Context: an optimization exercise on an open-source flow, tuned for small area and a short achievable clock period. The choices shown serve that exercise and are no tape-out recipe. RTL that was checked went through simulation tests only; none was proved equivalent to the original. Some runs may be left out. An edit can pass the tests and still lose a function that they never use. No functional check of the RTL was part of runs 1 to 5. Power and IR drop assume default switching activity.

==> flow/design.v, too long to show whole: its modules and the start of the top module <==
// module Q1S: 4753 lines
module Q1S(a, b, clk, res);
  // ...
==> flow/run.sh <==
#!/bin/bash
# synth_recipe.tcl (not shown) runs the flow's synth.tcl, then flattens the netlist and writes it again
# the make line also repeats each setting of config.mk as NAME=value (left out here)
make -C /OpenROAD-flow-scripts/flow DESIGN_CONFIG=/design/flow/config.mk WORK_HOME=/design/flow/orfs CLKGATE_MAP_FILE= SYNTH_SCRIPT=/design/flow/synth_recipe.tcl finish
==> flow/config.mk <==
export PLATFORM = sky130hd
export DESIGN_NAME = Q1S
export DESIGN_NICKNAME = Q1S
export VERILOG_FILES = /design/flow/design.v
export SDC_FILE = /design/flow/constraint.sdc
export NUM_CORES = 4
export LEC_CHECK = 0
export CAP_MARGIN = 20
export CORE_MARGIN = 2
export CORE_UTILIZATION = 40
export SETUP_SLACK_MARGIN = 4.6
export SLEW_MARGIN = 20
==> flow/constraint.sdc <==
create_clock -name core_clock -period 7.5 [get_ports {clk}]
set_input_delay 1.5000 -clock core_clock [delete_from_list [all_inputs] [get_ports {clk}]]
set_output_delay 1.5000 -clock core_clock [all_outputs]
set_load 0.01 [all_outputs]
Run 1, routed clock nets over the placement:
(1 px per um)
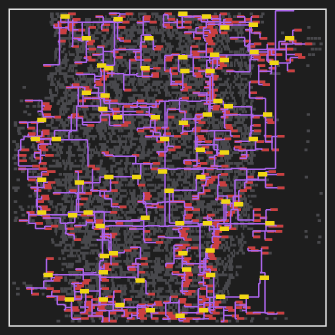
[flip-flops] red | count: 629
[clock drivers] yellow | count: 74
[clock wires] purple | length: 8710 um
flops lie	spread over the die

Run 1, cell sizes after repair:
(1.5 px per um)
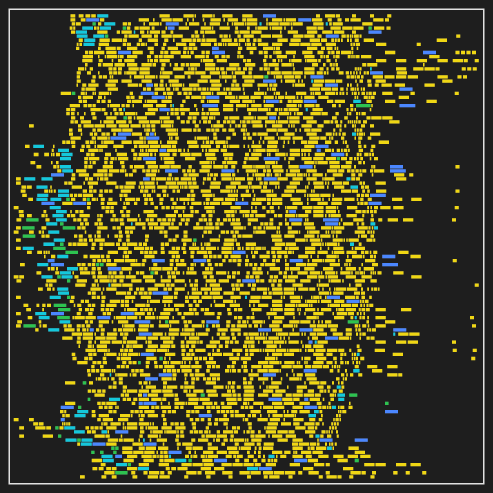
size	color	cells	share
_3 and _4 cells	green	52	1.4%
_0 and _1 cells	yellow	3371	93%
_6 and larger	blue	103	2.8%
_2 cells	cyan	96	2.7%

Run 1, routing congestion:
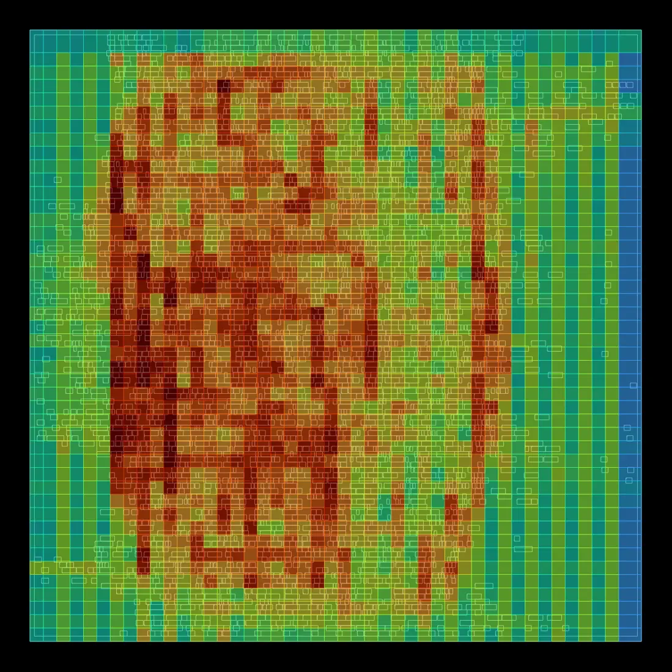
fin util: 0.445
met1 usage: 0.334
Total GRT Usage: 0.246
drt wl/cell: 25.0 um

Run 1, wiring heat map:
(1 px per um) The die is cut into 32 by 32 equal tiles; dark blue is low, red is high, scaled to the fullest tile. Values are wire area over tile area, all layers added.
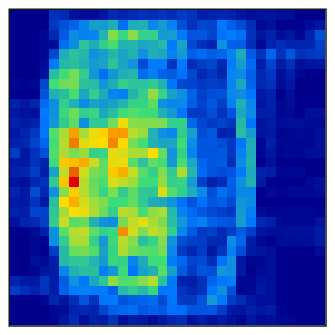
fullest tile	0.93
tiles over half the peak	14%
nearly empty tiles	18%
mean over tiles	0.22
emptiest ninth of the die	bottom right

==> results_dict.tcl, run 1 <==
set metrics [dict create \
    core_area_um2 96400 \
    powerClk_w 0.00380 \
    final-clk-cell-share 0.0598 \
    crit_arrival_ns 3.46 \
    syn_to_final_growth_pct 10.6 \
    finalSetupTns_ns 0 \
    ys_seq_area_frac 0.325 \
    cp-end-kind "flip-flop" \
    insertion_delay_ns 0.65 \
    switchingPower_w 0.00915 \
    crit_buf_inv 0 \
    syn_nets 4347 \
    synth_area_leaders "dfxtp_1 32%, fa_1 24%, a22oi_1 9.6%, xnor2_1 9.5%, inv_1 5.2%" \
    r2r_cells 4 \
    final-nonclk-buf-share 0.0324 \
    ir_drop_uv 240 \
    synthArstFlopShare 0 \
    met1_length_um 50000 \
    drive_gt1_frac 0.0693 \
    diodes 0 \
    drc 0 \
    grt-ovfl-total 0 \
    worstMarginPinSlew_ns 1.22 \
    io_buffer_count 128 \
    largest_class "multi-input combinational cells" \
    status "timing/DRC/antenna clean" \
    cts_buffers 74 \
    vias 26900 \
    synth_area_per_cell_um2 10.5 \
    cp_slowest_cell "dfxtp_2" \
    dp_cells 4761 \
    syn_inst 3707 \
    finalWirelength_um 122000 \
    nNonClkBuffers 153 \
    critPathLaunchType "flip-flop" \
    final_common_cell "dfxtp_1" \
    synth_enable_flop_cells 0 \
    synth_top_area_cell "dfxtp_1" \
    synth.top_cell.area_share 0.325 \
    ys_seq_elements 629 \
    comb.multi_input.count 2165 \
    ios 129 \
    max_stage_delay_ns 1.14 \
    path_depth 4 \
    period_needed_ns 2.95 \
    drtAntennaViolNets 0 \
    post-route-worst-setup-slack_ns 4.55 \
    grt-busiest-layer "met2" \
    grt_pass1_wl_um 182000 \
    route.met2.wl_um 50700 \
    synth_xor_area_frac 0.136 \
    clkbuf_count 94 \
    antenna_found_initial 9 \
    multi_input_area_share 0.527 \
    holdWs_ns 0.317 \
    top_power_group "combinational logic" \
    path_max_fanout 33 \
    synthTopCellsByCount "629 x dfxtp_1, 533 x inv_1, 497 x a22oi_1, 474 x fa_1, 421 x xnor2_1" \
    p_seq_w 0.00613 \
    maxCapViolCount 0 \
    crit_top_cell "fa_1" \
    powerDensity_nw_per_um2 494 \
    grt_pass1_vias 28400 \
    synth-simple-area-share 0.0357 \
    multi_input_area_um2 22600 \
    inv_count 540 \
    nets 4203 \
    cts_sinks 629 \
    criticalPathCategory "reg2reg" \
    die_w_um 315 \
    routabilityCongestion 0.874 \
    dr_wl_met3_um 16500 \
    required_ns 8.01 \
    hold_violations 0 \
    crit_family "adder cells" \
    grt_max_degree 67 \
    start_util 0.402 \
    synth_compound_area_frac 0.130 \
    holdCritPathClass "reg2reg" \
    fp.dieH_um 315 \
    slew_headroom 0.184 \
    cts_buffer_depth 3 \
    drt-initial-drc-count 3269 \
    row_count 114 \
    dr.max_layer_used "met5" \
    gr-usage-met3 0.0829 \
    p_clk_frac 0.179 \
    clkTransAtPathRegs_ns 0.06 \
    die_area_um2 99400 \
    power_w 0.0212 \
    slew_viol_final 0 \
    taps 1276 \
    place_area_um2 40200 \
    swShare 0.432 \
    setup_viol 0 \
    internal-power_w 0.0120 \
    met2_usage 0.358 \
    post_cts_buffers 0 \
    fin_cells 4898 \
    final_cell_mix "559 x dfxtp_1, 531 x inv_1, 497 x a22oi_1, 474 x fa_1, 421 x xnor2_1" \
]
==> inputs of run 2 (changes only) <==
--- a/flow/config.mk
+++ b/flow/config.mk
@@ -8,5 +8,7 @@
 export CAP_MARGIN = 20
 export CORE_MARGIN = 2
 export CORE_UTILIZATION = 40
-export SETUP_SLACK_MARGIN = 4.6
+export CTS_CLUSTER_DIAMETER = 100
+export CTS_CLUSTER_SIZE = 20
+export SETUP_SLACK_MARGIN = 4.8
 export SLEW_MARGIN = 20
Run 2, routing congestion:
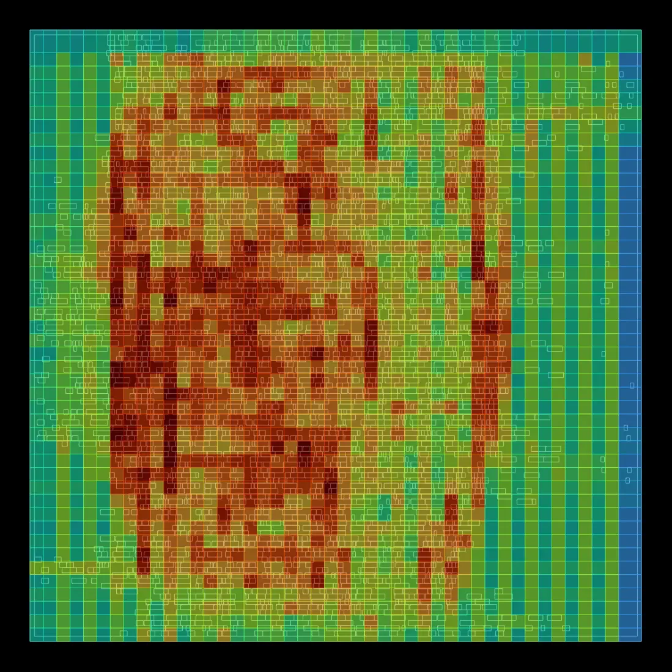
met1 usage: 0.331
GR peak layer: met2

Run 2, cell sizes after repair:
(1.5 px per um)
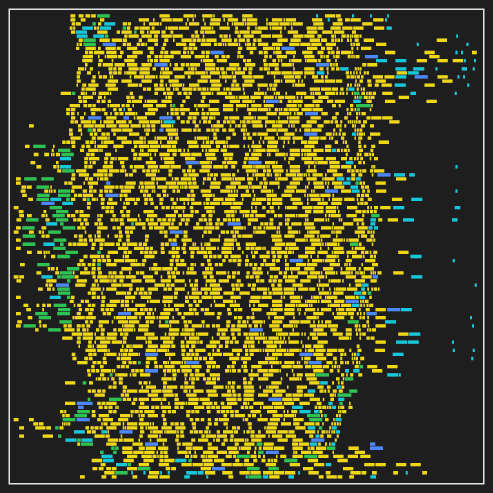
size	color	cells	share
_6 and larger	blue	48	1.4%
_2 cells	cyan	136	3.8%
_0 and _1 cells	yellow	3250	92%
_3 and _4 cells	green	108	3.0%
Area Growth Syn to Fin: 7.71%
Buffers excl. clock: 162
fin area: 41800 um2
Setup WS post-layout: 4.71 ns

==> run 2 against run 1 <==
  * Synthesized area is the same
  * Non-clock buffer count grew 9
  * Clock-buffer cell count shrank 53
  * Routed wire length shrank 0.18%
  * Clock skew grew 0.0015 ns
  * Cell area shrank 2.6%
  * Synthesized cell count is the same
  * Die area is the same
  * Sequential power is essentially flat
  * Clock power shrank 43%
  * Critical endpoint is now r2_242$_DFF_P_
  * Largest power group unchanged
  * Highest routed layer unchanged
==> results_dict.tcl, run 2 <==
set metrics [dict create \
    status "timing/DRC/antenna clean" \
    internal-power_w 0.0109 \
    ys_seq_elements 629 \
    drtAntennaViolNets 0 \
    dr_wl_met3_um 16400 \
    cp_slowest_cell "dfxtp_2" \
    powerDensity_nw_per_um2 475 \
    place_area_um2 40200 \
    cp-end-kind "flip-flop" \
    crit_buf_inv 0 \
    p_clk_frac 0.110 \
    gr-usage-met3 0.0901 \
    met2_usage 0.355 \
    final-clk-cell-share 0.0254 \
    insertion_delay_ns 0.63 \
    fp.dieH_um 315 \
    diodes 1 \
    crit_family "flip-flops" \
    maxCapViolCount 0 \
    route.met2.wl_um 50700 \
    synth_compound_area_frac 0.130 \
    synth_area_leaders "dfxtp_1 32%, fa_1 24%, a22oi_1 9.6%, xnor2_1 9.5%, inv_1 5.2%" \
    max_stage_delay_ns 1.06 \
    nets 4176 \
    io_buffer_count 128 \
    synth_enable_flop_cells 0 \
    powerClk_w 0.00218 \
    row_count 114 \
    synth-simple-area-share 0.0357 \
    finClkSkew_ns 0.0429 \
    dr.max_layer_used "met5" \
    dp_cells 4761 \
    core_area_um2 96400 \
    synthTopCellsByCount "629 x dfxtp_1, 533 x inv_1, 497 x a22oi_1, 474 x fa_1, 421 x xnor2_1" \
    grt-ovfl-total 0 \
    power_w 0.0198 \
    start_util 0.402 \
    slew_headroom 0.274 \
    worstMarginPinSlew_ns 1.09 \
    holdCritPathClass "reg2reg" \
    syn_nets 4347 \
    ys_seq_area_frac 0.325 \
    multi_input_area_um2 22800 \
    taps 1276 \
    synth_top_area_cell "dfxtp_1" \
    final_cell_mix "535 x dfxtp_1, 531 x inv_1, 497 x a22oi_1, 473 x fa_1, 421 x xnor2_1" \
    largest_class "multi-input combinational cells" \
    drc 0 \
    grt_pass1_wl_um 181000 \
    period_needed_ns 2.79 \
    fin_util 0.433 \
    critPathLaunchType "flip-flop" \
    ir_drop_uv 222 \
    path_depth 4 \
    required_ns 7.97 \
    seq_area_um2 12800 \
    hold_violations 0 \
    syn_inst 3707 \
    ios 129 \
    comb.multi_input.count 2165 \
    final-nonclk-buf-share 0.0332 \
    die_w_um 315 \
    holdWs_ns 0.329 \
    clkbuf_count 41 \
    top_power_group "combinational logic" \
    path_max_fanout 32 \
    p_seq_w 0.00616 \
    wl_per_cell_um 25.4 \
    clkTransAtPathRegs_ns 0.09 \
    met1_length_um 50000 \
    final_common_cell "dfxtp_1" \
    fin_cells 4819 \
    crit_arrival_ns 3.26 \
    routabilityCongestion 0.874 \
    yosys_warnings 1 \
    synth_area_per_cell_um2 10.5 \
    vias 26600 \
    finalWirelength_um 122000 \
    grt_max_degree 67 \
    cts_sinks 629 \
    swShare 0.449 \
    rrSetupSlack_ns 4.71 \
    combPwrFrac 0.580 \
    drive_gt1_frac 0.0824 \
    grt_pass1_vias 28000 \
    antenna_found_initial 6 \
    finalSetupTns_ns 0 \
    crit_top_cell "fa_1" \
    synth.top_cell.area_share 0.325 \
    setup_viol 0 \
    criticalPathCategory "reg2reg" \
    multi_input_area_share 0.547 \
    slew_viol_final 0 \
    grtUsageTotal 0.245 \
    inv_count 540 \
    post_cts_buffers 8 \
    synth_xor_area_frac 0.136 \
    r2r_cells 4 \
    die_area_um2 99400 \
    cts_buffer_depth 3 \
    drt-initial-drc-count 3034 \
    switchingPower_w 0.00891 \
    cts_resized 256 \
    cts_buffers 38 \
]
Run 2, PDN straps and rails:
(1 px per um) Pins as bars on the die edge.
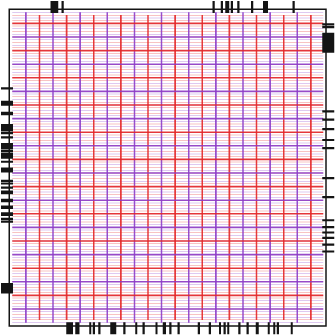
net	color
VDD	red
VSS	purple
rows	114
met1 rails	115
met5 straps	22
met4 straps	22

==> run 3: too many edits to list; what changed since run 2 <==
flow/design.v: 4753 -> 4139 lines; modules unchanged: 0
  Q1S: edited, 4753 -> 4139 lines
--- a/flow/config.mk
+++ b/flow/config.mk
@@ -8,7 +8,7 @@
 export CAP_MARGIN = 20
 export CORE_MARGIN = 2
-export CORE_UTILIZATION = 40
+export CORE_UTILIZATION = 55
 export CTS_CLUSTER_DIAMETER = 100
 export CTS_CLUSTER_SIZE = 20
-export SETUP_SLACK_MARGIN = 4.8
+export SETUP_SLACK_MARGIN = 4.9
 export SLEW_MARGIN = 20
Run 3, routed clock nets over the placement:
(1.5 px per um)
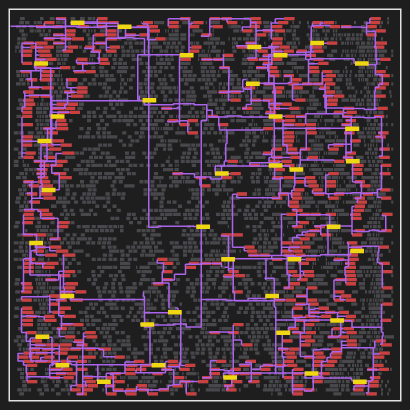
[flip-flops] red | count: 611
[clock drivers] yellow | count: 38
[clock wires] purple | length: 6670 um
routed clock nets	39
flops lie	spread over the die

Run 3, wiring heat map:
(1.5 px per um) The die is cut into 26 by 26 equal tiles; dark blue is low, red is high, scaled to the fullest tile. Values are wire area over tile area, all layers added.
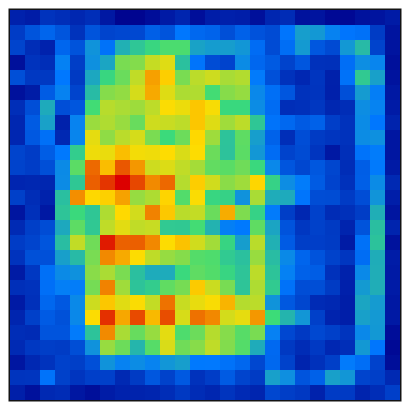
fullest tile	0.99
nearly empty tiles	0.70%
densest ninth of the die	middle
Vias: 28.3k
Total GRT Usage: 0.356
drt wl/cell: 29.5 um

==> run 3 against run 2 <==
  * Total power decreased by 15%
  * Synthesized area is 7.0% lower
  * Utilization is 17 points higher
  * Clock skew down 0.026 ns
  * Largest cell class unchanged
  * Die area shrank 32%
  * Cell count is 13% lower
  * Routed wire length increased by 0.92%
  * Worst setup slack improved by 0.10 ns
  * Maximum frequency is 3.8% higher
  * Register-to-register slack better by 0.10 ns
  * Flip-flop and latch count down 18
  * Sequential share of layout area rose by 1.1 points
==> results_dict.tcl, run 3 <==
set metrics [dict create \
    slew_headroom 0.407 \
    r2r_cells 12 \
    crit_family "compound AO/OA/AOI/OAI gates" \
    synth_area_per_cell_um2 10.4 \
    power_w 0.0168 \
    die_w_um 260 \
    criticalPathCategory "reg2reg" \
    status "timing/DRC/antenna clean" \
    routabilityCongestion 0.997 \
    synth_enable_flop_cells 0 \
    switchingPower_w 0.00733 \
    internal-power_w 0.00949 \
    grt_pass1_vias 28200 \
    setup_viol 0 \
    ir_drop_uv 203 \
    required_ns 7.98 \
    clkTransAtPathRegs_ns 0.08 \
    dr.max_layer_used "met5" \
    cp_slowest_cell "a221o_2" \
    place_area_um2 37000 \
    critPathLaunchType "flip-flop" \
    cts_buffer_depth 3 \
    synthTopCellsByCount "611 x dfxtp_1, 414 x xnor2_1, 319 x inv_1, 318 x clkbuf_1, 307 x a221oi_1" \
    synth-simple-area-share 0.0451 \
    synthArstFlopShare 0 \
    inv_count 325 \
    holdWs_ns 0.322 \
    dp_cells 4086 \
    yosys_warnings 1 \
    grt-busiest-layer "met2" \
    drive_gt1_frac 0.127 \
    syn_to_final_growth_pct 8.46 \
    ys_seq_elements 611 \
    crit_top_cell "a21oi_4" \
    cts_buffers 38 \
    cp-end-kind "flip-flop" \
    fin_util 0.606 \
    powerDensity_nw_per_um2 430 \
    top_power_group "combinational logic" \
    slew_viol_final 0 \
    fin_cells 4184 \
    period_needed_ns 2.69 \
    rrSetupSlack_ns 4.81 \
    seq_area_um2 12500 \
    final-clk-cell-share 0.0275 \
    holdCritPathClass "reg2reg" \
    drt-initial-drc-count 4218 \
    core_area_um2 64600 \
    use_met1 0.476 \
    finalWirelength_um 123000 \
    grt_pass1_wl_um 180000 \
    clkbuf_count 40 \
    final-nonclk-buf-share 0.0444 \
    netlist_area_um2 36100 \
    synth_top_family_by_area "compound AO/OA/AOI/OAI gates" \
    final_cell_area_um2 39100 \
    swShare 0.436 \
    drtAntennaViolNets 0 \
    syn_nets 3976 \
    nets 3813 \
    diodes 6 \
    cts_sinks 611 \
    path_depth 12 \
    fp.dieH_um 260 \
    antenna_found_initial 12 \
    synth_compound_area_frac 0.213 \
    final_common_cell "dfxtp_1" \
    dr_wl_met3_um 19500 \
    insertion_delay_ns 0.61 \
    combPwrFrac 0.538 \
    drc 0 \
    finalSetupTns_ns 0 \
    ys_seq_area_frac 0.339 \
    post-route-worst-setup-slack_ns 4.81 \
    cts_resized 380 \
    grt_max_degree 35 \
    row_count 93 \
    crit_arrival_ns 3.17 \
    synth_top_area_cell "dfxtp_1" \
    comb.multi_input.count 2128 \
    worstMarginPinSlew_ns 0.889 \
    gr-usage-met3 0.174 \
    p_clk_frac 0.123 \
    taps 855 \
    final_cell_mix "522 x dfxtp_1, 414 x xnor2_1, 315 x inv_1, 306 x a22o_1, 293 x a221oi_1" \
    grt-ovfl-total 0 \
    path_max_fanout 6 \
    multi_input_area_share 0.550 \
    synth_area_leaders "dfxtp_1 34%, fa_1 16%, xnor2_1 10%, a221oi_1 7.5%, a22o_1 7.4%" \
    io_buffer_count 128 \
    met1_length_um 49300 \
    largest_class "multi-input combinational cells" \
    start_util 0.558 \
    post_cts_buffers 27 \
    route.met2.wl_um 47800 \
    p_seq_w 0.00570 \
    maxCapViolCount 0 \
    ios 129 \
    multi_input_area_um2 21500 \
    hold_violations 0 \
    finClkSkew_ns 0.0173 \
    crit_buf_inv 2 \
    synth_xor_area_frac 0.108 \
    synth.top_cell.area_share 0.339 \
    syn_inst 3478 \
    die_area_um2 67600 \
    powerClk_w 0.00207 \
    max_stage_delay_ns 0.41 \
    nNonClkBuffers 211 \
]
Run 3, cell sizes after repair:
(2 px per um)
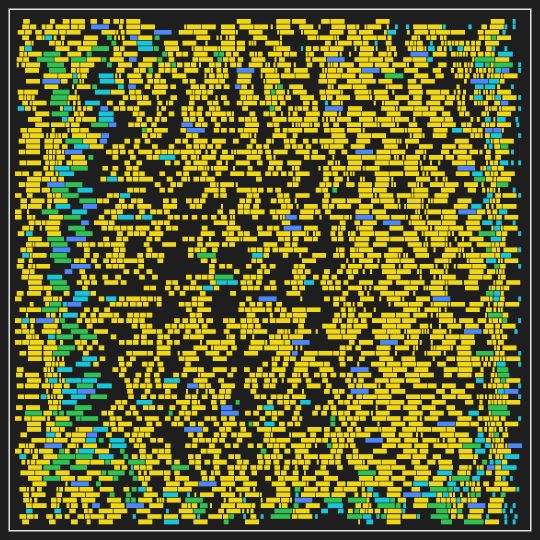
size	color	cells	share
_6 and larger	blue	67	2.0%
_2 cells	cyan	200	6.0%
_3 and _4 cells	green	156	4.7%
_0 and _1 cells	yellow	2900	87%

==> inputs of run 4 (changes only) <==
==> flow/config.mk (replaced) <==
export PLATFORM = sky130hd
export DESIGN_NAME = Q1S
export DESIGN_NICKNAME = Q1S
export VERILOG_FILES = /design/flow/design.v
export SDC_FILE = /design/flow/constraint.sdc
export NUM_CORES = 4
export LEC_CHECK = 0
export CAP_MARGIN = 50
export CORE_MARGIN = 2
export CORE_UTILIZATION = 40
export CTS_CLUSTER_DIAMETER = 100
export CTS_CLUSTER_SIZE = 20
export SETUP_SLACK_MARGIN = 4.9
export SLEW_MARGIN = 70
Run 4, cell sizes after repair:
(1.5 px per um)
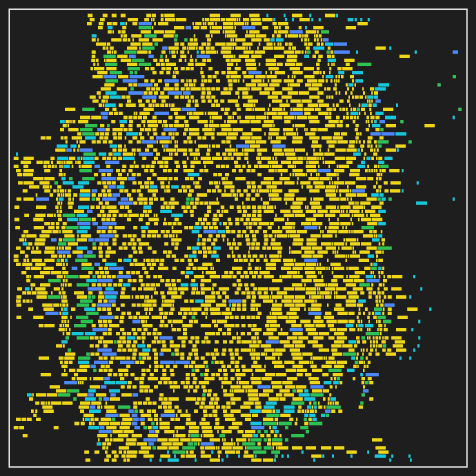
size	color	cells	share
_3 and _4 cells	green	148	4.4%
_2 cells	cyan	221	6.5%
_0 and _1 cells	yellow	2904	85%
_6 and larger	blue	126	3.7%

Run 4, routed clock nets over the placement:
(1 px per um)
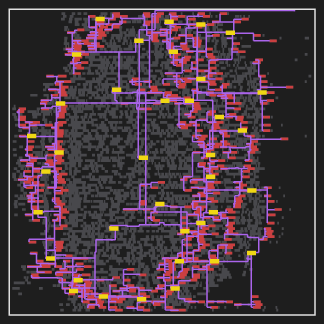
[flip-flops] red | count: 611
[clock wires] purple | length: 6910 um
[clock drivers] yellow | count: 37
flops lie	spread over the die
clock share of power: 0.121
skew final: 0.0208 ns
Clk power: 0.00203 W
Clk Latency, worst-skew pair: 0.59 ns

==> run 4 against run 3 <==
  * Utilization down 15 points
  * Sequential share of layout area down 1.4 points
  * Global-route usage down 12 points
  * Highest routed layer unchanged
  * Synthesized area unchanged
  * Sequential power down 4.0%
==> results_dict.tcl, run 4 <==
set metrics [dict create \
    clkTransAtPathRegs_ns 0.08 \
    ios 129 \
    cts_sinks 611 \
    io_buffer_count 128 \
    swShare 0.426 \
    final_common_cell "dfxtp_1" \
    drive_gt1_frac 0.146 \
    dr_wl_met3_um 16800 \
    crit_arrival_ns 3.14 \
    synth_top_family_by_area "compound AO/OA/AOI/OAI gates" \
    fp.dieH_um 304 \
    nets 3882 \
    place_area_um2 38700 \
    netlist_area_um2 36100 \
    post-route-worst-setup-slack_ns 4.83 \
    nNonClkBuffers 281 \
    p_seq_w 0.00547 \
    final_cell_area_um2 40900 \
    row_count 110 \
    yosysUniqueCellTypes 79 \
    cts_buffers 37 \
    inv_count 325 \
    holdWs_ns 0.317 \
    criticalPathCategory "reg2reg" \
    crit_top_cell "buf_4" \
    start_util 0.402 \
    path_depth 14 \
    cp-end-kind "flip-flop" \
    status "timing/DRC/antenna clean" \
    r2r_cells 14 \
    comb.multi_input.count 2128 \
    core_area_um2 89700 \
    synth_compound_area_frac 0.213 \
    multi_input_area_um2 21600 \
    grt_max_degree 35 \
    diodes 2 \
    synth_enable_flop_cells 0 \
    crit_family "compound AO/OA/AOI/OAI gates" \
    vias 27400 \
    routabilityCongestion 0.910 \
    antenna_found_initial 9 \
    switchingPower_w 0.00716 \
    powerDensity_nw_per_um2 411 \
    route.met2.wl_um 45400 \
    finalWirelength_um 114000 \
    wl_per_cell_um 25.0 \
    met1_length_um 46600 \
    synth_xor_area_frac 0.108 \
    grtUsageTotal 0.238 \
    synth_area_leaders "dfxtp_1 34%, fa_1 16%, xnor2_1 10%, a221oi_1 7.5%, a22o_1 7.4%" \
    cts_resized 344 \
    final-clk-cell-share 0.0255 \
    p_seq_frac 0.325 \
    path_max_fanout 5 \
    seq_area_um2 12400 \
    power_w 0.0168 \
    syn_to_final_growth_pct 13.3 \
    synth.top_cell.area_share 0.339 \
    slew_viol_final 0 \
    grt-ovfl-total 0 \
    cts_buffer_depth 3 \
    ys_seq_area_frac 0.339 \
    synth-simple-area-share 0.0451 \
    grt_pass1_vias 27300 \
    setup_viol 0 \
    clkbuf_count 46 \
    post_cts_buffers 22 \
    finalSetupTns_ns 0 \
    die_w_um 304 \
    worstMarginPinSlew_ns 0.520 \
    slew_headroom 0.653 \
    multi_input_area_share 0.529 \
    internal-power_w 0.00965 \
    hold_violations 0 \
    ir_drop_uv 186 \
    met2_usage 0.336 \
    dr.max_layer_used "met5" \
    fin_cells 4577 \
    critPathLaunchType "flip-flop" \
    drt-initial-drc-count 3210 \
    fin_util 0.455 \
    period_needed_ns 2.67 \
    use_met1 0.320 \
    synthTopCellsByCount "611 x dfxtp_1, 414 x xnor2_1, 319 x inv_1, 318 x clkbuf_1, 307 x a221oi_1" \
    grt_pass1_wl_um 171000 \
    maxCapViolCount 0 \
    crit_buf_inv 3 \
    ys_seq_elements 611 \
    combPwrFrac 0.554 \
    final_cell_mix "527 x dfxtp_1, 406 x xnor2_1, 315 x inv_1, 306 x a22o_1, 286 x a221oi_1" \
    taps 1176 \
    syn_inst 3478 \
    yosys_warnings 1 \
    synth_top_area_cell "dfxtp_1" \
    top_power_group "combinational logic" \
    grt-busiest-layer "met2" \
    gr-usage-met3 0.105 \
    largest_class "multi-input combinational cells" \
    synthArstFlopShare 0 \
    rrSetupSlack_ns 4.83 \
    drc 0 \
    synth_flop_cell "dfxtp_1" \
]
Run 4, PDN straps and rails:
(1 px per um) Pins as bars on the die edge.
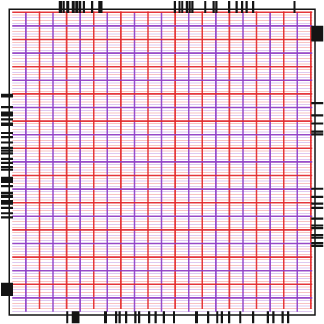
net	color
VSS	purple
VDD	red
rows	110
met4 straps	22
met1 rails	111
signal pins	129

--- run 5: outline of the changes from run 4 ---
flow/design.v: 4139 -> 5111 lines; modules unchanged: 0
  Q1S: edited, 4139 -> 5111 lines
--- a/flow/config.mk
+++ b/flow/config.mk
@@ -6,9 +6,9 @@
 export NUM_CORES = 4
 export LEC_CHECK = 0
-export CAP_MARGIN = 50
+export CAP_MARGIN = 20
 export CORE_MARGIN = 2
-export CORE_UTILIZATION = 40
+export CORE_UTILIZATION = 55
 export CTS_CLUSTER_DIAMETER = 100
 export CTS_CLUSTER_SIZE = 20
 export SETUP_SLACK_MARGIN = 4.9
-export SLEW_MARGIN = 70
+export SLEW_MARGIN = 20
Run 5, PDN straps and rails:
(1.5 px per um) Pins as bars on the die edge.
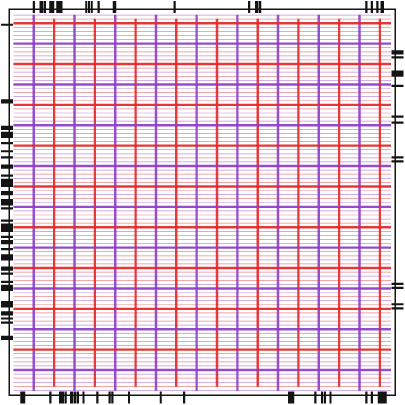
net	color
VDD	red
VSS	purple
met4 straps	18
met5 straps	18
rows	92

Run 5, wiring heat map:
(1.5 px per um) The die is cut into 26 by 26 equal tiles; dark blue is low, red is high, scaled to the fullest tile. Values are wire area over tile area, all layers added.
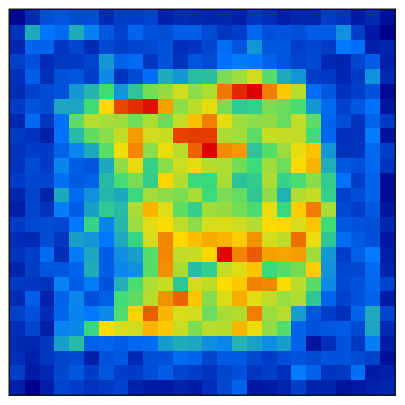
mean over tiles	0.29
tiles over half the peak	32%
densest ninth of the die	middle
nearly empty tiles	0.40%
drt wl/cell: 27.0 um
WL final: 108000 um
Total GRT Usage: 0.327
Vias: 26.0k

==> run 5 against run 4 <==
  * Still clean on timing, DRC and antenna
  * Routed wire length decreased by 5.2%
  * Die area decreased by 29%
  * Worst setup slack improved by 0.0011 ns
  * Register-to-register slack about the same
  * Flip-flop and latch count unchanged
  * Via count decreased by 5.1%
  * Worst hold slack improved by 0.00093 ns
  * Synthesized area decreased by 2.9%
  * Clock skew increased by 0.0099 ns
  * First-iteration DRC count increased by 12%
  * Total power decreased by 8.4%
  * Clock power increased by 3%
  * Largest cell class unchanged
==> results_dict.tcl, run 5 <==
set metrics [dict create \
    grt-ovfl-total 0 \
    syn_nets 3791 \
    holdWs_ns 0.318 \
    drc 0 \
    comb.multi_input.count 1970 \
    power_w 0.0154 \
    status "timing/DRC/antenna clean" \
    cts_buffer_depth 3 \
    powerClk_w 0.00209 \
    synthTopCellsByCount "611 x dfxtp_1, 407 x xnor2_1, 306 x a221oi_1, 306 x a22o_1, 302 x inv_1" \
    diodes 1 \
    grt_max_degree 35 \
    route.met2.wl_um 45400 \
    hold_violations 0 \
    nets 3655 \
    max_stage_delay_ns 0.44 \
    crit_top_cell "o21ai_4" \
    synth_enable_flop_cells 0 \
    crit_family "compound AO/OA/AOI/OAI gates" \
    start_util 0.556 \
    r2r_cells 14 \
    grt_pass1_wl_um 165000 \
    syn_inst 3288 \
    met2_usage 0.481 \
    switchingPower_w 0.00632 \
    synth_flop_cell "dfxtp_1" \
    multi_input_area_share 0.538 \
    cp_slowest_cell "or4_4" \
    path_max_fanout 4 \
    clkTransAtPathRegs_ns 0.09 \
    die_w_um 256 \
    cts_buffers 38 \
    cts_sinks 611 \
    routabilityCongestion 0.919 \
    drt-initial-drc-count 3589 \
    holdCritPathClass "reg2reg" \
    seq_area_um2 12400 \
    inv_count 310 \
    synth_area_per_cell_um2 10.7 \
    post-route-worst-setup-slack_ns 4.83 \
    largest_class "multi-input combinational cells" \
    final_common_cell "dfxtp_1" \
    dp_cells 3924 \
    worstMarginPinSlew_ns 0.942 \
    final-clk-cell-share 0.0287 \
    insertion_delay_ns 0.60 \
    dr_wl_met3_um 14000 \
    row_count 92 \
    slew_viol_final 0 \
    nNonClkBuffers 221 \
    ir_drop_uv 202 \
    internal-power_w 0.00907 \
    swShare 0.411 \
    grt_pass1_vias 26200 \
    io_buffer_count 128 \
    required_ns 7.99 \
    die_area_um2 65700 \
    netlist_area_um2 35000 \
    finalSetupTns_ns 0 \
    yosysUniqueCellTypes 75 \
    core_area_um2 63000 \
    met1_length_um 43300 \
    powerDensity_nw_per_um2 407 \
    fp.dieH_um 256 \
    p_seq_w 0.00570 \
    crit_arrival_ns 3.17 \
    multi_input_area_um2 20300 \
    period_needed_ns 2.67 \
]
Run 5, cell sizes after repair:
(2 px per um)
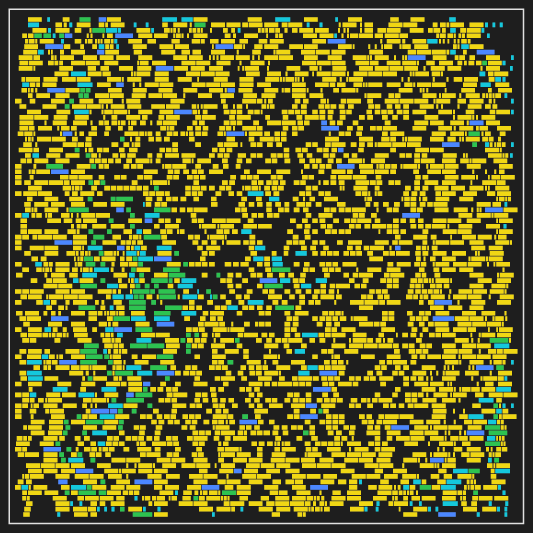
size	color	cells	share
_0 and _1 cells	yellow	2790	88%
_6 and larger	blue	60	1.9%
_3 and _4 cells	green	141	4.5%
_2 cells	cyan	168	5.3%

==> run 6: too many edits to list; what changed since run 5 <==
flow/design.v: 5111 -> 5047 lines; modules unchanged: 0
  Q1S: edited, 5111 -> 5047 lines
--- a/flow/config.mk
+++ b/flow/config.mk
@@ -8,7 +8,7 @@
 export CAP_MARGIN = 20
 export CORE_MARGIN = 2
-export CORE_UTILIZATION = 55
+export CORE_UTILIZATION = 65
 export CTS_CLUSTER_DIAMETER = 100
 export CTS_CLUSTER_SIZE = 20
-export SETUP_SLACK_MARGIN = 4.9
+export SETUP_SLACK_MARGIN = 5.0
 export SLEW_MARGIN = 20
Run 6, cell sizes after repair:
(2 px per um)
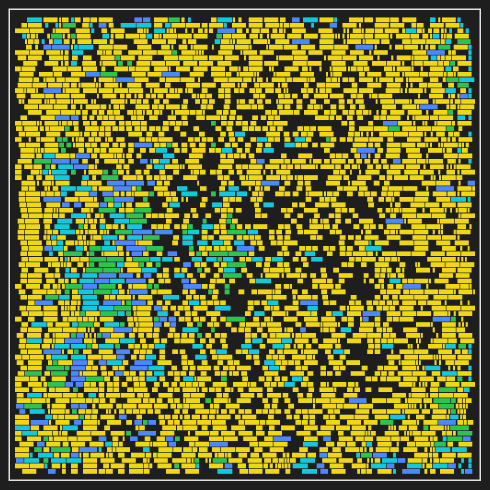
size	color	cells	share
_2 cells	cyan	225	7.1%
_3 and _4 cells	green	139	4.4%
_6 and larger	blue	129	4.1%
_0 and _1 cells	yellow	2678	84%
Buffers excl. clock: 259
Setup WS post-layout: 4.88 ns
fin area: 38400 um2
Area Growth Syn to Fin: 11.0%

Run 6, wiring heat map:
(1.5 px per um) The die is cut into 23 by 23 equal tiles; dark blue is low, red is high, scaled to the fullest tile. Values are wire area over tile area, all layers added.
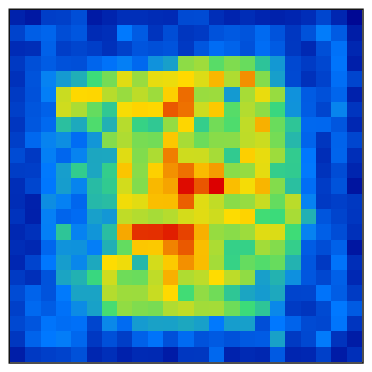
tiles over half the peak	33%
nearly empty tiles	0.20%
mean over tiles	0.39
fullest tile	1.0
densest ninth of the die	middle
drt wl/cell: 29.5 um
Vias: 27.5k
WL final: 114000 um

==> run 6 against run 5 <==
  * Total power rose by 1.2%
  * Clock power fell by 7%
  * Maximum frequency rose by 2.2%
  * Critical endpoint is now r5_588$_DFF_P_
  * Still clean on timing, DRC and antenna
  * Largest cell class unchanged
  * Worst hold slack improved by 0.010 ns
  * Worst setup slack improved by 0.057 ns
==> results_dict.tcl, run 6 <==
set metrics [dict create \
    die_w_um 235 \
    slew_viol_final 0 \
    holdWs_ns 0.328 \
    p_clk_frac 0.125 \
    drt-initial-drc-count 4058 \
    top_power_group "combinational logic" \
    fin_cells 3864 \
    synth_top_area_cell "dfxtp_1" \
    drtAntennaViolNets 0 \
    nets 3668 \
    synthTopCellsByCount "589 x dfxtp_1, 410 x xnor2_1, 306 x a221oi_1, 306 x a22o_1, 305 x inv_1" \
    final-clk-cell-share 0.0256 \
    die_area_um2 55100 \
    met1_length_um 41100 \
    core_area_um2 52700 \
    dp_cells 3751 \
    grt_pass1_wl_um 165000 \
    io_buffer_count 128 \
    criticalPathCategory "reg2reg" \
    ys_seq_area_frac 0.341 \
    diodes 5 \
    largest_class "multi-input combinational cells" \
    comb.multi_input.count 1966 \
    holdCritPathClass "reg2reg" \
    synth_area_leaders "dfxtp_1 34%, fa_1 17%, xnor2_1 10%, a221oi_1 7.7%, a22o_1 7.7%" \
    drc 0 \
    rrSetupSlack_ns 4.88 \
    crit_family "compound AO/OA/AOI/OAI gates" \
    grt_max_degree 35 \
    taps 688 \
    internal-power_w 0.00906 \
    critPathLaunchType "flip-flop" \
    power_w 0.0156 \
    synth_top_family_by_area "adder cells" \
    final_common_cell "dfxtp_1" \
    syn_inst 3265 \
    ir_drop_uv 272 \
    ios 129 \
    cp-end-kind "flip-flop" \
    insertion_delay_ns 0.60 \
    cts_sinks 589 \
    hold_violations 0 \
    ys_seq_elements 589 \
    syn_nets 3768 \
    seq_area_um2 12000 \
    synth.top_cell.area_share 0.341 \
    synth_area_per_cell_um2 10.6 \
    cts_buffer_depth 3 \
    period_needed_ns 2.62 \
    synthArstFlopShare 0 \
    routabilityCongestion 0.971 \
    synth_xor_area_frac 0.110 \
    status "timing/DRC/antenna clean" \
    clkbuf_count 38 \
    switchingPower_w 0.00651 \
    cp_slowest_cell "or4_1" \
    max_stage_delay_ns 0.42 \
    gr-usage-met3 0.160 \
]
Run 6, routing congestion:
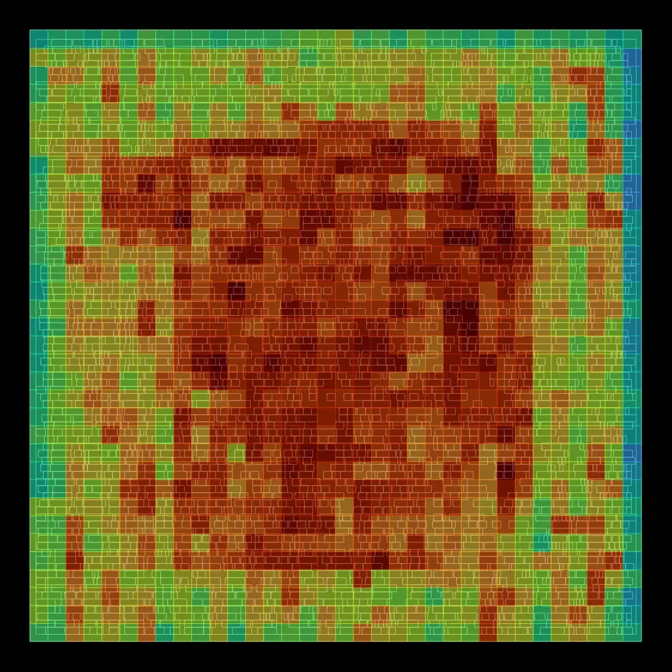
Total GRT Usage: 0.388
met2 GRT Util: 0.558

==> inputs of run 7 (changes only) <==
--- a/flow/config.mk
+++ b/flow/config.mk
@@ -7,8 +7,8 @@
 export LEC_CHECK = 0
 export CAP_MARGIN = 20
 export CORE_MARGIN = 2
-export CORE_UTILIZATION = 65
+export CORE_UTILIZATION = 55
 export CTS_CLUSTER_DIAMETER = 100
 export CTS_CLUSTER_SIZE = 20
-export SETUP_SLACK_MARGIN = 5.0
+export SETUP_SLACK_MARGIN = 4.9
 export SLEW_MARGIN = 20
Run 7, routed clock nets over the placement:
(1.5 px per um)
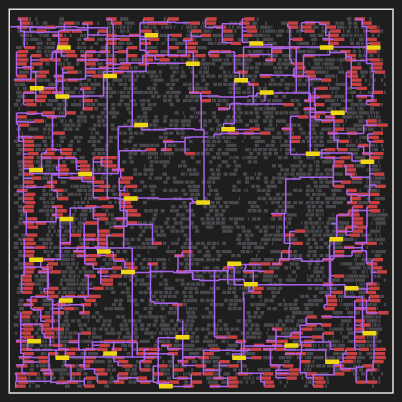
[clock wires] purple | length: 6800 um
[clock drivers] yellow | count: 38
[flip-flops] red | count: 589
routed clock nets	39
Clk power: 0.00210 W
clock share of power: 0.137
skew final: 0.0226 ns

Run 7, wiring heat map:
(1.5 px per um) The die is cut into 25 by 25 equal tiles; dark blue is low, red is high, scaled to the fullest tile. Values are wire area over tile area, all layers added.
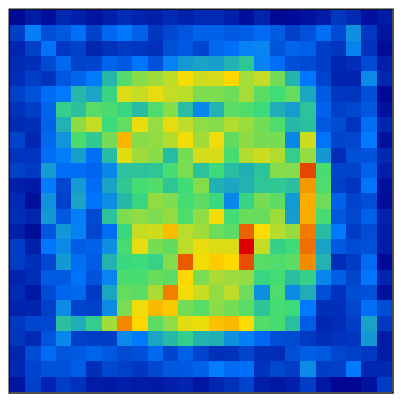
fullest tile	0.94
tiles over half the peak	28%
densest ninth of the die	middle
drt wl/cell: 28.2 um
Vias: 26.3k

==> run 7 against run 6 <==
  * Clock-buffer cell count grew 1
  * Cell count grew 2.6%
  * Non-clock buffer count shrank 53
  * Maximum frequency shrank 1.2%
  * Critical path depth grew 1
  * Worst hold slack gained 0.00072 ns
  * Cell area shrank 3.2%
  * Worst setup slack lost 0.031 ns
  * Via count shrank 4.2%
  * Clock power grew 8%
  * Clock skew shrank 0.0063 ns
  * Combinational power shrank 5.0%
==> results_dict.tcl, run 7 <==
set metrics [dict create \
    p_seq_w 0.00566 \
    setup_viol 0 \
    crit_buf_inv 3 \
    cts_sinks 589 \
    combPwrFrac 0.496 \
    yosys_warnings 1 \
    grt-busiest-layer "met2" \
    syn_inst 3265 \
    fp.dieH_um 255 \
    syn_nets 3768 \
    cts_buffers 38 \
    final_common_cell "dfxtp_1" \
    synth_compound_area_frac 0.208 \
    swShare 0.419 \
    hold_violations 0 \
    ir_drop_uv 224 \
    post_cts_buffers 19 \
    final-nonclk-buf-share 0.0441 \
    cp-end-kind "flip-flop" \
    gr-usage-met3 0.116 \
    io_buffer_count 128 \
    final_cell_area_um2 37200 \
    row_count 91 \
    p_seq_frac 0.368 \
    synth_top_area_cell "dfxtp_1" \
    ys_seq_elements 589 \
    status "timing/DRC/antenna clean" \
    route.met2.wl_um 47400 \
    required_ns 8.00 \
    crit_family "compound AO/OA/AOI/OAI gates" \
    fin_cells 3963 \
    synth_area_leaders "dfxtp_1 34%, fa_1 17%, xnor2_1 10%, a221oi_1 7.7%, a22o_1 7.7%" \
    synth_xor_area_frac 0.110 \
    crit_top_cell "o21ai_4" \
    maxCapViolCount 0 \
    drtAntennaViolNets 0 \
    dr.max_layer_used "met5" \
    multi_input_area_share 0.544 \
    r2r_cells 13 \
    period_needed_ns 2.65 \
    insertion_delay_ns 0.60 \
    worstMarginPinSlew_ns 0.929 \
    place_area_um2 35700 \
    max_stage_delay_ns 0.42 \
    slew_viol_final 0 \
    grt_pass1_wl_um 167000 \
    powerDensity_nw_per_um2 414 \
]
Run 7, cell sizes after repair:
(2 px per um)
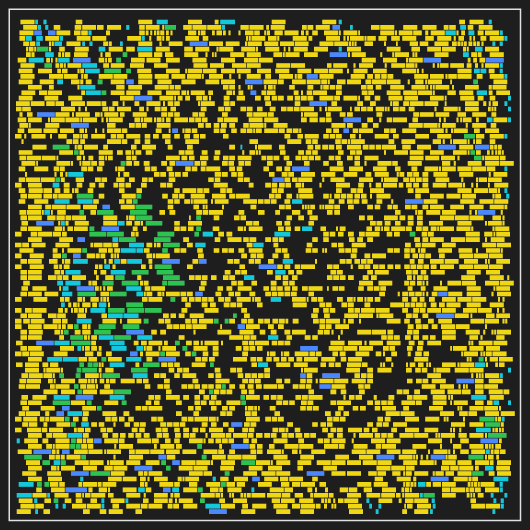
size	color	cells	share
_0 and _1 cells	yellow	2770	89%
_2 cells	cyan	161	5.2%
_3 and _4 cells	green	124	4.0%
_6 and larger	blue	69	2.2%
Area Growth Syn to Fin: 7.46%
Setup WS post-layout: 4.85 ns
Buffers excl. clock: 206

==> inputs of run 8 (changes only) <==
==> flow/flow/run.sh (new file) <==
#!/bin/bash
# The standard layout, with one extra step between synthesis and floorplan:
# flow/polarity.py picks the polarity of each full-adder cell so that fewer
# inverters are needed (FA(~a,~b,~c) = ~FA(a,b,c)); registers are untouched.
set -euo pipefail
cd "$(dirname "$0")/.."
R="$PWD/orfs/results/${FLOW_PLATFORM:-sky130hd}/Q1S/base"
bash standard.sh "$R/1_2_yosys.v" > synth.log 2>&1
cp "$R/1_2_yosys.v" synth_netlist_before_polarity.v
python3 flow/polarity.py "$R/1_2_yosys.v" > polarity.log 2>&1
bash standard.sh > layout.log 2>&1
==> flow/flow/polarity.py (new file) <==
#!/usr/bin/env python3
"""Remove inverters around full-adder cells in a flat sky130 netlist.

A full adder with all three inputs complemented gives both outputs
complemented: FA(~a, ~b, ~c) = (~sum, ~cout).  Each fa cell may therefore be
used in either polarity.  This script picks a polarity for every fa cell so
that fewer signals need an inverter, then rewrites the netlist: inverters
between cells are dropped and one inverter is added for each signal that some
load still needs in the other polarity.  Registers, ports and every other
cell keep their names and functions.

usage: polarity.py NETLIST.v   (rewrites the file in place; prints a summary)
"""
import re
import sys
from collections import defaultdict

path = sys.argv[1]
text = open(path).read()

m_mod = re.search(r'\bmodule\s+\w+\s*\(.*?\);', text, re.S)
end = text.rindex('endmodule')
body = text[m_mod.end():end]

inst_re = re.compile(r'^\s*(sky130_fd_sc_hd__\w+)\s+(\\\S+|\S+)\s*\((.*?)\);\s*$', re.S | re.M)
pin_re = re.compile(r'\.(\w+)\(\s*([^()]*?)\s*\)')

cells = []          # dict(type, name, pins{pin: net}, span)
for m in inst_re.finditer(body):
    pins = dict(pin_re.findall(m.group(3)))
    cells.append({'type': m.group(1), 'name': m.group(2), 'pins': pins,
                  'span': m.span()})

OUT_PINS = {'X', 'Y', 'Q', 'Q_N', 'SUM', 'COUT', 'HI', 'LO'}
port_nets = set()
for m in re.finditer(r'^\s*(input|output)\s+(\[\d+:\d+\]\s+)?(\w+)\s*;', body, re.M):
    rng, nm = m.group(2), m.group(3)
    if rng:
        hi, lo = map(int, re.findall(r'\d+', rng))
        for i in range(min(hi, lo), max(hi, lo) + 1):
            port_nets.add('%s[%d]' % (nm, i))
    port_nets.add(nm)


def is_inv(c):
    return re.match(r'sky130_fd_sc_hd__(clk)?inv_\d+$', c['type']) is not None


def is_fa(c):
    return re.match(r'sky130_fd_sc_hd__fa_\d+$', c['type']) is not None


# inverters that can be absorbed: output not a port
inv_out = {}        # out net -> in net
removable = set()
for i, c in enumerate(cells):
    if is_inv(c) and c['pins']['Y'] not in port_nets:
        inv_out[c['pins']['Y']] = c['pins']['A']
        removable.add(i)


def base(net):
    par = 0
    seen = 0
    while net in inv_out:
        net = inv_out[net]
        par ^= 1
        seen += 1
        if seen > 100:
            raise SystemExit('inverter loop')
    return net, par


driver_fa = {}      # base net -> fa cell index
for i, c in enumerate(cells):
    if is_fa(c):
        for p in ('SUM', 'COUT'):
            driver_fa[c['pins'][p]] = i

consumers = defaultdict(list)   # base net -> list of (cell idx, pin, parity)
for i, c in enumerate(cells):
    if i in removable:
        continue
    for p, n in c['pins'].items():
        if p in OUT_PINS or n == '':
            continue
        b, par = base(n)
        consumers[b].append((i, p, par))

fa_ids = [i for i, c in enumerate(cells) if is_fa(c)]
flip = defaultdict(int)


def provided(b):
    i = driver_fa.get(b)
    return flip[i] if i is not None else 0


def required(i, par):
    return par ^ flip[i] if is_fa(cells[i]) else par


def cost(b):
    pv = provided(b)
    return int(any(required(i, par) != pv for i, _, par in consumers[b]))


def touched(i):
    c = cells[i]
    s = set()
    for p in ('A', 'B', 'CIN'):
        s.add(base(c['pins'][p])[0])
    for p in ('SUM', 'COUT'):
        s.add(c['pins'][p])
    return s


before = sum(cost(b) for b in consumers)
improved = True
rounds = 0
while improved and rounds < 50:
    improved = False
    rounds += 1
    for i in fa_ids:
        sig = touched(i)
        c0 = sum(cost(b) for b in sig)
        flip[i] ^= 1
        c1 = sum(cost(b) for b in sig)
        if c1 < c0:
            improved = True
        else:
            flip[i] ^= 1
after = sum(cost(b) for b in consumers)

# rebuild
new_wires = []
new_cells = []
inv_net = {}


def comp_net(b):
    if b not in inv_net:
        k = len(inv_net)
        n = 'polinv_n%d' % k
        inv_net[b] = n
        new_wires.append(n)
        new_cells.append('  sky130_fd_sc_hd__inv_1 polinv_%d (\n    .A(%s),\n    .Y(%s)\n  );\n' % (k, b, n))
    return inv_net[b]


conn = {}           # (cell idx, pin) -> net
for b, lst in consumers.items():
    pv = provided(b)
    for i, p, par in lst:
        conn[(i, p)] = b if required(i, par) == pv else comp_net(b)

out = []
pos = 0
for i, c in enumerate(cells):
    s, e = c['span']
    out.append(body[pos:s])
    pos = e
    if i in removable:
        continue
    pins = []
    for p, n in c['pins'].items():
        pins.append('    .%s(%s)' % (p, conn.get((i, p), n)))
    out.append('\n  %s %s (\n%s\n  );' % (c['type'], c['name'], ',\n'.join(pins)))
out.append(body[pos:])
newbody = ''.join(out)
decl = ''.join('  wire %s;\n' % n for n in new_wires)
text2 = text[:m_mod.end()] + '\n' + decl + newbody + ''.join(new_cells) + text[end:]
open(path, 'w').write(text2)
print('fa cells %d, flipped %d, removable inverters %d, signals needing an inverter %d -> %d, new inverters %d'
      % (len(fa_ids), sum(flip[i] for i in fa_ids), len(removable), before, after, len(inv_net)))
==> flow/standard.sh (new file) <==
#!/bin/bash
# synth_recipe.tcl (not shown) runs the flow's synth.tcl, then flattens the netlist and writes it again
# the make line also repeats each setting of config.mk as NAME=value (left out here)
make -C /OpenROAD-flow-scripts/flow DESIGN_CONFIG=/design/flow/config.mk WORK_HOME=/design/flow/orfs CLKGATE_MAP_FILE= SYNTH_SCRIPT=/design/flow/synth_recipe.tcl "${@:-finish}"
removed: flow/run.sh
Run 8, wiring heat map:
(1.5 px per um) The die is cut into 25 by 25 equal tiles; dark blue is low, red is high, scaled to the fullest tile. Values are wire area over tile area, all layers added.
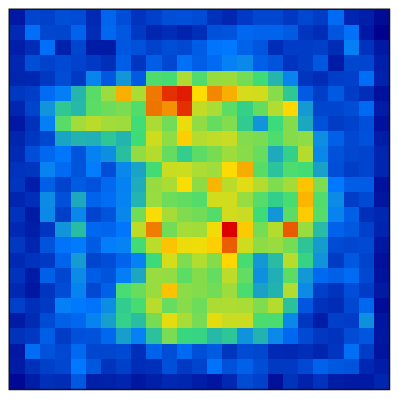
tiles over half the peak	29%
densest ninth of the die	middle
fullest tile	0.97
nearly empty tiles	0.30%
mean over tiles	0.31
WL final: 110000 um
drt wl/cell: 29.2 um
Total GRT Usage: 0.342
Vias: 25.7k

Run 8, cell sizes after repair:
(2 px per um)
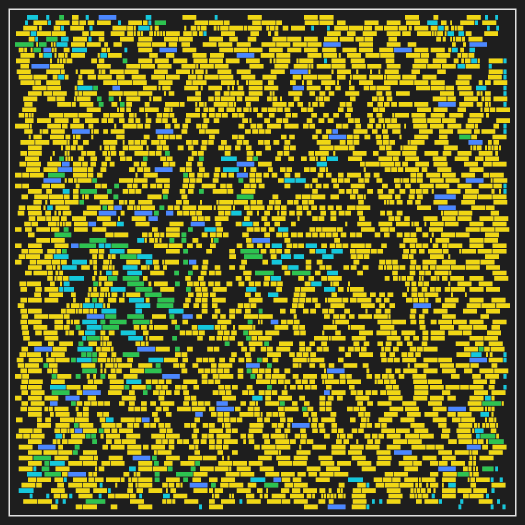
size	color	cells	share
_0 and _1 cells	yellow	2608	88%
_2 cells	cyan	165	5.5%
_6 and larger	blue	66	2.2%
_3 and _4 cells	green	137	4.6%
Area Growth Syn to Fin: 8.22%
Setup WS post-layout: 4.84 ns
Buffers excl. clock: 234
fin area: 36800 um2

==> run 8 against run 7 <==
  * First-iteration DRC count increased by 9.6%
  * Global-route usage about the same
  * Critical path depth decreased by 7
  * Register-to-register slack about the same
  * Largest cell class unchanged
  * Largest power group unchanged
==> results_dict.tcl, run 8 <==
set metrics [dict create \
    seq_area_um2 11900 \
    hold_buffers 0 \
    die_w_um 253 \
    powerDensity_nw_per_um2 406 \
    whs_path_depth 0 \
    fp.dieH_um 253 \
    row_count 91 \
    yosys_warnings 1 \
    cp-end-kind "flip-flop" \
    holdWs_ns 0.332 \
    place_ws_ns 4.37 \
    inv_count 142 \
    crit_family "adder cells" \
    ir_drop_uv 247 \
    power_w 0.0149 \
    crit_arrival_ns 3.12 \
    nFlopsAndLatches 589 \
    drc 0 \
    antenna_found_initial 5 \
    crit_buf_inv 2 \
    clkTransAtPathRegs_ns 0.08 \
    diodes 1 \
    comb.multi_input.count 1966 \
    post_cts_buffers 24 \
    met1_length_um 43300 \
    crit_chain "buf_12 > a222oi_1 > xnor2_1 > fa_1 > inv_1 > fa_1" \
    cts_buffers 37 \
    drtAntennaViolNets 0 \
    max_stage_delay_ns 0.80 \
    fmax_ghz 0.376 \
    clkbuf_count 37 \
    nFillCells 5193 \
    routabilityCongestion 0.948 \
    taps 790 \
    core_area_um2 61400 \
    root_buffer "clkbuf_16" \
    rsz0062_at_grt "true" \
    dp_cells 3684 \
    final_common_cell "dfxtp_1" \
    grt_max_degree 35 \
    grt-ovfl-total 0 \
    maxCapViolCount 0 \
    drt-pass1-iter-count 7 \
    die_area_um2 63800 \
    path_depth 6 \
    syn_inst 3094 \
    multi_input_area_um2 20400 \
    swShare 0.405 \
    setup_viol 0 \
    slew_headroom 0.374 \
    p_seq_w 0.00555 \
    drt-initial-drc-count 3597 \
    required_ns 7.96 \
    cts_resized 338 \
    synth_area_per_cell_um2 11.0 \
    internal-power_w 0.00889 \
    final_cell_mix "539 x dfxtp_1, 402 x xnor2_1, 306 x a22o_1, 286 x fa_1, 284 x a221oi_1" \
    grt-busiest-layer "met2" \
    dr_wl_met3_um 14800 \
    cp_slowest_cell "a222oi_1" \
    cts_max_level 2 \
    ios 129 \
    fin_crit_sh 0.355 \
    path_max_fanout 32 \
    crit_top_cell "fa_1" \
    status "timing/DRC/antenna clean" \
    powerComb_w 0.00738 \
    drt-vias-per-instance 6.82 \
    grt_pass1_vias 25700 \
    tritoncts "built" \
    dpl.hpwl_um 70600 \
    final-clk-cell-share 0.0281 \
    switchingPower_w 0.00605 \
    grt_pass1_wl_um 164000 \
    largest_class "multi-input combinational cells" \
    finalSetupTns_ns 0 \
    drive_gt1_frac 0.124 \
    multi_input_area_share 0.554 \
    worstMarginPinSlew_ns 0.940 \
    period_needed_ns 2.66 \
    fin_cells 3767 \
    rrSetupSlack_ns 4.84 \
    dr.max_layer_used "met5" \
    combPwrFrac 0.494 \
    top_power_group "combinational logic" \
    nets 3473 \
    p_leak_nw 14.4 \
    start_util 0.554 \
    syn_nets 3597 \
    route.met2.wl_um 45500 \
    cts_sinks 589 \
    powerClk_w 0.00201 \
    place_area_um2 35100 \
    hold_violations 0 \
    p_clk_frac 0.135 \
    insertion_delay_ns 0.60 \
    io_buffer_count 128 \
    holdCritPathClass "reg2reg" \
    p_seq_frac 0.371 \
    final-nonclk-buf-share 0.0521 \
    r2r_cells 6 \
    netlist_area_um2 34000 \
    cts_buffer_depth 3 \
    finClkSkew_ns 0.0253 \
    slew_viol_final 0 \
    criticalPathCategory "reg2reg" \
    critPathLaunchType "flip-flop" \
]
Run 8, routing congestion:
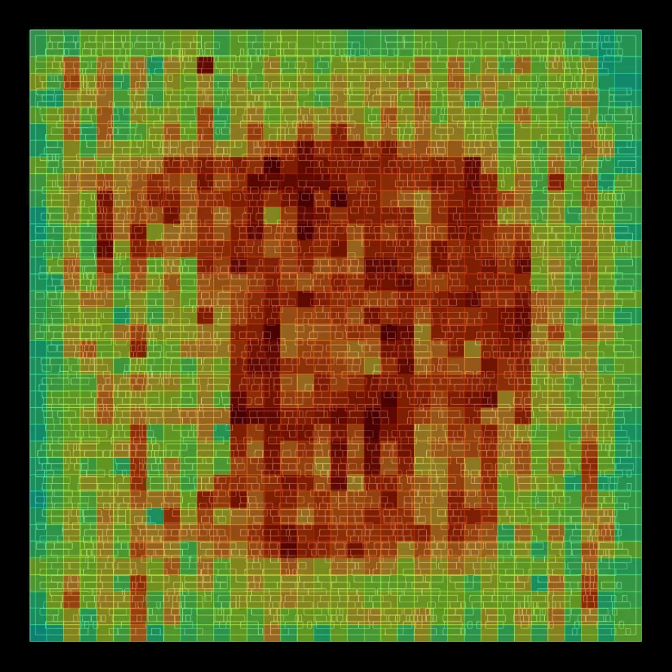
met3 Use GR: 0.126
fin util: 0.599
met2 GRT Util: 0.497
met1 usage: 0.455

==> inputs of run 9 (changes only) <==
--- a/flow/flow/run.sh
+++ b/flow/flow/run.sh
@@ -1,7 +1,8 @@
 #!/bin/bash
 # The standard layout, with one extra step between synthesis and floorplan:
 # flow/polarity.py picks the polarity of each full-adder cell so that fewer
-# inverters are needed (FA(~a,~b,~c) = ~FA(a,b,c)); registers are untouched.
+# inverters are needed (FA(~a,~b,~c) = ~FA(a,b,c); xor2 and xnor2 swap to absorb
+# input or output inversions); registers are untouched.
 set -euo pipefail
 cd "$(dirname "$0")/.."
 R="$PWD/orfs/results/${FLOW_PLATFORM:-sky130hd}/Q1S/base"
--- a/flow/flow/polarity.py
+++ b/flow/flow/polarity.py
@@ -48,6 +48,15 @@
 
 def is_fa(c):
     return re.match(r'sky130_fd_sc_hd__fa_\d+$', c['type']) is not None
+
+
+def is_x(c):
+    return re.match(r'sky130_fd_sc_hd__x(n)?or2_\d+$', c['type']) is not None
+
+
+def xout(c):
+    # xor2 drives X, xnor2 drives Y
+    return c['pins']['X'] if 'X' in c['pins'] else c['pins']['Y']
 
 
 # inverters that can be absorbed: output not a port
@@ -71,11 +80,14 @@
     return net, par
 
 
-driver_fa = {}      # base net -> fa cell index
+driver_fa = {}      # base net -> fa or xor cell index
 for i, c in enumerate(cells):
     if is_fa(c):
         for p in ('SUM', 'COUT'):
             driver_fa[c['pins'][p]] = i
+for i, c in enumerate(cells):
+    if is_x(c):
+        driver_fa[xout(c)] = i
 
 consumers = defaultdict(list)   # base net -> list of (cell idx, pin, parity)
 for i, c in enumerate(cells):
@@ -87,7 +99,7 @@
         b, par = base(n)
         consumers[b].append((i, p, par))
 
-fa_ids = [i for i, c in enumerate(cells) if is_fa(c)]
+fa_ids = [i for i, c in enumerate(cells) if is_fa(c) or is_x(c)]
 flip = defaultdict(int)
 
 
@@ -102,12 +114,16 @@
 
 def cost(b):
     pv = provided(b)
-    return int(any(required(i, par) != pv for i, _, par in consumers[b]))
+    return int(any(required(i, par) != pv for i, _, par in consumers[b]
+                   if not is_x(cells[i])))
 
 
 def touched(i):
     c = cells[i]
     s = set()
+    if is_x(c):
+        s.add(xout(c))
+        return s
     for p in ('A', 'B', 'CIN'):
         s.add(base(c['pins'][p])[0])
     for p in ('SUM', 'COUT'):
@@ -116,20 +132,52 @@
 
 
 before = sum(cost(b) for b in consumers)
-improved = True
-rounds = 0
-while improved and rounds < 50:
-    improved = False
-    rounds += 1
-    for i in fa_ids:
-        sig = touched(i)
-        c0 = sum(cost(b) for b in sig)
+import random
+rng = random.Random(1)
+
+
+def total():
+    return sum(cost(b) for b in consumers)
+
+
+def local_search(plateau):
+    improved = True
+    rounds = 0
+    while improved and rounds < 60:
+        improved = False
+        rounds += 1
+        order = list(fa_ids)
+        rng.shuffle(order)
+        for i in order:
+            sig = touched(i)
+            c0 = sum(cost(b) for b in sig)
+            flip[i] ^= 1
+            c1 = sum(cost(b) for b in sig)
+            if c1 < c0:
+                improved = True
+            elif c1 == c0 and rng.random() < plateau:
+                pass
+            else:
+                flip[i] ^= 1
+
+
+local_search(0.0)
+best = total()
+best_flip = dict(flip)
+for it in range(40):
+    # perturb from the best solution, then descend
+    flip.clear()
+    flip.update(best_flip)
+    for i in rng.sample(fa_ids, max(1, len(fa_ids) // 20)):
         flip[i] ^= 1
-        c1 = sum(cost(b) for b in sig)
-        if c1 < c0:
-            improved = True
-        else:
-            flip[i] ^= 1
+    local_search(0.3)
+    local_search(0.0)
+    t = total()
+    if t < best:
+        best = t
+        best_flip = dict(flip)
+flip.clear()
+flip.update(best_flip)
 after = sum(cost(b) for b in consumers)
 
 # rebuild
@@ -149,10 +197,24 @@
 
 
 conn = {}           # (cell idx, pin) -> net
+xpar = defaultdict(int)     # xor cell -> parity of its physical inputs vs logical
 for b, lst in consumers.items():
     pv = provided(b)
     for i, p, par in lst:
-        conn[(i, p)] = b if required(i, par) == pv else comp_net(b)
+        if is_x(cells[i]):
+            conn[(i, p)] = b
+            xpar[i] ^= pv ^ par
+        else:
+            conn[(i, p)] = b if required(i, par) == pv else comp_net(b)
+for i, c in enumerate(cells):
+    if is_x(c):
+        m = re.match(r'sky130_fd_sc_hd__(x(n)?or2)_(\d+)$', c['type'])
+        inv = 1 if m.group(2) else 0
+        newinv = inv ^ xpar[i] ^ flip[i]
+        o = xout(c)
+        c['type'] = 'sky130_fd_sc_hd__%s_%s' % ('xnor2' if newinv else 'xor2', m.group(3))
+        c['pins'] = {k: v for k, v in c['pins'].items() if k not in ('X', 'Y')}
+        c['pins']['Y' if newinv else 'X'] = o
 
 out = []
 pos = 0
Run 9, cell sizes after repair:
(2 px per um)
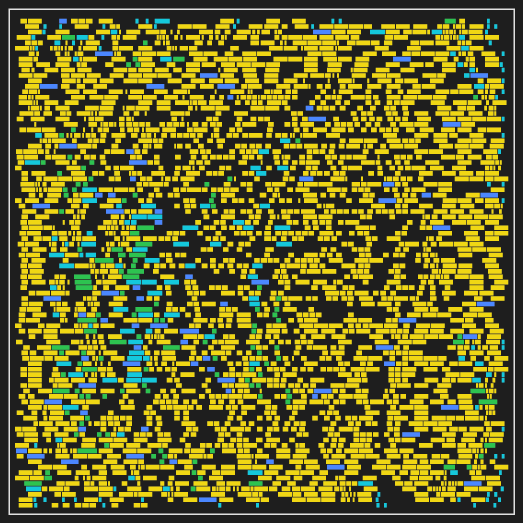
size	color	cells	share
_3 and _4 cells	green	129	4.4%
_6 and larger	blue	73	2.5%
_2 cells	cyan	160	5.5%
_0 and _1 cells	yellow	2563	88%

Run 9, routed clock nets over the placement:
(1.5 px per um)
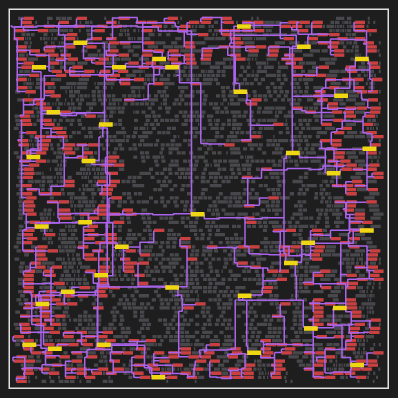
[clock wires] purple | length: 6560 um
[clock drivers] yellow | count: 37
[flip-flops] red | count: 589
routed clock nets	38
Clk power: 0.00200 W
skew final: 0.0231 ns
Clk Latency, worst-skew pair: 0.60 ns

==> run 9 against run 8 <==
  * Still clean
  * Die area shrank 0.66%
  * First-iteration DRC count shrank 0.95%
  * Sequential power shrank 0.7%
  * Register-to-register slack is essentially flat
  * Clock power is essentially flat
  * Synthesized cell count shrank 2.0%
  * Highest routed layer unchanged
==> results_dict.tcl, run 9 <==
set metrics [dict create \
    multi_input_area_um2 20200 \
    powerComb_w 0.00733 \
    start_util 0.558 \
    setup_viol 0 \
    met1_length_um 43300 \
    combPwrFrac 0.494 \
    r2r_cells 11 \
    final-clk-cell-share 0.0284 \
    criticalPathCategory "reg2reg" \
    cp-end-kind "flip-flop" \
    cts_sinks 589 \
    drt-vias-per-instance 6.78 \
    required_ns 8.00 \
    switchingPower_w 0.00600 \
    grt-ovfl-total 0 \
    ir_drop_uv 234 \
    crit_chain "ha_4 > fa_2 > a21o_1 > a21o_1 > a31oi_4 > o21bai_4 > o2111ai_2 > nand2_2 > o41a_1 > a21oi_2 > xnor2_1" \
    crit_family "compound AO/OA/AOI/OAI gates" \
    maxCapViolCount 0 \
    path_max_fanout 3 \
    routabilityCongestion 0.951 \
    drive_gt1_frac 0.124 \
    cts_max_level 2 \
    fin_cells 3711 \
    taps 782 \
    fin_crit_sh 0.354 \
    final-nonclk-buf-share 0.0538 \
    dp_cells 3622 \
    slew_headroom 0.409 \
    fp.dieH_um 252 \
    row_count 90 \
    netlist_area_um2 33700 \
    core_area_um2 60500 \
    nFlopsAndLatches 589 \
    root_buffer "clkbuf_16" \
    clkbuf_count 38 \
    comb.multi_input.count 1966 \
    place_ws_ns 4.36 \
    internal-power_w 0.00885 \
    syn_to_final_growth_pct 7.94 \
    grt_max_degree 37 \
    nets 3421 \
    grt_pass1_vias 25200 \
    largest_class "multi-input combinational cells" \
    dr_wl_met3_um 13900 \
    multi_input_area_share 0.555 \
    post-route-worst-setup-slack_ns 4.84 \
    gr-usage-met3 0.119 \
    status "timing/DRC/antenna clean" \
    use_met1 0.457 \
    cp_slowest_cell "dfxtp_4" \
    fmax_ghz 0.376 \
    grt-busiest-layer "met2" \
    rrSetupSlack_ns 4.84 \
    seq_area_um2 11900 \
    drt-pass1-iter-count 8 \
    post_cts_buffers 32 \
    cts_buffers 37 \
    slew_viol_final 0 \
    syn_inst 3033 \
    final_cell_mix "545 x dfxtp_1, 306 x a22o_1, 304 x xnor2_1, 292 x a221oi_1, 284 x fa_1" \
    crit_arrival_ns 3.16 \
    drt-initial-drc-count 3563 \
]
Run 9, wiring heat map:
(1.5 px per um) The die is cut into 25 by 25 equal tiles; dark blue is low, red is high, scaled to the fullest tile. Values are wire area over tile area, all layers added.
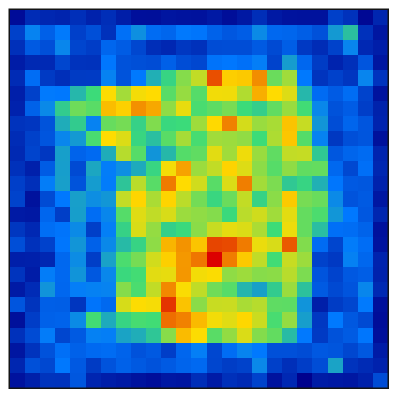
tiles over half the peak	32%
mean over tiles	0.30
densest ninth of the die	middle
nearly empty tiles	0.30%
fullest tile	0.86
drt wl/cell: 29.1 um
Total GRT Usage: 0.340
WL final: 108000 um
Vias: 25.2k

==> inputs of run 10 (changes only) <==
==> flow/flow/run.sh (replaced) <==
#!/bin/bash
# The standard layout with two changes:
# - one extra step between synthesis and floorplan: flow/polarity.py picks the
#   polarity of each full-adder cell so that fewer inverters are needed
#   (FA(~a,~b,~c) = ~FA(a,b,c); xor2 and xnor2 swap to absorb input or output
#   inversions); registers are untouched.
# - the port buffers that placement inserts on every input and output are
#   buf_1 cells (timing repair still resizes them where needed).
set -euo pipefail
cd "$(dirname "$0")/.."
R="$PWD/orfs/results/${FLOW_PLATFORM:-sky130hd}/Q1S/base"
export BUFFER_PORTS_ARGS="-buffer_cell sky130_fd_sc_hd__buf_1"
bash standard.sh "$R/1_2_yosys.v" > synth.log 2>&1
cp "$R/1_2_yosys.v" synth_netlist_before_polarity.v
python3 flow/polarity.py "$R/1_2_yosys.v" > polarity.log 2>&1
bash standard.sh > layout.log 2>&1
--- a/flow/config.mk
+++ b/flow/config.mk
@@ -8,7 +8,7 @@
 export CAP_MARGIN = 20
 export CORE_MARGIN = 2
 export CORE_UTILIZATION = 55
-export CTS_CLUSTER_DIAMETER = 100
-export CTS_CLUSTER_SIZE = 20
+export CTS_CLUSTER_DIAMETER = 90
+export CTS_CLUSTER_SIZE = 24
 export SETUP_SLACK_MARGIN = 4.9
 export SLEW_MARGIN = 20
Run 10, PDN straps and rails:
(1.5 px per um) Pins as bars on the die edge.
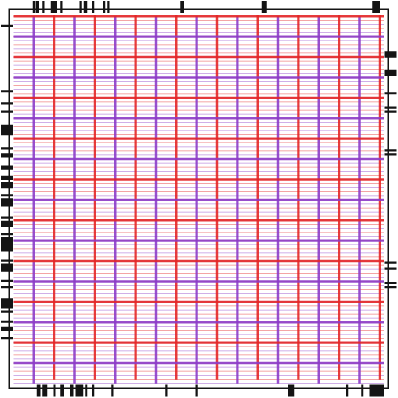
net	color
VSS	purple
VDD	red
rows	90
met4 straps	18
met1 rails	91
met5 straps	18
signal pins	129

Run 10, routing congestion:
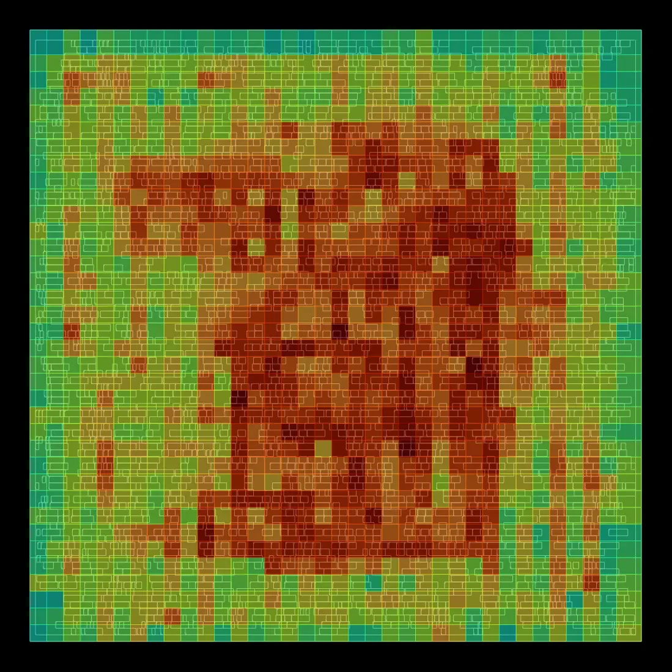
met1 usage: 0.451
drt wl/cell: 29.0 um
Total GRT Usage: 0.335
met3 Use GR: 0.111

==> run 10 against run 9 <==
  * First-iteration DRC count is 1.8% higher
  * Cell count hardly changed
  * Clock skew up 0.0061 ns
  * Sequential share of layout area grew 0.13 points
  * Maximum frequency is 2.2% lower
  * Synthesized area unchanged
  * Worst hold slack improved by 0.026 ns
  * Worst setup slack worse by 0.059 ns
  * Via count rose by 0.12%
  * Utilization down 0.18 points
==> results_dict.tcl, run 10 <==
set metrics [dict create \
    status "timing/DRC/antenna clean" \
    maxCapViolCount 0 \
    post-route-worst-setup-slack_ns 4.78 \
    multi_input_area_um2 20300 \
    drt-initial-drc-count 3626 \
    hold_buffers 0 \
    dp_cells 3630 \
    internal-power_w 0.00885 \
    cp-end-kind "flip-flop" \
    finalSetupTns_ns 0 \
    nFlopsAndLatches 589 \
    p_leak_nw 14.1 \
    route.met2.wl_um 45400 \
    clkbuf_count 31 \
    rrSetupSlack_ns 4.78 \
    fmax_ghz 0.368 \
    post_cts_buffers 31 \
    inv_count 81 \
    grt_max_degree 37 \
    row_count 90 \
    tritoncts "built" \
    syn_nets 3536 \
    comb.multi_input.count 1966 \
    setup_viol 0 \
    crit_buf_inv 2 \
    dr_wl_met3_um 14500 \
    powerComb_w 0.00749 \
    start_util 0.558 \
    holdCritPathClass "reg2reg" \
    switchingPower_w 0.00602 \
    clkTransAtPathRegs_ns 0.09 \
    ios 129 \
    grt-busiest-layer "met2" \
    multi_input_area_share 0.560 \
    path_max_fanout 4 \
    cts_max_level 1 \
    synth_area_per_cell_um2 11.1 \
    final-clk-cell-share 0.0251 \
    drtAntennaViolNets 0 \
    slew_viol_final 0 \
    insertion_delay_ns 0.65 \
    dpl.hpwl_um 69700 \
    diodes 0 \
    dr.max_layer_used "met5" \
    critPathLaunchType "flip-flop" \
    die_area_um2 63400 \
    root_buffer "clkbuf_16" \
    netlist_area_um2 33700 \
    nNonClkBuffers 256 \
    taps 782 \
    criticalPathCategory "reg2reg" \
    place_area_um2 34100 \
    p_clk_frac 0.125 \
    hold_violations 0 \
    grt_pass1_vias 25100 \
    cts_buffer_depth 3 \
    die_w_um 252 \
    antenna_found_initial 3 \
    grt_pass1_wl_um 161000 \
    whs_path_depth 0 \
    cts_sinks 589 \
    path_depth 12 \
    finClkSkew_ns 0.0291 \
    yosys_warnings 1 \
    fin_util 0.601 \
    largest_class "multi-input combinational cells" \
    ir_drop_uv 221 \
    syn_to_final_growth_pct 7.62 \
    final_cell_mix "518 x dfxtp_1, 306 x a22o_1, 303 x xnor2_1, 283 x a221oi_1, 281 x fa_1" \
    crit_chain "ha_4 > and3_4 > a41oi_4 > a211oi_4 > buf_6 > o21ai_4 > o21ai_4 > buf_12 > o21ai_4 > a21oi_4 > or4_1 > o311ai_1" \
    holdWs_ns 0.334 \
    cp_slowest_cell "or4_1" \
    drt-pass1-iter-count 8 \
    swShare 0.405 \
    finalWirelength_um 108000 \
    drt-vias-per-instance 6.79 \
    cts_resized 139 \
    crit_family "compound AO/OA/AOI/OAI gates" \
    powerDensity_nw_per_um2 409 \
    drive_gt1_frac 0.141 \
    grt-ovfl-total 0 \
    cts_buffers 31 \
    seq_area_um2 11900 \
    nets 3428 \
    crit_arrival_ns 3.25 \
    fp.dieH_um 252 \
    p_seq_w 0.00552 \
    core_area_um2 60500 \
    final_cell_area_um2 36300 \
    crit_top_cell "o21ai_4" \
    met1_length_um 42100 \
    top_power_group "combinational logic" \
    rsz0062_at_grt "true" \
]
Run 10, wiring heat map:
(1.5 px per um) The die is cut into 25 by 25 equal tiles; dark blue is low, red is high, scaled to the fullest tile. Values are wire area over tile area, all layers added.
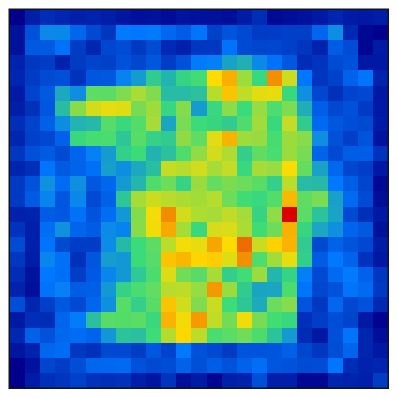
nearly empty tiles	1.9%
fullest tile	0.95
densest ninth of the die	middle
tiles over half the peak	27%
mean over tiles	0.30

==> inputs of run 11 (changes only) <==
--- a/flow/config.mk
+++ b/flow/config.mk
@@ -7,8 +7,8 @@
 export LEC_CHECK = 0
 export CAP_MARGIN = 20
 export CORE_MARGIN = 2
-export CORE_UTILIZATION = 55
-export CTS_CLUSTER_DIAMETER = 90
-export CTS_CLUSTER_SIZE = 24
+export CORE_UTILIZATION = 62
+export CTS_CLUSTER_DIAMETER = 100
+export CTS_CLUSTER_SIZE = 20
 export SETUP_SLACK_MARGIN = 4.9
 export SLEW_MARGIN = 20
Run 11, routed clock nets over the placement:
(1.5 px per um)
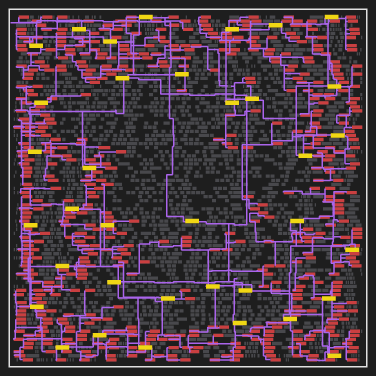
[clock drivers] yellow | count: 36
[flip-flops] red | count: 589
[clock wires] purple | length: 6460 um
routed clock nets	37

Run 11, cell sizes after repair:
(2 px per um)
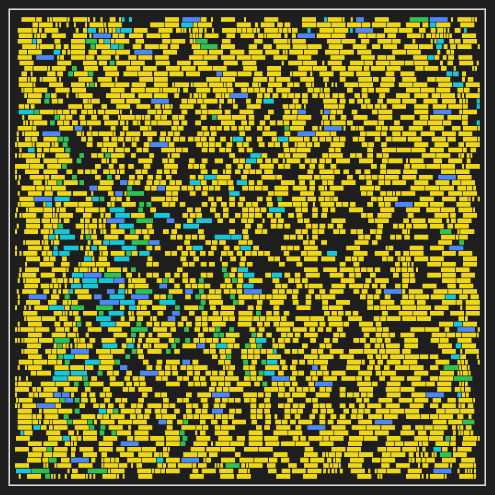
size	color	cells	share
_2 cells	cyan	107	3.7%
_6 and larger	blue	66	2.3%
_0 and _1 cells	yellow	2626	90%
_3 and _4 cells	green	125	4.3%
Buffers excl. clock: 245
Setup WS post-layout: 4.85 ns

==> run 11 against run 10 <==
  * Still clean on timing, DRC and antenna
  * Via count grew 1.3%
  * Combinational power shrank 2%
  * Register-to-register slack gained 0.06 ns
  * Sequential share of layout area grew 0.42 points
  * Sequential power is essentially flat
  * Clock power grew 6%
  * Global-route usage grew 3.4 points
  * Worst hold slack lost 0.0044 ns
  * First-iteration DRC count shrank 1.5%
  * Non-clock buffer count shrank 11
  * Cell area shrank 1.6%
  * Synthesized cell count is the same
  * Largest cell class unchanged
  * Largest power group unchanged
==> results_dict.tcl, run 11 <==
set metrics [dict create \
    status "timing/DRC/antenna clean" \
    diodes 1 \
    crit_top_cell "fa_1" \
    wl_per_cell_um 29.0 \
    maxCapViolCount 0 \
    dr_wl_met3_um 15200 \
    grt_pass1_wl_um 157000 \
    path_depth 5 \
    p_leak_nw 13.9 \
    comb.multi_input.count 1966 \
    drtAntennaViolNets 0 \
    cts_resized 45 \
    setup_viol 0 \
    cts_buffers 36 \
    place_ws_ns 4.47 \
    holdWs_ns 0.329 \
    core_area_um2 53800 \
    seq_area_um2 11900 \
    top_power_group "combinational logic" \
    finClkSkew_ns 0.0231 \
    routabilityCongestion 0.970 \
    row_count 85 \
    taps 696 \
    cts_max_level 2 \
    multi_input_area_um2 20200 \
    cts_buffer_depth 3 \
    syn_nets 3536 \
    powerComb_w 0.00732 \
    drt-pass1-iter-count 9 \
    yosys_warnings 1 \
    netlist_area_um2 33700 \
    drive_gt1_frac 0.102 \
    powerClk_w 0.00196 \
    rrSetupSlack_ns 4.85 \
    gr-usage-met3 0.139 \
    ios 129 \
    crit_family "adder cells" \
    route.met2.wl_um 42900 \
    dr.max_layer_used "met4" \
    final-clk-cell-share 0.0275 \
]
Run 11, PDN straps and rails:
(1.5 px per um) Pins as bars on the die edge.
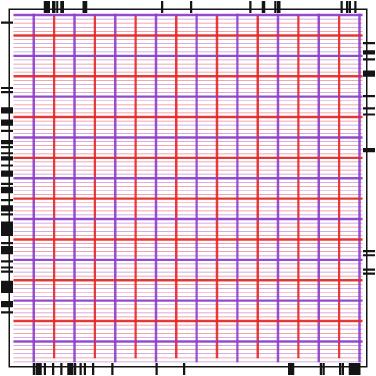
net	color
VSS	purple
VDD	red
met4 straps	17
signal pins	129
met5 straps	17
met1 rails	86
rows	85

==> inputs of run 12 (changes only) <==
--- a/flow/config.mk
+++ b/flow/config.mk
@@ -7,8 +7,8 @@
 export LEC_CHECK = 0
 export CAP_MARGIN = 20
 export CORE_MARGIN = 2
-export CORE_UTILIZATION = 62
+export CORE_UTILIZATION = 55
 export CTS_CLUSTER_DIAMETER = 100
 export CTS_CLUSTER_SIZE = 20
-export SETUP_SLACK_MARGIN = 4.9
+export SETUP_SLACK_MARGIN = 4.8
 export SLEW_MARGIN = 20
Run 12, cell sizes after repair:
(2 px per um)
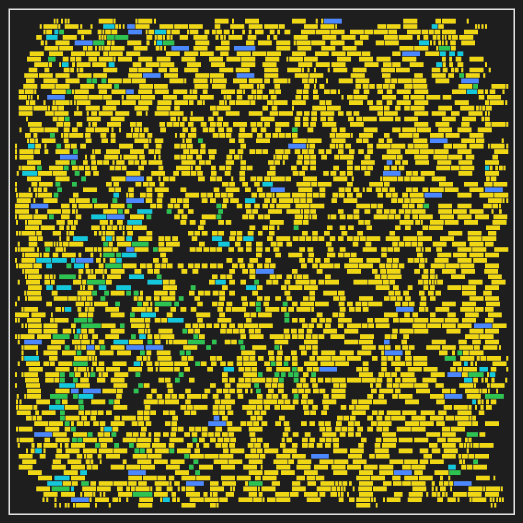
size	color	cells	share
_3 and _4 cells	green	154	5.3%
_0 and _1 cells	yellow	2661	91%
_6 and larger	blue	49	1.7%
_2 cells	cyan	69	2.4%

Run 12, wiring heat map:
(1.5 px per um) The die is cut into 25 by 25 equal tiles; dark blue is low, red is high, scaled to the fullest tile. Values are wire area over tile area, all layers added.
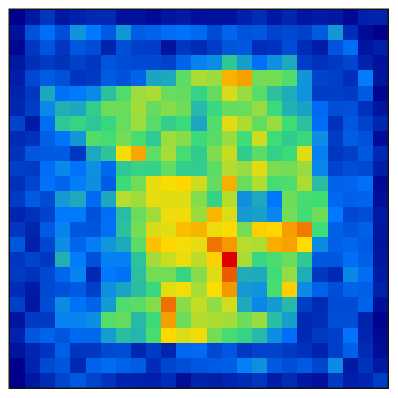
tiles over half the peak	26%
fullest tile	0.95
densest ninth of the die	middle

==> run 12 against run 11 <==
  * Flip-flop and latch count stayed put
  * Utilization decreased by 7.2 points
  * Clock-buffer cell count unchanged
==> results_dict.tcl, run 12 <==
set metrics [dict create \
    status "timing/DRC/antenna clean" \
    required_ns 7.97 \
    start_util 0.558 \
    post_cts_buffers 27 \
    drt-vias-per-instance 6.78 \
    diodes 1 \
    dr.max_layer_used "met5" \
    hold_buffers 0 \
    multi_input_area_um2 20200 \
    fin_crit_sh 0.369 \
    syn_inst 3033 \
    final_cell_area_um2 35800 \
    internal-power_w 0.00876 \
    slew_headroom 0.311 \
    dpl.hpwl_um 69700 \
    fin_cells 3716 \
    p_seq_frac 0.374 \
    setup_viol 0 \
    route.met2.wl_um 44600 \
    routabilityCongestion 0.941 \
    cts_buffers 36 \
    grt-ovfl-total 0 \
    powerComb_w 0.00722 \
    crit_top_cell "fa_1" \
    cts_buffer_depth 3 \
    root_buffer "clkbuf_16" \
    met1_length_um 43000 \
    row_count 90 \
    die_area_um2 63400 \
    largest_class "multi-input combinational cells" \
    combPwrFrac 0.490 \
    switchingPower_w 0.00597 \
    drive_gt1_frac 0.0927 \
    top_power_group "combinational logic" \
    inv_count 81 \
    comb.multi_input.count 1966 \
    swShare 0.405 \
    grt-busiest-layer "met2" \
    path_depth 5 \
    drt-initial-drc-count 3433 \
    cts_max_level 2 \
    ir_drop_uv 260 \
    finalSetupTns_ns 0 \
    maxCapViolCount 0 \
    grt_pass1_vias 25300 \
    die_w_um 252 \
    cts_resized 30 \
    fin_util 0.592 \
    ios 129 \
    nNonClkBuffers 252 \
    crit_family "adder cells" \
    vias 25200 \
    rsz0062_at_grt "true" \
    nFillCells 5091 \
    powerClk_w 0.00200 \
    period_needed_ns 2.76 \
    clkbuf_count 37 \
    max_stage_delay_ns 1.01 \
    p_seq_w 0.00552 \
    dr_wl_met3_um 13500 \
    synth_area_per_cell_um2 11.1 \
    core_area_um2 60500 \
    power_w 0.0147 \
    io_buffer_count 128 \
    whs_path_depth 0 \
    dp_cells 3626 \
    cp-end-kind "flip-flop" \
    holdCritPathClass "reg2reg" \
    clkTransAtPathRegs_ns 0.09 \
    final-nonclk-buf-share 0.0410 \
    criticalPathCategory "reg2reg" \
    finalWirelength_um 107000 \
    multi_input_area_share 0.563 \
    path_max_fanout 11 \
    nets 3429 \
    grt_max_degree 37 \
    place_area_um2 34100 \
    tritoncts "built" \
    rrSetupSlack_ns 4.74 \
    worstMarginPinSlew_ns 1.03 \
    final-clk-cell-share 0.0283 \
    drc 0 \
    slew_viol_final 0 \
    drtAntennaViolNets 0 \
    hold_violations 0 \
    cts_sinks 589 \
    syn_nets 3536 \
    post-route-worst-setup-slack_ns 4.74 \
    yosys_warnings 1 \
    p_leak_nw 13.8 \
    powerDensity_nw_per_um2 412 \
    nFlopsAndLatches 589 \
    seq_area_um2 11800 \
    final_cell_mix "564 x dfxtp_1, 306 x a22o_1, 305 x xnor2_1, 299 x a221oi_1, 288 x fa_1" \
    netlist_area_um2 33700 \
    p_clk_frac 0.136 \
    crit_buf_inv 0 \
    finClkSkew_ns 0.0184 \
    insertion_delay_ns 0.59 \
    cp_slowest_cell "dfxtp_1" \
    fmax_ghz 0.362 \
    critPathLaunchType "flip-flop" \
    syn_to_final_growth_pct 6.07 \
    crit_chain "a22o_1 > a221oi_1 > xnor2_1 > fa_1 > fa_1" \
    fp.dieH_um 252 \
    grt_pass1_wl_um 162000 \
    place_ws_ns 4.43 \
    r2r_cells 5 \
    crit_arrival_ns 3.24 \
]
Run 12, routing congestion:
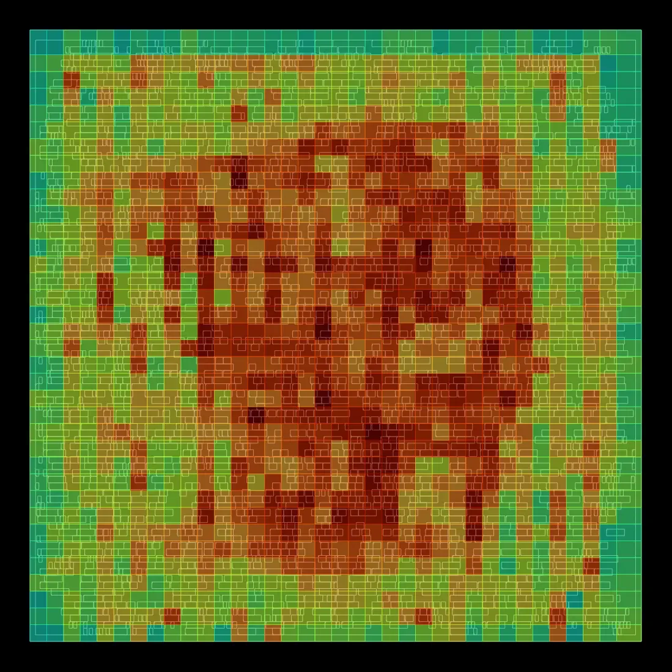
met1 usage: 0.454
Total GRT Usage: 0.338
met2 GRT Util: 0.487
drt wl/cell: 28.9 um
met3 Use GR: 0.116

==> inputs of run 13 (changes only) <==
--- a/flow/config.mk
+++ b/flow/config.mk
@@ -10,5 +10,5 @@
 export CORE_UTILIZATION = 55
 export CTS_CLUSTER_DIAMETER = 100
 export CTS_CLUSTER_SIZE = 20
-export SETUP_SLACK_MARGIN = 4.8
+export SETUP_SLACK_MARGIN = 5.0
 export SLEW_MARGIN = 20
Run 13, routed clock nets over the placement:
(1.5 px per um)
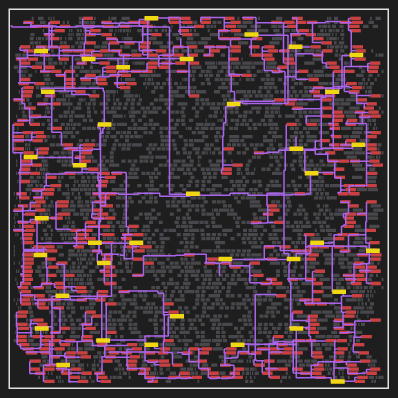
[clock wires] purple | length: 6580 um
[clock drivers] yellow | count: 37
[flip-flops] red | count: 589
routed clock nets	38
flops lie	spread over the die

Run 13, cell sizes after repair:
(2 px per um)
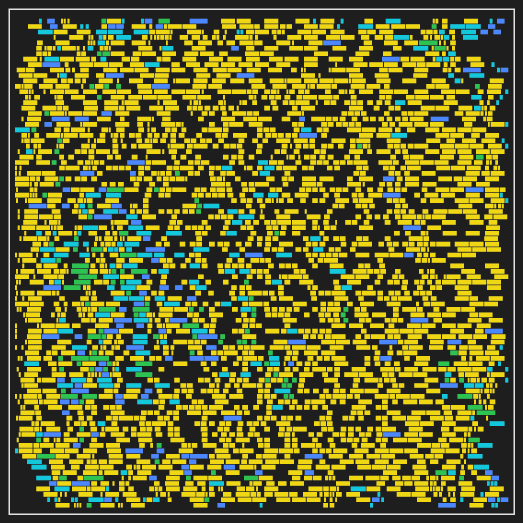
size	color	cells	share
_0 and _1 cells	yellow	2499	85%
_6 and larger	blue	119	4.0%
_2 cells	cyan	201	6.8%
_3 and _4 cells	green	124	4.2%
Area Growth Syn to Fin: 8.71%
Setup WS post-layout: 4.83 ns
Buffers excl. clock: 259

==> run 13 against run 12 <==
  * Still clean
  * Synthesized area unchanged
  * First-iteration DRC count increased by 2.1%
  * Maximum frequency increased by 3.5%
  * Non-clock buffer count increased by 7
  * Register-to-register slack improved by 0.09 ns
  * Cell area increased by 2.5%
  * Routed wire length increased by 1.1%
  * Worst hold slack got worse by 0.0068 ns
  * Total power increased by 1.7%
  * Cell count increased by 0.27%
  * Largest cell class unchanged
  * Largest power group unchanged
==> results_dict.tcl, run 13 <==
set metrics [dict create \
    path_depth 12 \
    p_seq_frac 0.370 \
    required_ns 8.03 \
    cp-end-kind "flip-flop" \
    status "timing/DRC/antenna clean" \
    rsz0062_at_grt "true" \
    crit_family "compound AO/OA/AOI/OAI gates" \
    powerComb_w 0.00742 \
    nets 3437 \
    cts_buffers 37 \
    nFlopsAndLatches 589 \
    holdCritPathClass "reg2reg" \
    crit_chain "ha_4 > fa_2 > a21o_1 > a21o_1 > a31oi_4 > buf_6 > o2bb2ai_4 > o311ai_4 > a21boi_2 > o21ai_4 > nor2b_4 > xnor2_2" \
    grt_pass1_vias 25500 \
    internal-power_w 0.00895 \
    maxCapViolCount 0 \
    final-nonclk-buf-share 0.0540 \
    fin_cells 3726 \
    r2r_cells 12 \
    met2_usage 0.498 \
    dr_wl_met3_um 14200 \
    critPathLaunchType "flip-flop" \
    routabilityCongestion 0.934 \
    criticalPathCategory "reg2reg" \
    comb.multi_input.count 1966 \
    drive_gt1_frac 0.151 \
    use_met1 0.451 \
    cts_sinks 589 \
    power_w 0.0150 \
    diodes 1 \
    gr-usage-met3 0.114 \
    finalWirelength_um 108000 \
    p_clk_frac 0.135 \
    netlist_area_um2 33700 \
    io_buffer_count 128 \
    swShare 0.402 \
    holdWs_ns 0.322 \
    cp_slowest_cell "dfxtp_4" \
    switchingPower_w 0.00603 \
    p_seq_w 0.00554 \
    drt-vias-per-instance 6.80 \
    grtUsageTotal 0.338 \
    antenna_found_initial 2 \
    vias 25300 \
    nFillCells 4900 \
    final_cell_area_um2 36700 \
    syn_inst 3033 \
    row_count 90 \
    cts_resized 166 \
    setup_viol 0 \
    hold_violations 0 \
    fmax_ghz 0.375 \
    drtAntennaViolNets 0 \
    clkTransAtPathRegs_ns 0.08 \
    fin_crit_sh 0.356 \
    drt-initial-drc-count 3504 \
    drt-pass1-iter-count 6 \
    wl_per_cell_um 29.1 \
    max_stage_delay_ns 0.37 \
]
Run 13, PDN straps and rails:
(1.5 px per um) Pins as bars on the die edge.
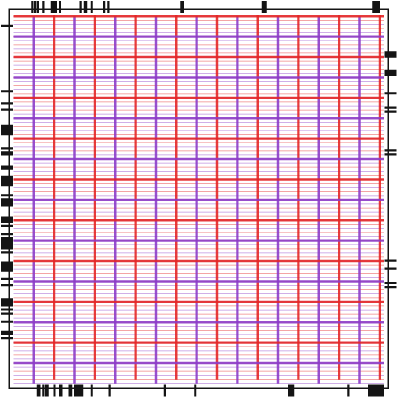
net	color
VDD	red
VSS	purple
met1 rails	91
met4 straps	18
rows	90
signal pins	129
Die Wd: 252 um
VDD IR max: 201 uV
CORE AREA: 60500 um2

==> inputs of run 14 (changes only) <==
--- a/flow/config.mk
+++ b/flow/config.mk
@@ -10,5 +10,5 @@
 export CORE_UTILIZATION = 55
 export CTS_CLUSTER_DIAMETER = 100
 export CTS_CLUSTER_SIZE = 20
-export SETUP_SLACK_MARGIN = 5.0
+export SETUP_SLACK_MARGIN = 4.9
 export SLEW_MARGIN = 20
Run 14, cell sizes after repair:
(2 px per um)
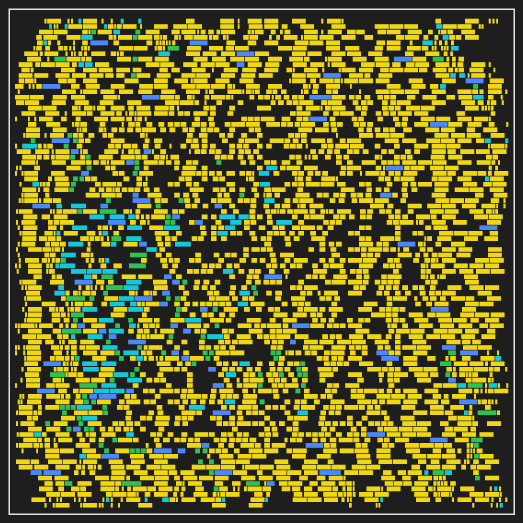
size	color	cells	share
_6 and larger	blue	76	2.6%
_3 and _4 cells	green	126	4.3%
_0 and _1 cells	yellow	2621	89%
_2 cells	cyan	112	3.8%

Run 14, routed clock nets over the placement:
(1.5 px per um)
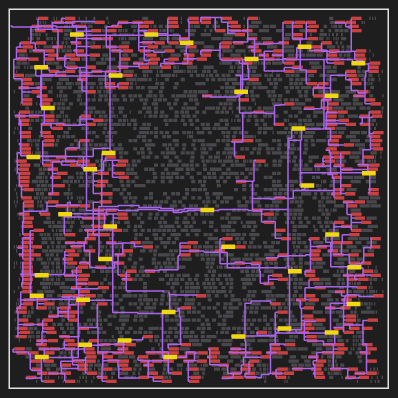
[flip-flops] red | count: 589
[clock wires] purple | length: 6550 um
[clock drivers] yellow | count: 37
flops lie	spread over the die
routed clock nets	38

==> run 14 against run 13 <==
  * Register-to-register slack better by 0.04 ns
  * Clock skew is 0.0010 ns lower
  * Largest cell class unchanged
  * Synthesized cell count stayed put
  * Worst setup slack better by 0.042 ns
  * Utilization is 1.1 points lower
  * Clock power is 2% higher
  * Non-clock buffer count is 7 lower
  * Global-route usage hardly changed
  * Maximum frequency is 1.6% higher
==> results_dict.tcl, run 14 <==
set metrics [dict create \
    grt_max_degree 37 \
    syn_nets 3536 \
    netlist_area_um2 33700 \
    final-nonclk-buf-share 0.0430 \
    finalWirelength_um 107000 \
    clkbuf_count 38 \
    seq_area_um2 11800 \
    dr.max_layer_used "met4" \
    period_needed_ns 2.63 \
    fp.dieH_um 252 \
    p_clk_frac 0.139 \
    ir_drop_uv 203 \
    grt_pass1_wl_um 162000 \
    route.met2.wl_um 45500 \
    drt-vias-per-instance 6.78 \
    fin_crit_sh 0.350 \
    hold_buffers 0 \
    die_w_um 252 \
    fmax_ghz 0.380 \
    syn_to_final_growth_pct 6.72 \
    drc 0 \
    p_leak_nw 13.9 \
    multi_input_area_um2 20200 \
    final-clk-cell-share 0.0301 \
    gr-usage-met3 0.114 \
    syn_inst 3033 \
    dr_wl_met3_um 14000 \
    wl_per_cell_um 28.9 \
    status "timing/DRC/antenna clean" \
    die_area_um2 63400 \
    insertion_delay_ns 0.60 \
    antenna_found_initial 2 \
    synth_area_per_cell_um2 11.1 \
    ios 129 \
    worstMarginPinSlew_ns 0.916 \
    rrSetupSlack_ns 4.87 \
    finClkSkew_ns 0.0263 \
    largest_class "multi-input combinational cells" \
    hold_violations 0 \
    met1_length_um 42900 \
    r2r_cells 6 \
    final_common_cell "dfxtp_1" \
    io_buffer_count 128 \
    power_w 0.0149 \
    powerClk_w 0.00207 \
    post_cts_buffers 31 \
    drive_gt1_frac 0.107 \
    rsz0062_at_grt "true" \
    root_buffer "clkbuf_16" \
    powerDensity_nw_per_um2 413 \
    place_area_um2 34100 \
    dpl.hpwl_um 69700 \
    grtUsageTotal 0.338 \
    internal-power_w 0.00887 \
    maxCapViolCount 0 \
    nets 3430 \
    crit_arrival_ns 3.07 \
    fin_cells 3719 \
    diodes 2 \
    required_ns 7.94 \
    powerComb_w 0.00734 \
    inv_count 81 \
    finalSetupTns_ns 0 \
    dp_cells 3630 \
    criticalPathCategory "reg2reg" \
    top_power_group "combinational logic" \
    whs_path_depth 0 \
    crit_buf_inv 1 \
    max_stage_delay_ns 0.54 \
    crit_top_cell "fa_1" \
    holdWs_ns 0.325 \
    drtAntennaViolNets 0 \
    drt-initial-drc-count 3784 \
    comb.multi_input.count 1966 \
    row_count 90 \
    slew_viol_final 0 \
    cts_max_level 2 \
    grt_pass1_vias 25200 \
    swShare 0.404 \
    place_ws_ns 4.42 \
    final_cell_mix "552 x dfxtp_1, 306 x a22o_1, 305 x xnor2_1, 292 x a221oi_1, 282 x fa_1" \
    routabilityCongestion 0.934 \
    nNonClkBuffers 252 \
    vias 25200 \
    cp_slowest_cell "fa_1" \
    path_depth 6 \
    path_max_fanout 33 \
    p_seq_w 0.00548 \
    met2_usage 0.491 \
    slew_headroom 0.389 \
    tritoncts "built" \
    holdCritPathClass "reg2reg" \
    taps 782 \
    multi_input_area_share 0.561 \
    critPathLaunchType "flip-flop" \
    core_area_um2 60500 \
    grt-busiest-layer "met2" \
    fin_util 0.596 \
    cts_resized 59 \
    crit_family "adder cells" \
    use_met1 0.457 \
    yosys_warnings 1 \
]
Run 14, wiring heat map:
(1.5 px per um) The die is cut into 25 by 25 equal tiles; dark blue is low, red is high, scaled to the fullest tile. Values are wire area over tile area, all layers added.
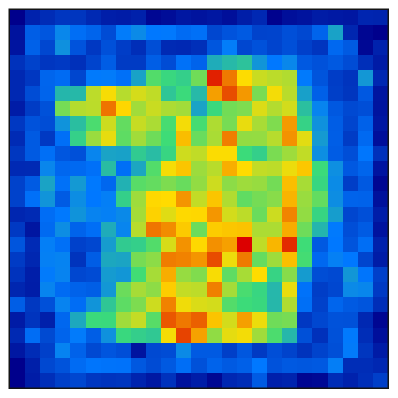
tiles over half the peak	32%
fullest tile	0.84
nearly empty tiles	2.1%
mean over tiles	0.30
densest ninth of the die	middle


==> notes/layouts.md <==
Pictures saved along the way, in no particular order.

PDN straps and rails.
(1.5 px per um) Pins as bars on the die edge.
panel A
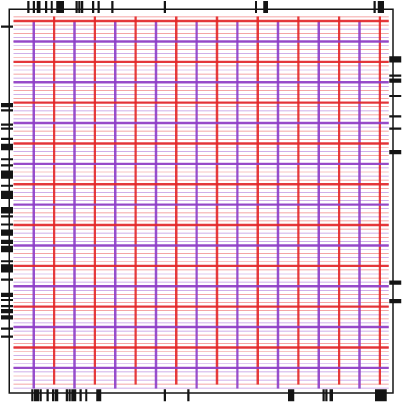
panel B
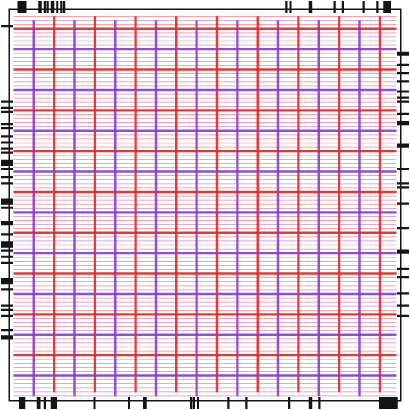
For run 3, see panel B.
For run 7, see panel A.

Key to panel B:
net	color
VDD	red
VSS	purple
met1 rails	94
rows	93
met4 straps	18
signal pins	129
met5 straps	18


==> notes/layouts.md <==
Pictures saved along the way, in no particular order.

Routed clock nets over the placement.
shot_01.png
(1.5 px per um)
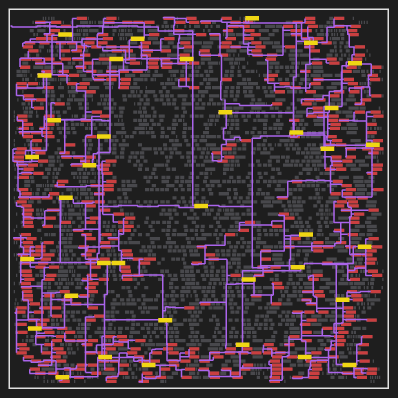
shot_02.png
(1.5 px per um)
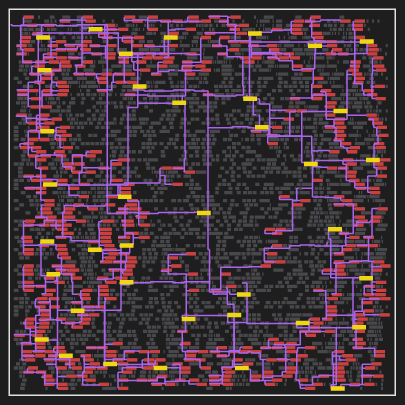
shot_03.png
(1 px per um)
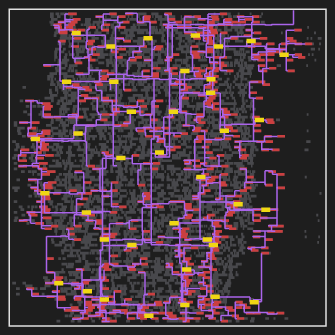
| picture | from |
|---|---|
| shot_01.png | run 12 |
| shot_03.png | run 2 |
| shot_02.png | run 5 |
- largest die: shot_03.png

Key to shot_03.png:
[flip-flops] red | count: 629
[clock wires] purple | length: 8210 um
[clock drivers] yellow | count: 38
routed clock nets	39

## afterwards: timing with drivers on the ports
The results above use ideal ports. As a check the final layouts listed here were re-extracted and re-timed, cells and wires unchanged. Step 1 assumes that a clkbuf_16 drives the clock port and a buf_2 every other input. Step 2 times the ports against the registers' clock, not the clock port: input delays grow and output delays shrink by t, the midpoint of the rising clock arrivals with the driver on. Slacks: ideal / step 1 / step 2; pairs: ideal / step 1.
run | shift t [ns] | slack for setup (ns) | slew at the worst register clock pin (ns)
run 1 | 0.696 | 4.550 / 4.550 / 4.550 | 0.07 / 0.07
run 2 | 0.678 | 4.712 / 4.712 / 4.712 | 0.10 / 0.10
run 3 | 0.665 | 4.814 / 4.814 / 4.523 | 0.09 / 0.09
run 4 | 0.648 | 4.826 / 4.803 / 4.534 | 0.08 / 0.08
run 5 | 0.647 | 4.827 / 4.827 / 4.536 | 0.10 / 0.10
run 6 | 0.645 | 4.884 / 4.884 / 4.884 | 0.09 / 0.09
run 7 | 0.657 | 4.853 / 4.853 / 4.853 | 0.09 / 0.09
run 8 | 0.647 | 4.840 / 4.840 / 4.840 | 0.09 / 0.09
run 9 | 0.649 | 4.842 / 4.842 / 4.842 | 0.09 / 0.09
run 10 | 0.695 | 4.782 / 4.782 / 4.782 | 0.10 / 0.10
run 11 | 0.660 | 4.847 / 4.842 / 4.847 | 0.10 / 0.10
run 12 | 0.648 | 4.736 / 4.736 / 4.736 | 0.10 / 0.10
run 13 | 0.645 | 4.830 / 4.830 / 4.830 | 0.09 / 0.09
run 14 | 0.649 | 4.871 / 4.871 / 4.871 | 0.09 / 0.09
After both steps setup and hold are still met in every run listed. For run 4, which loses most, drivers alone change the setup slack by -0.023 ns; drivers and shift together by -0.292 ns.
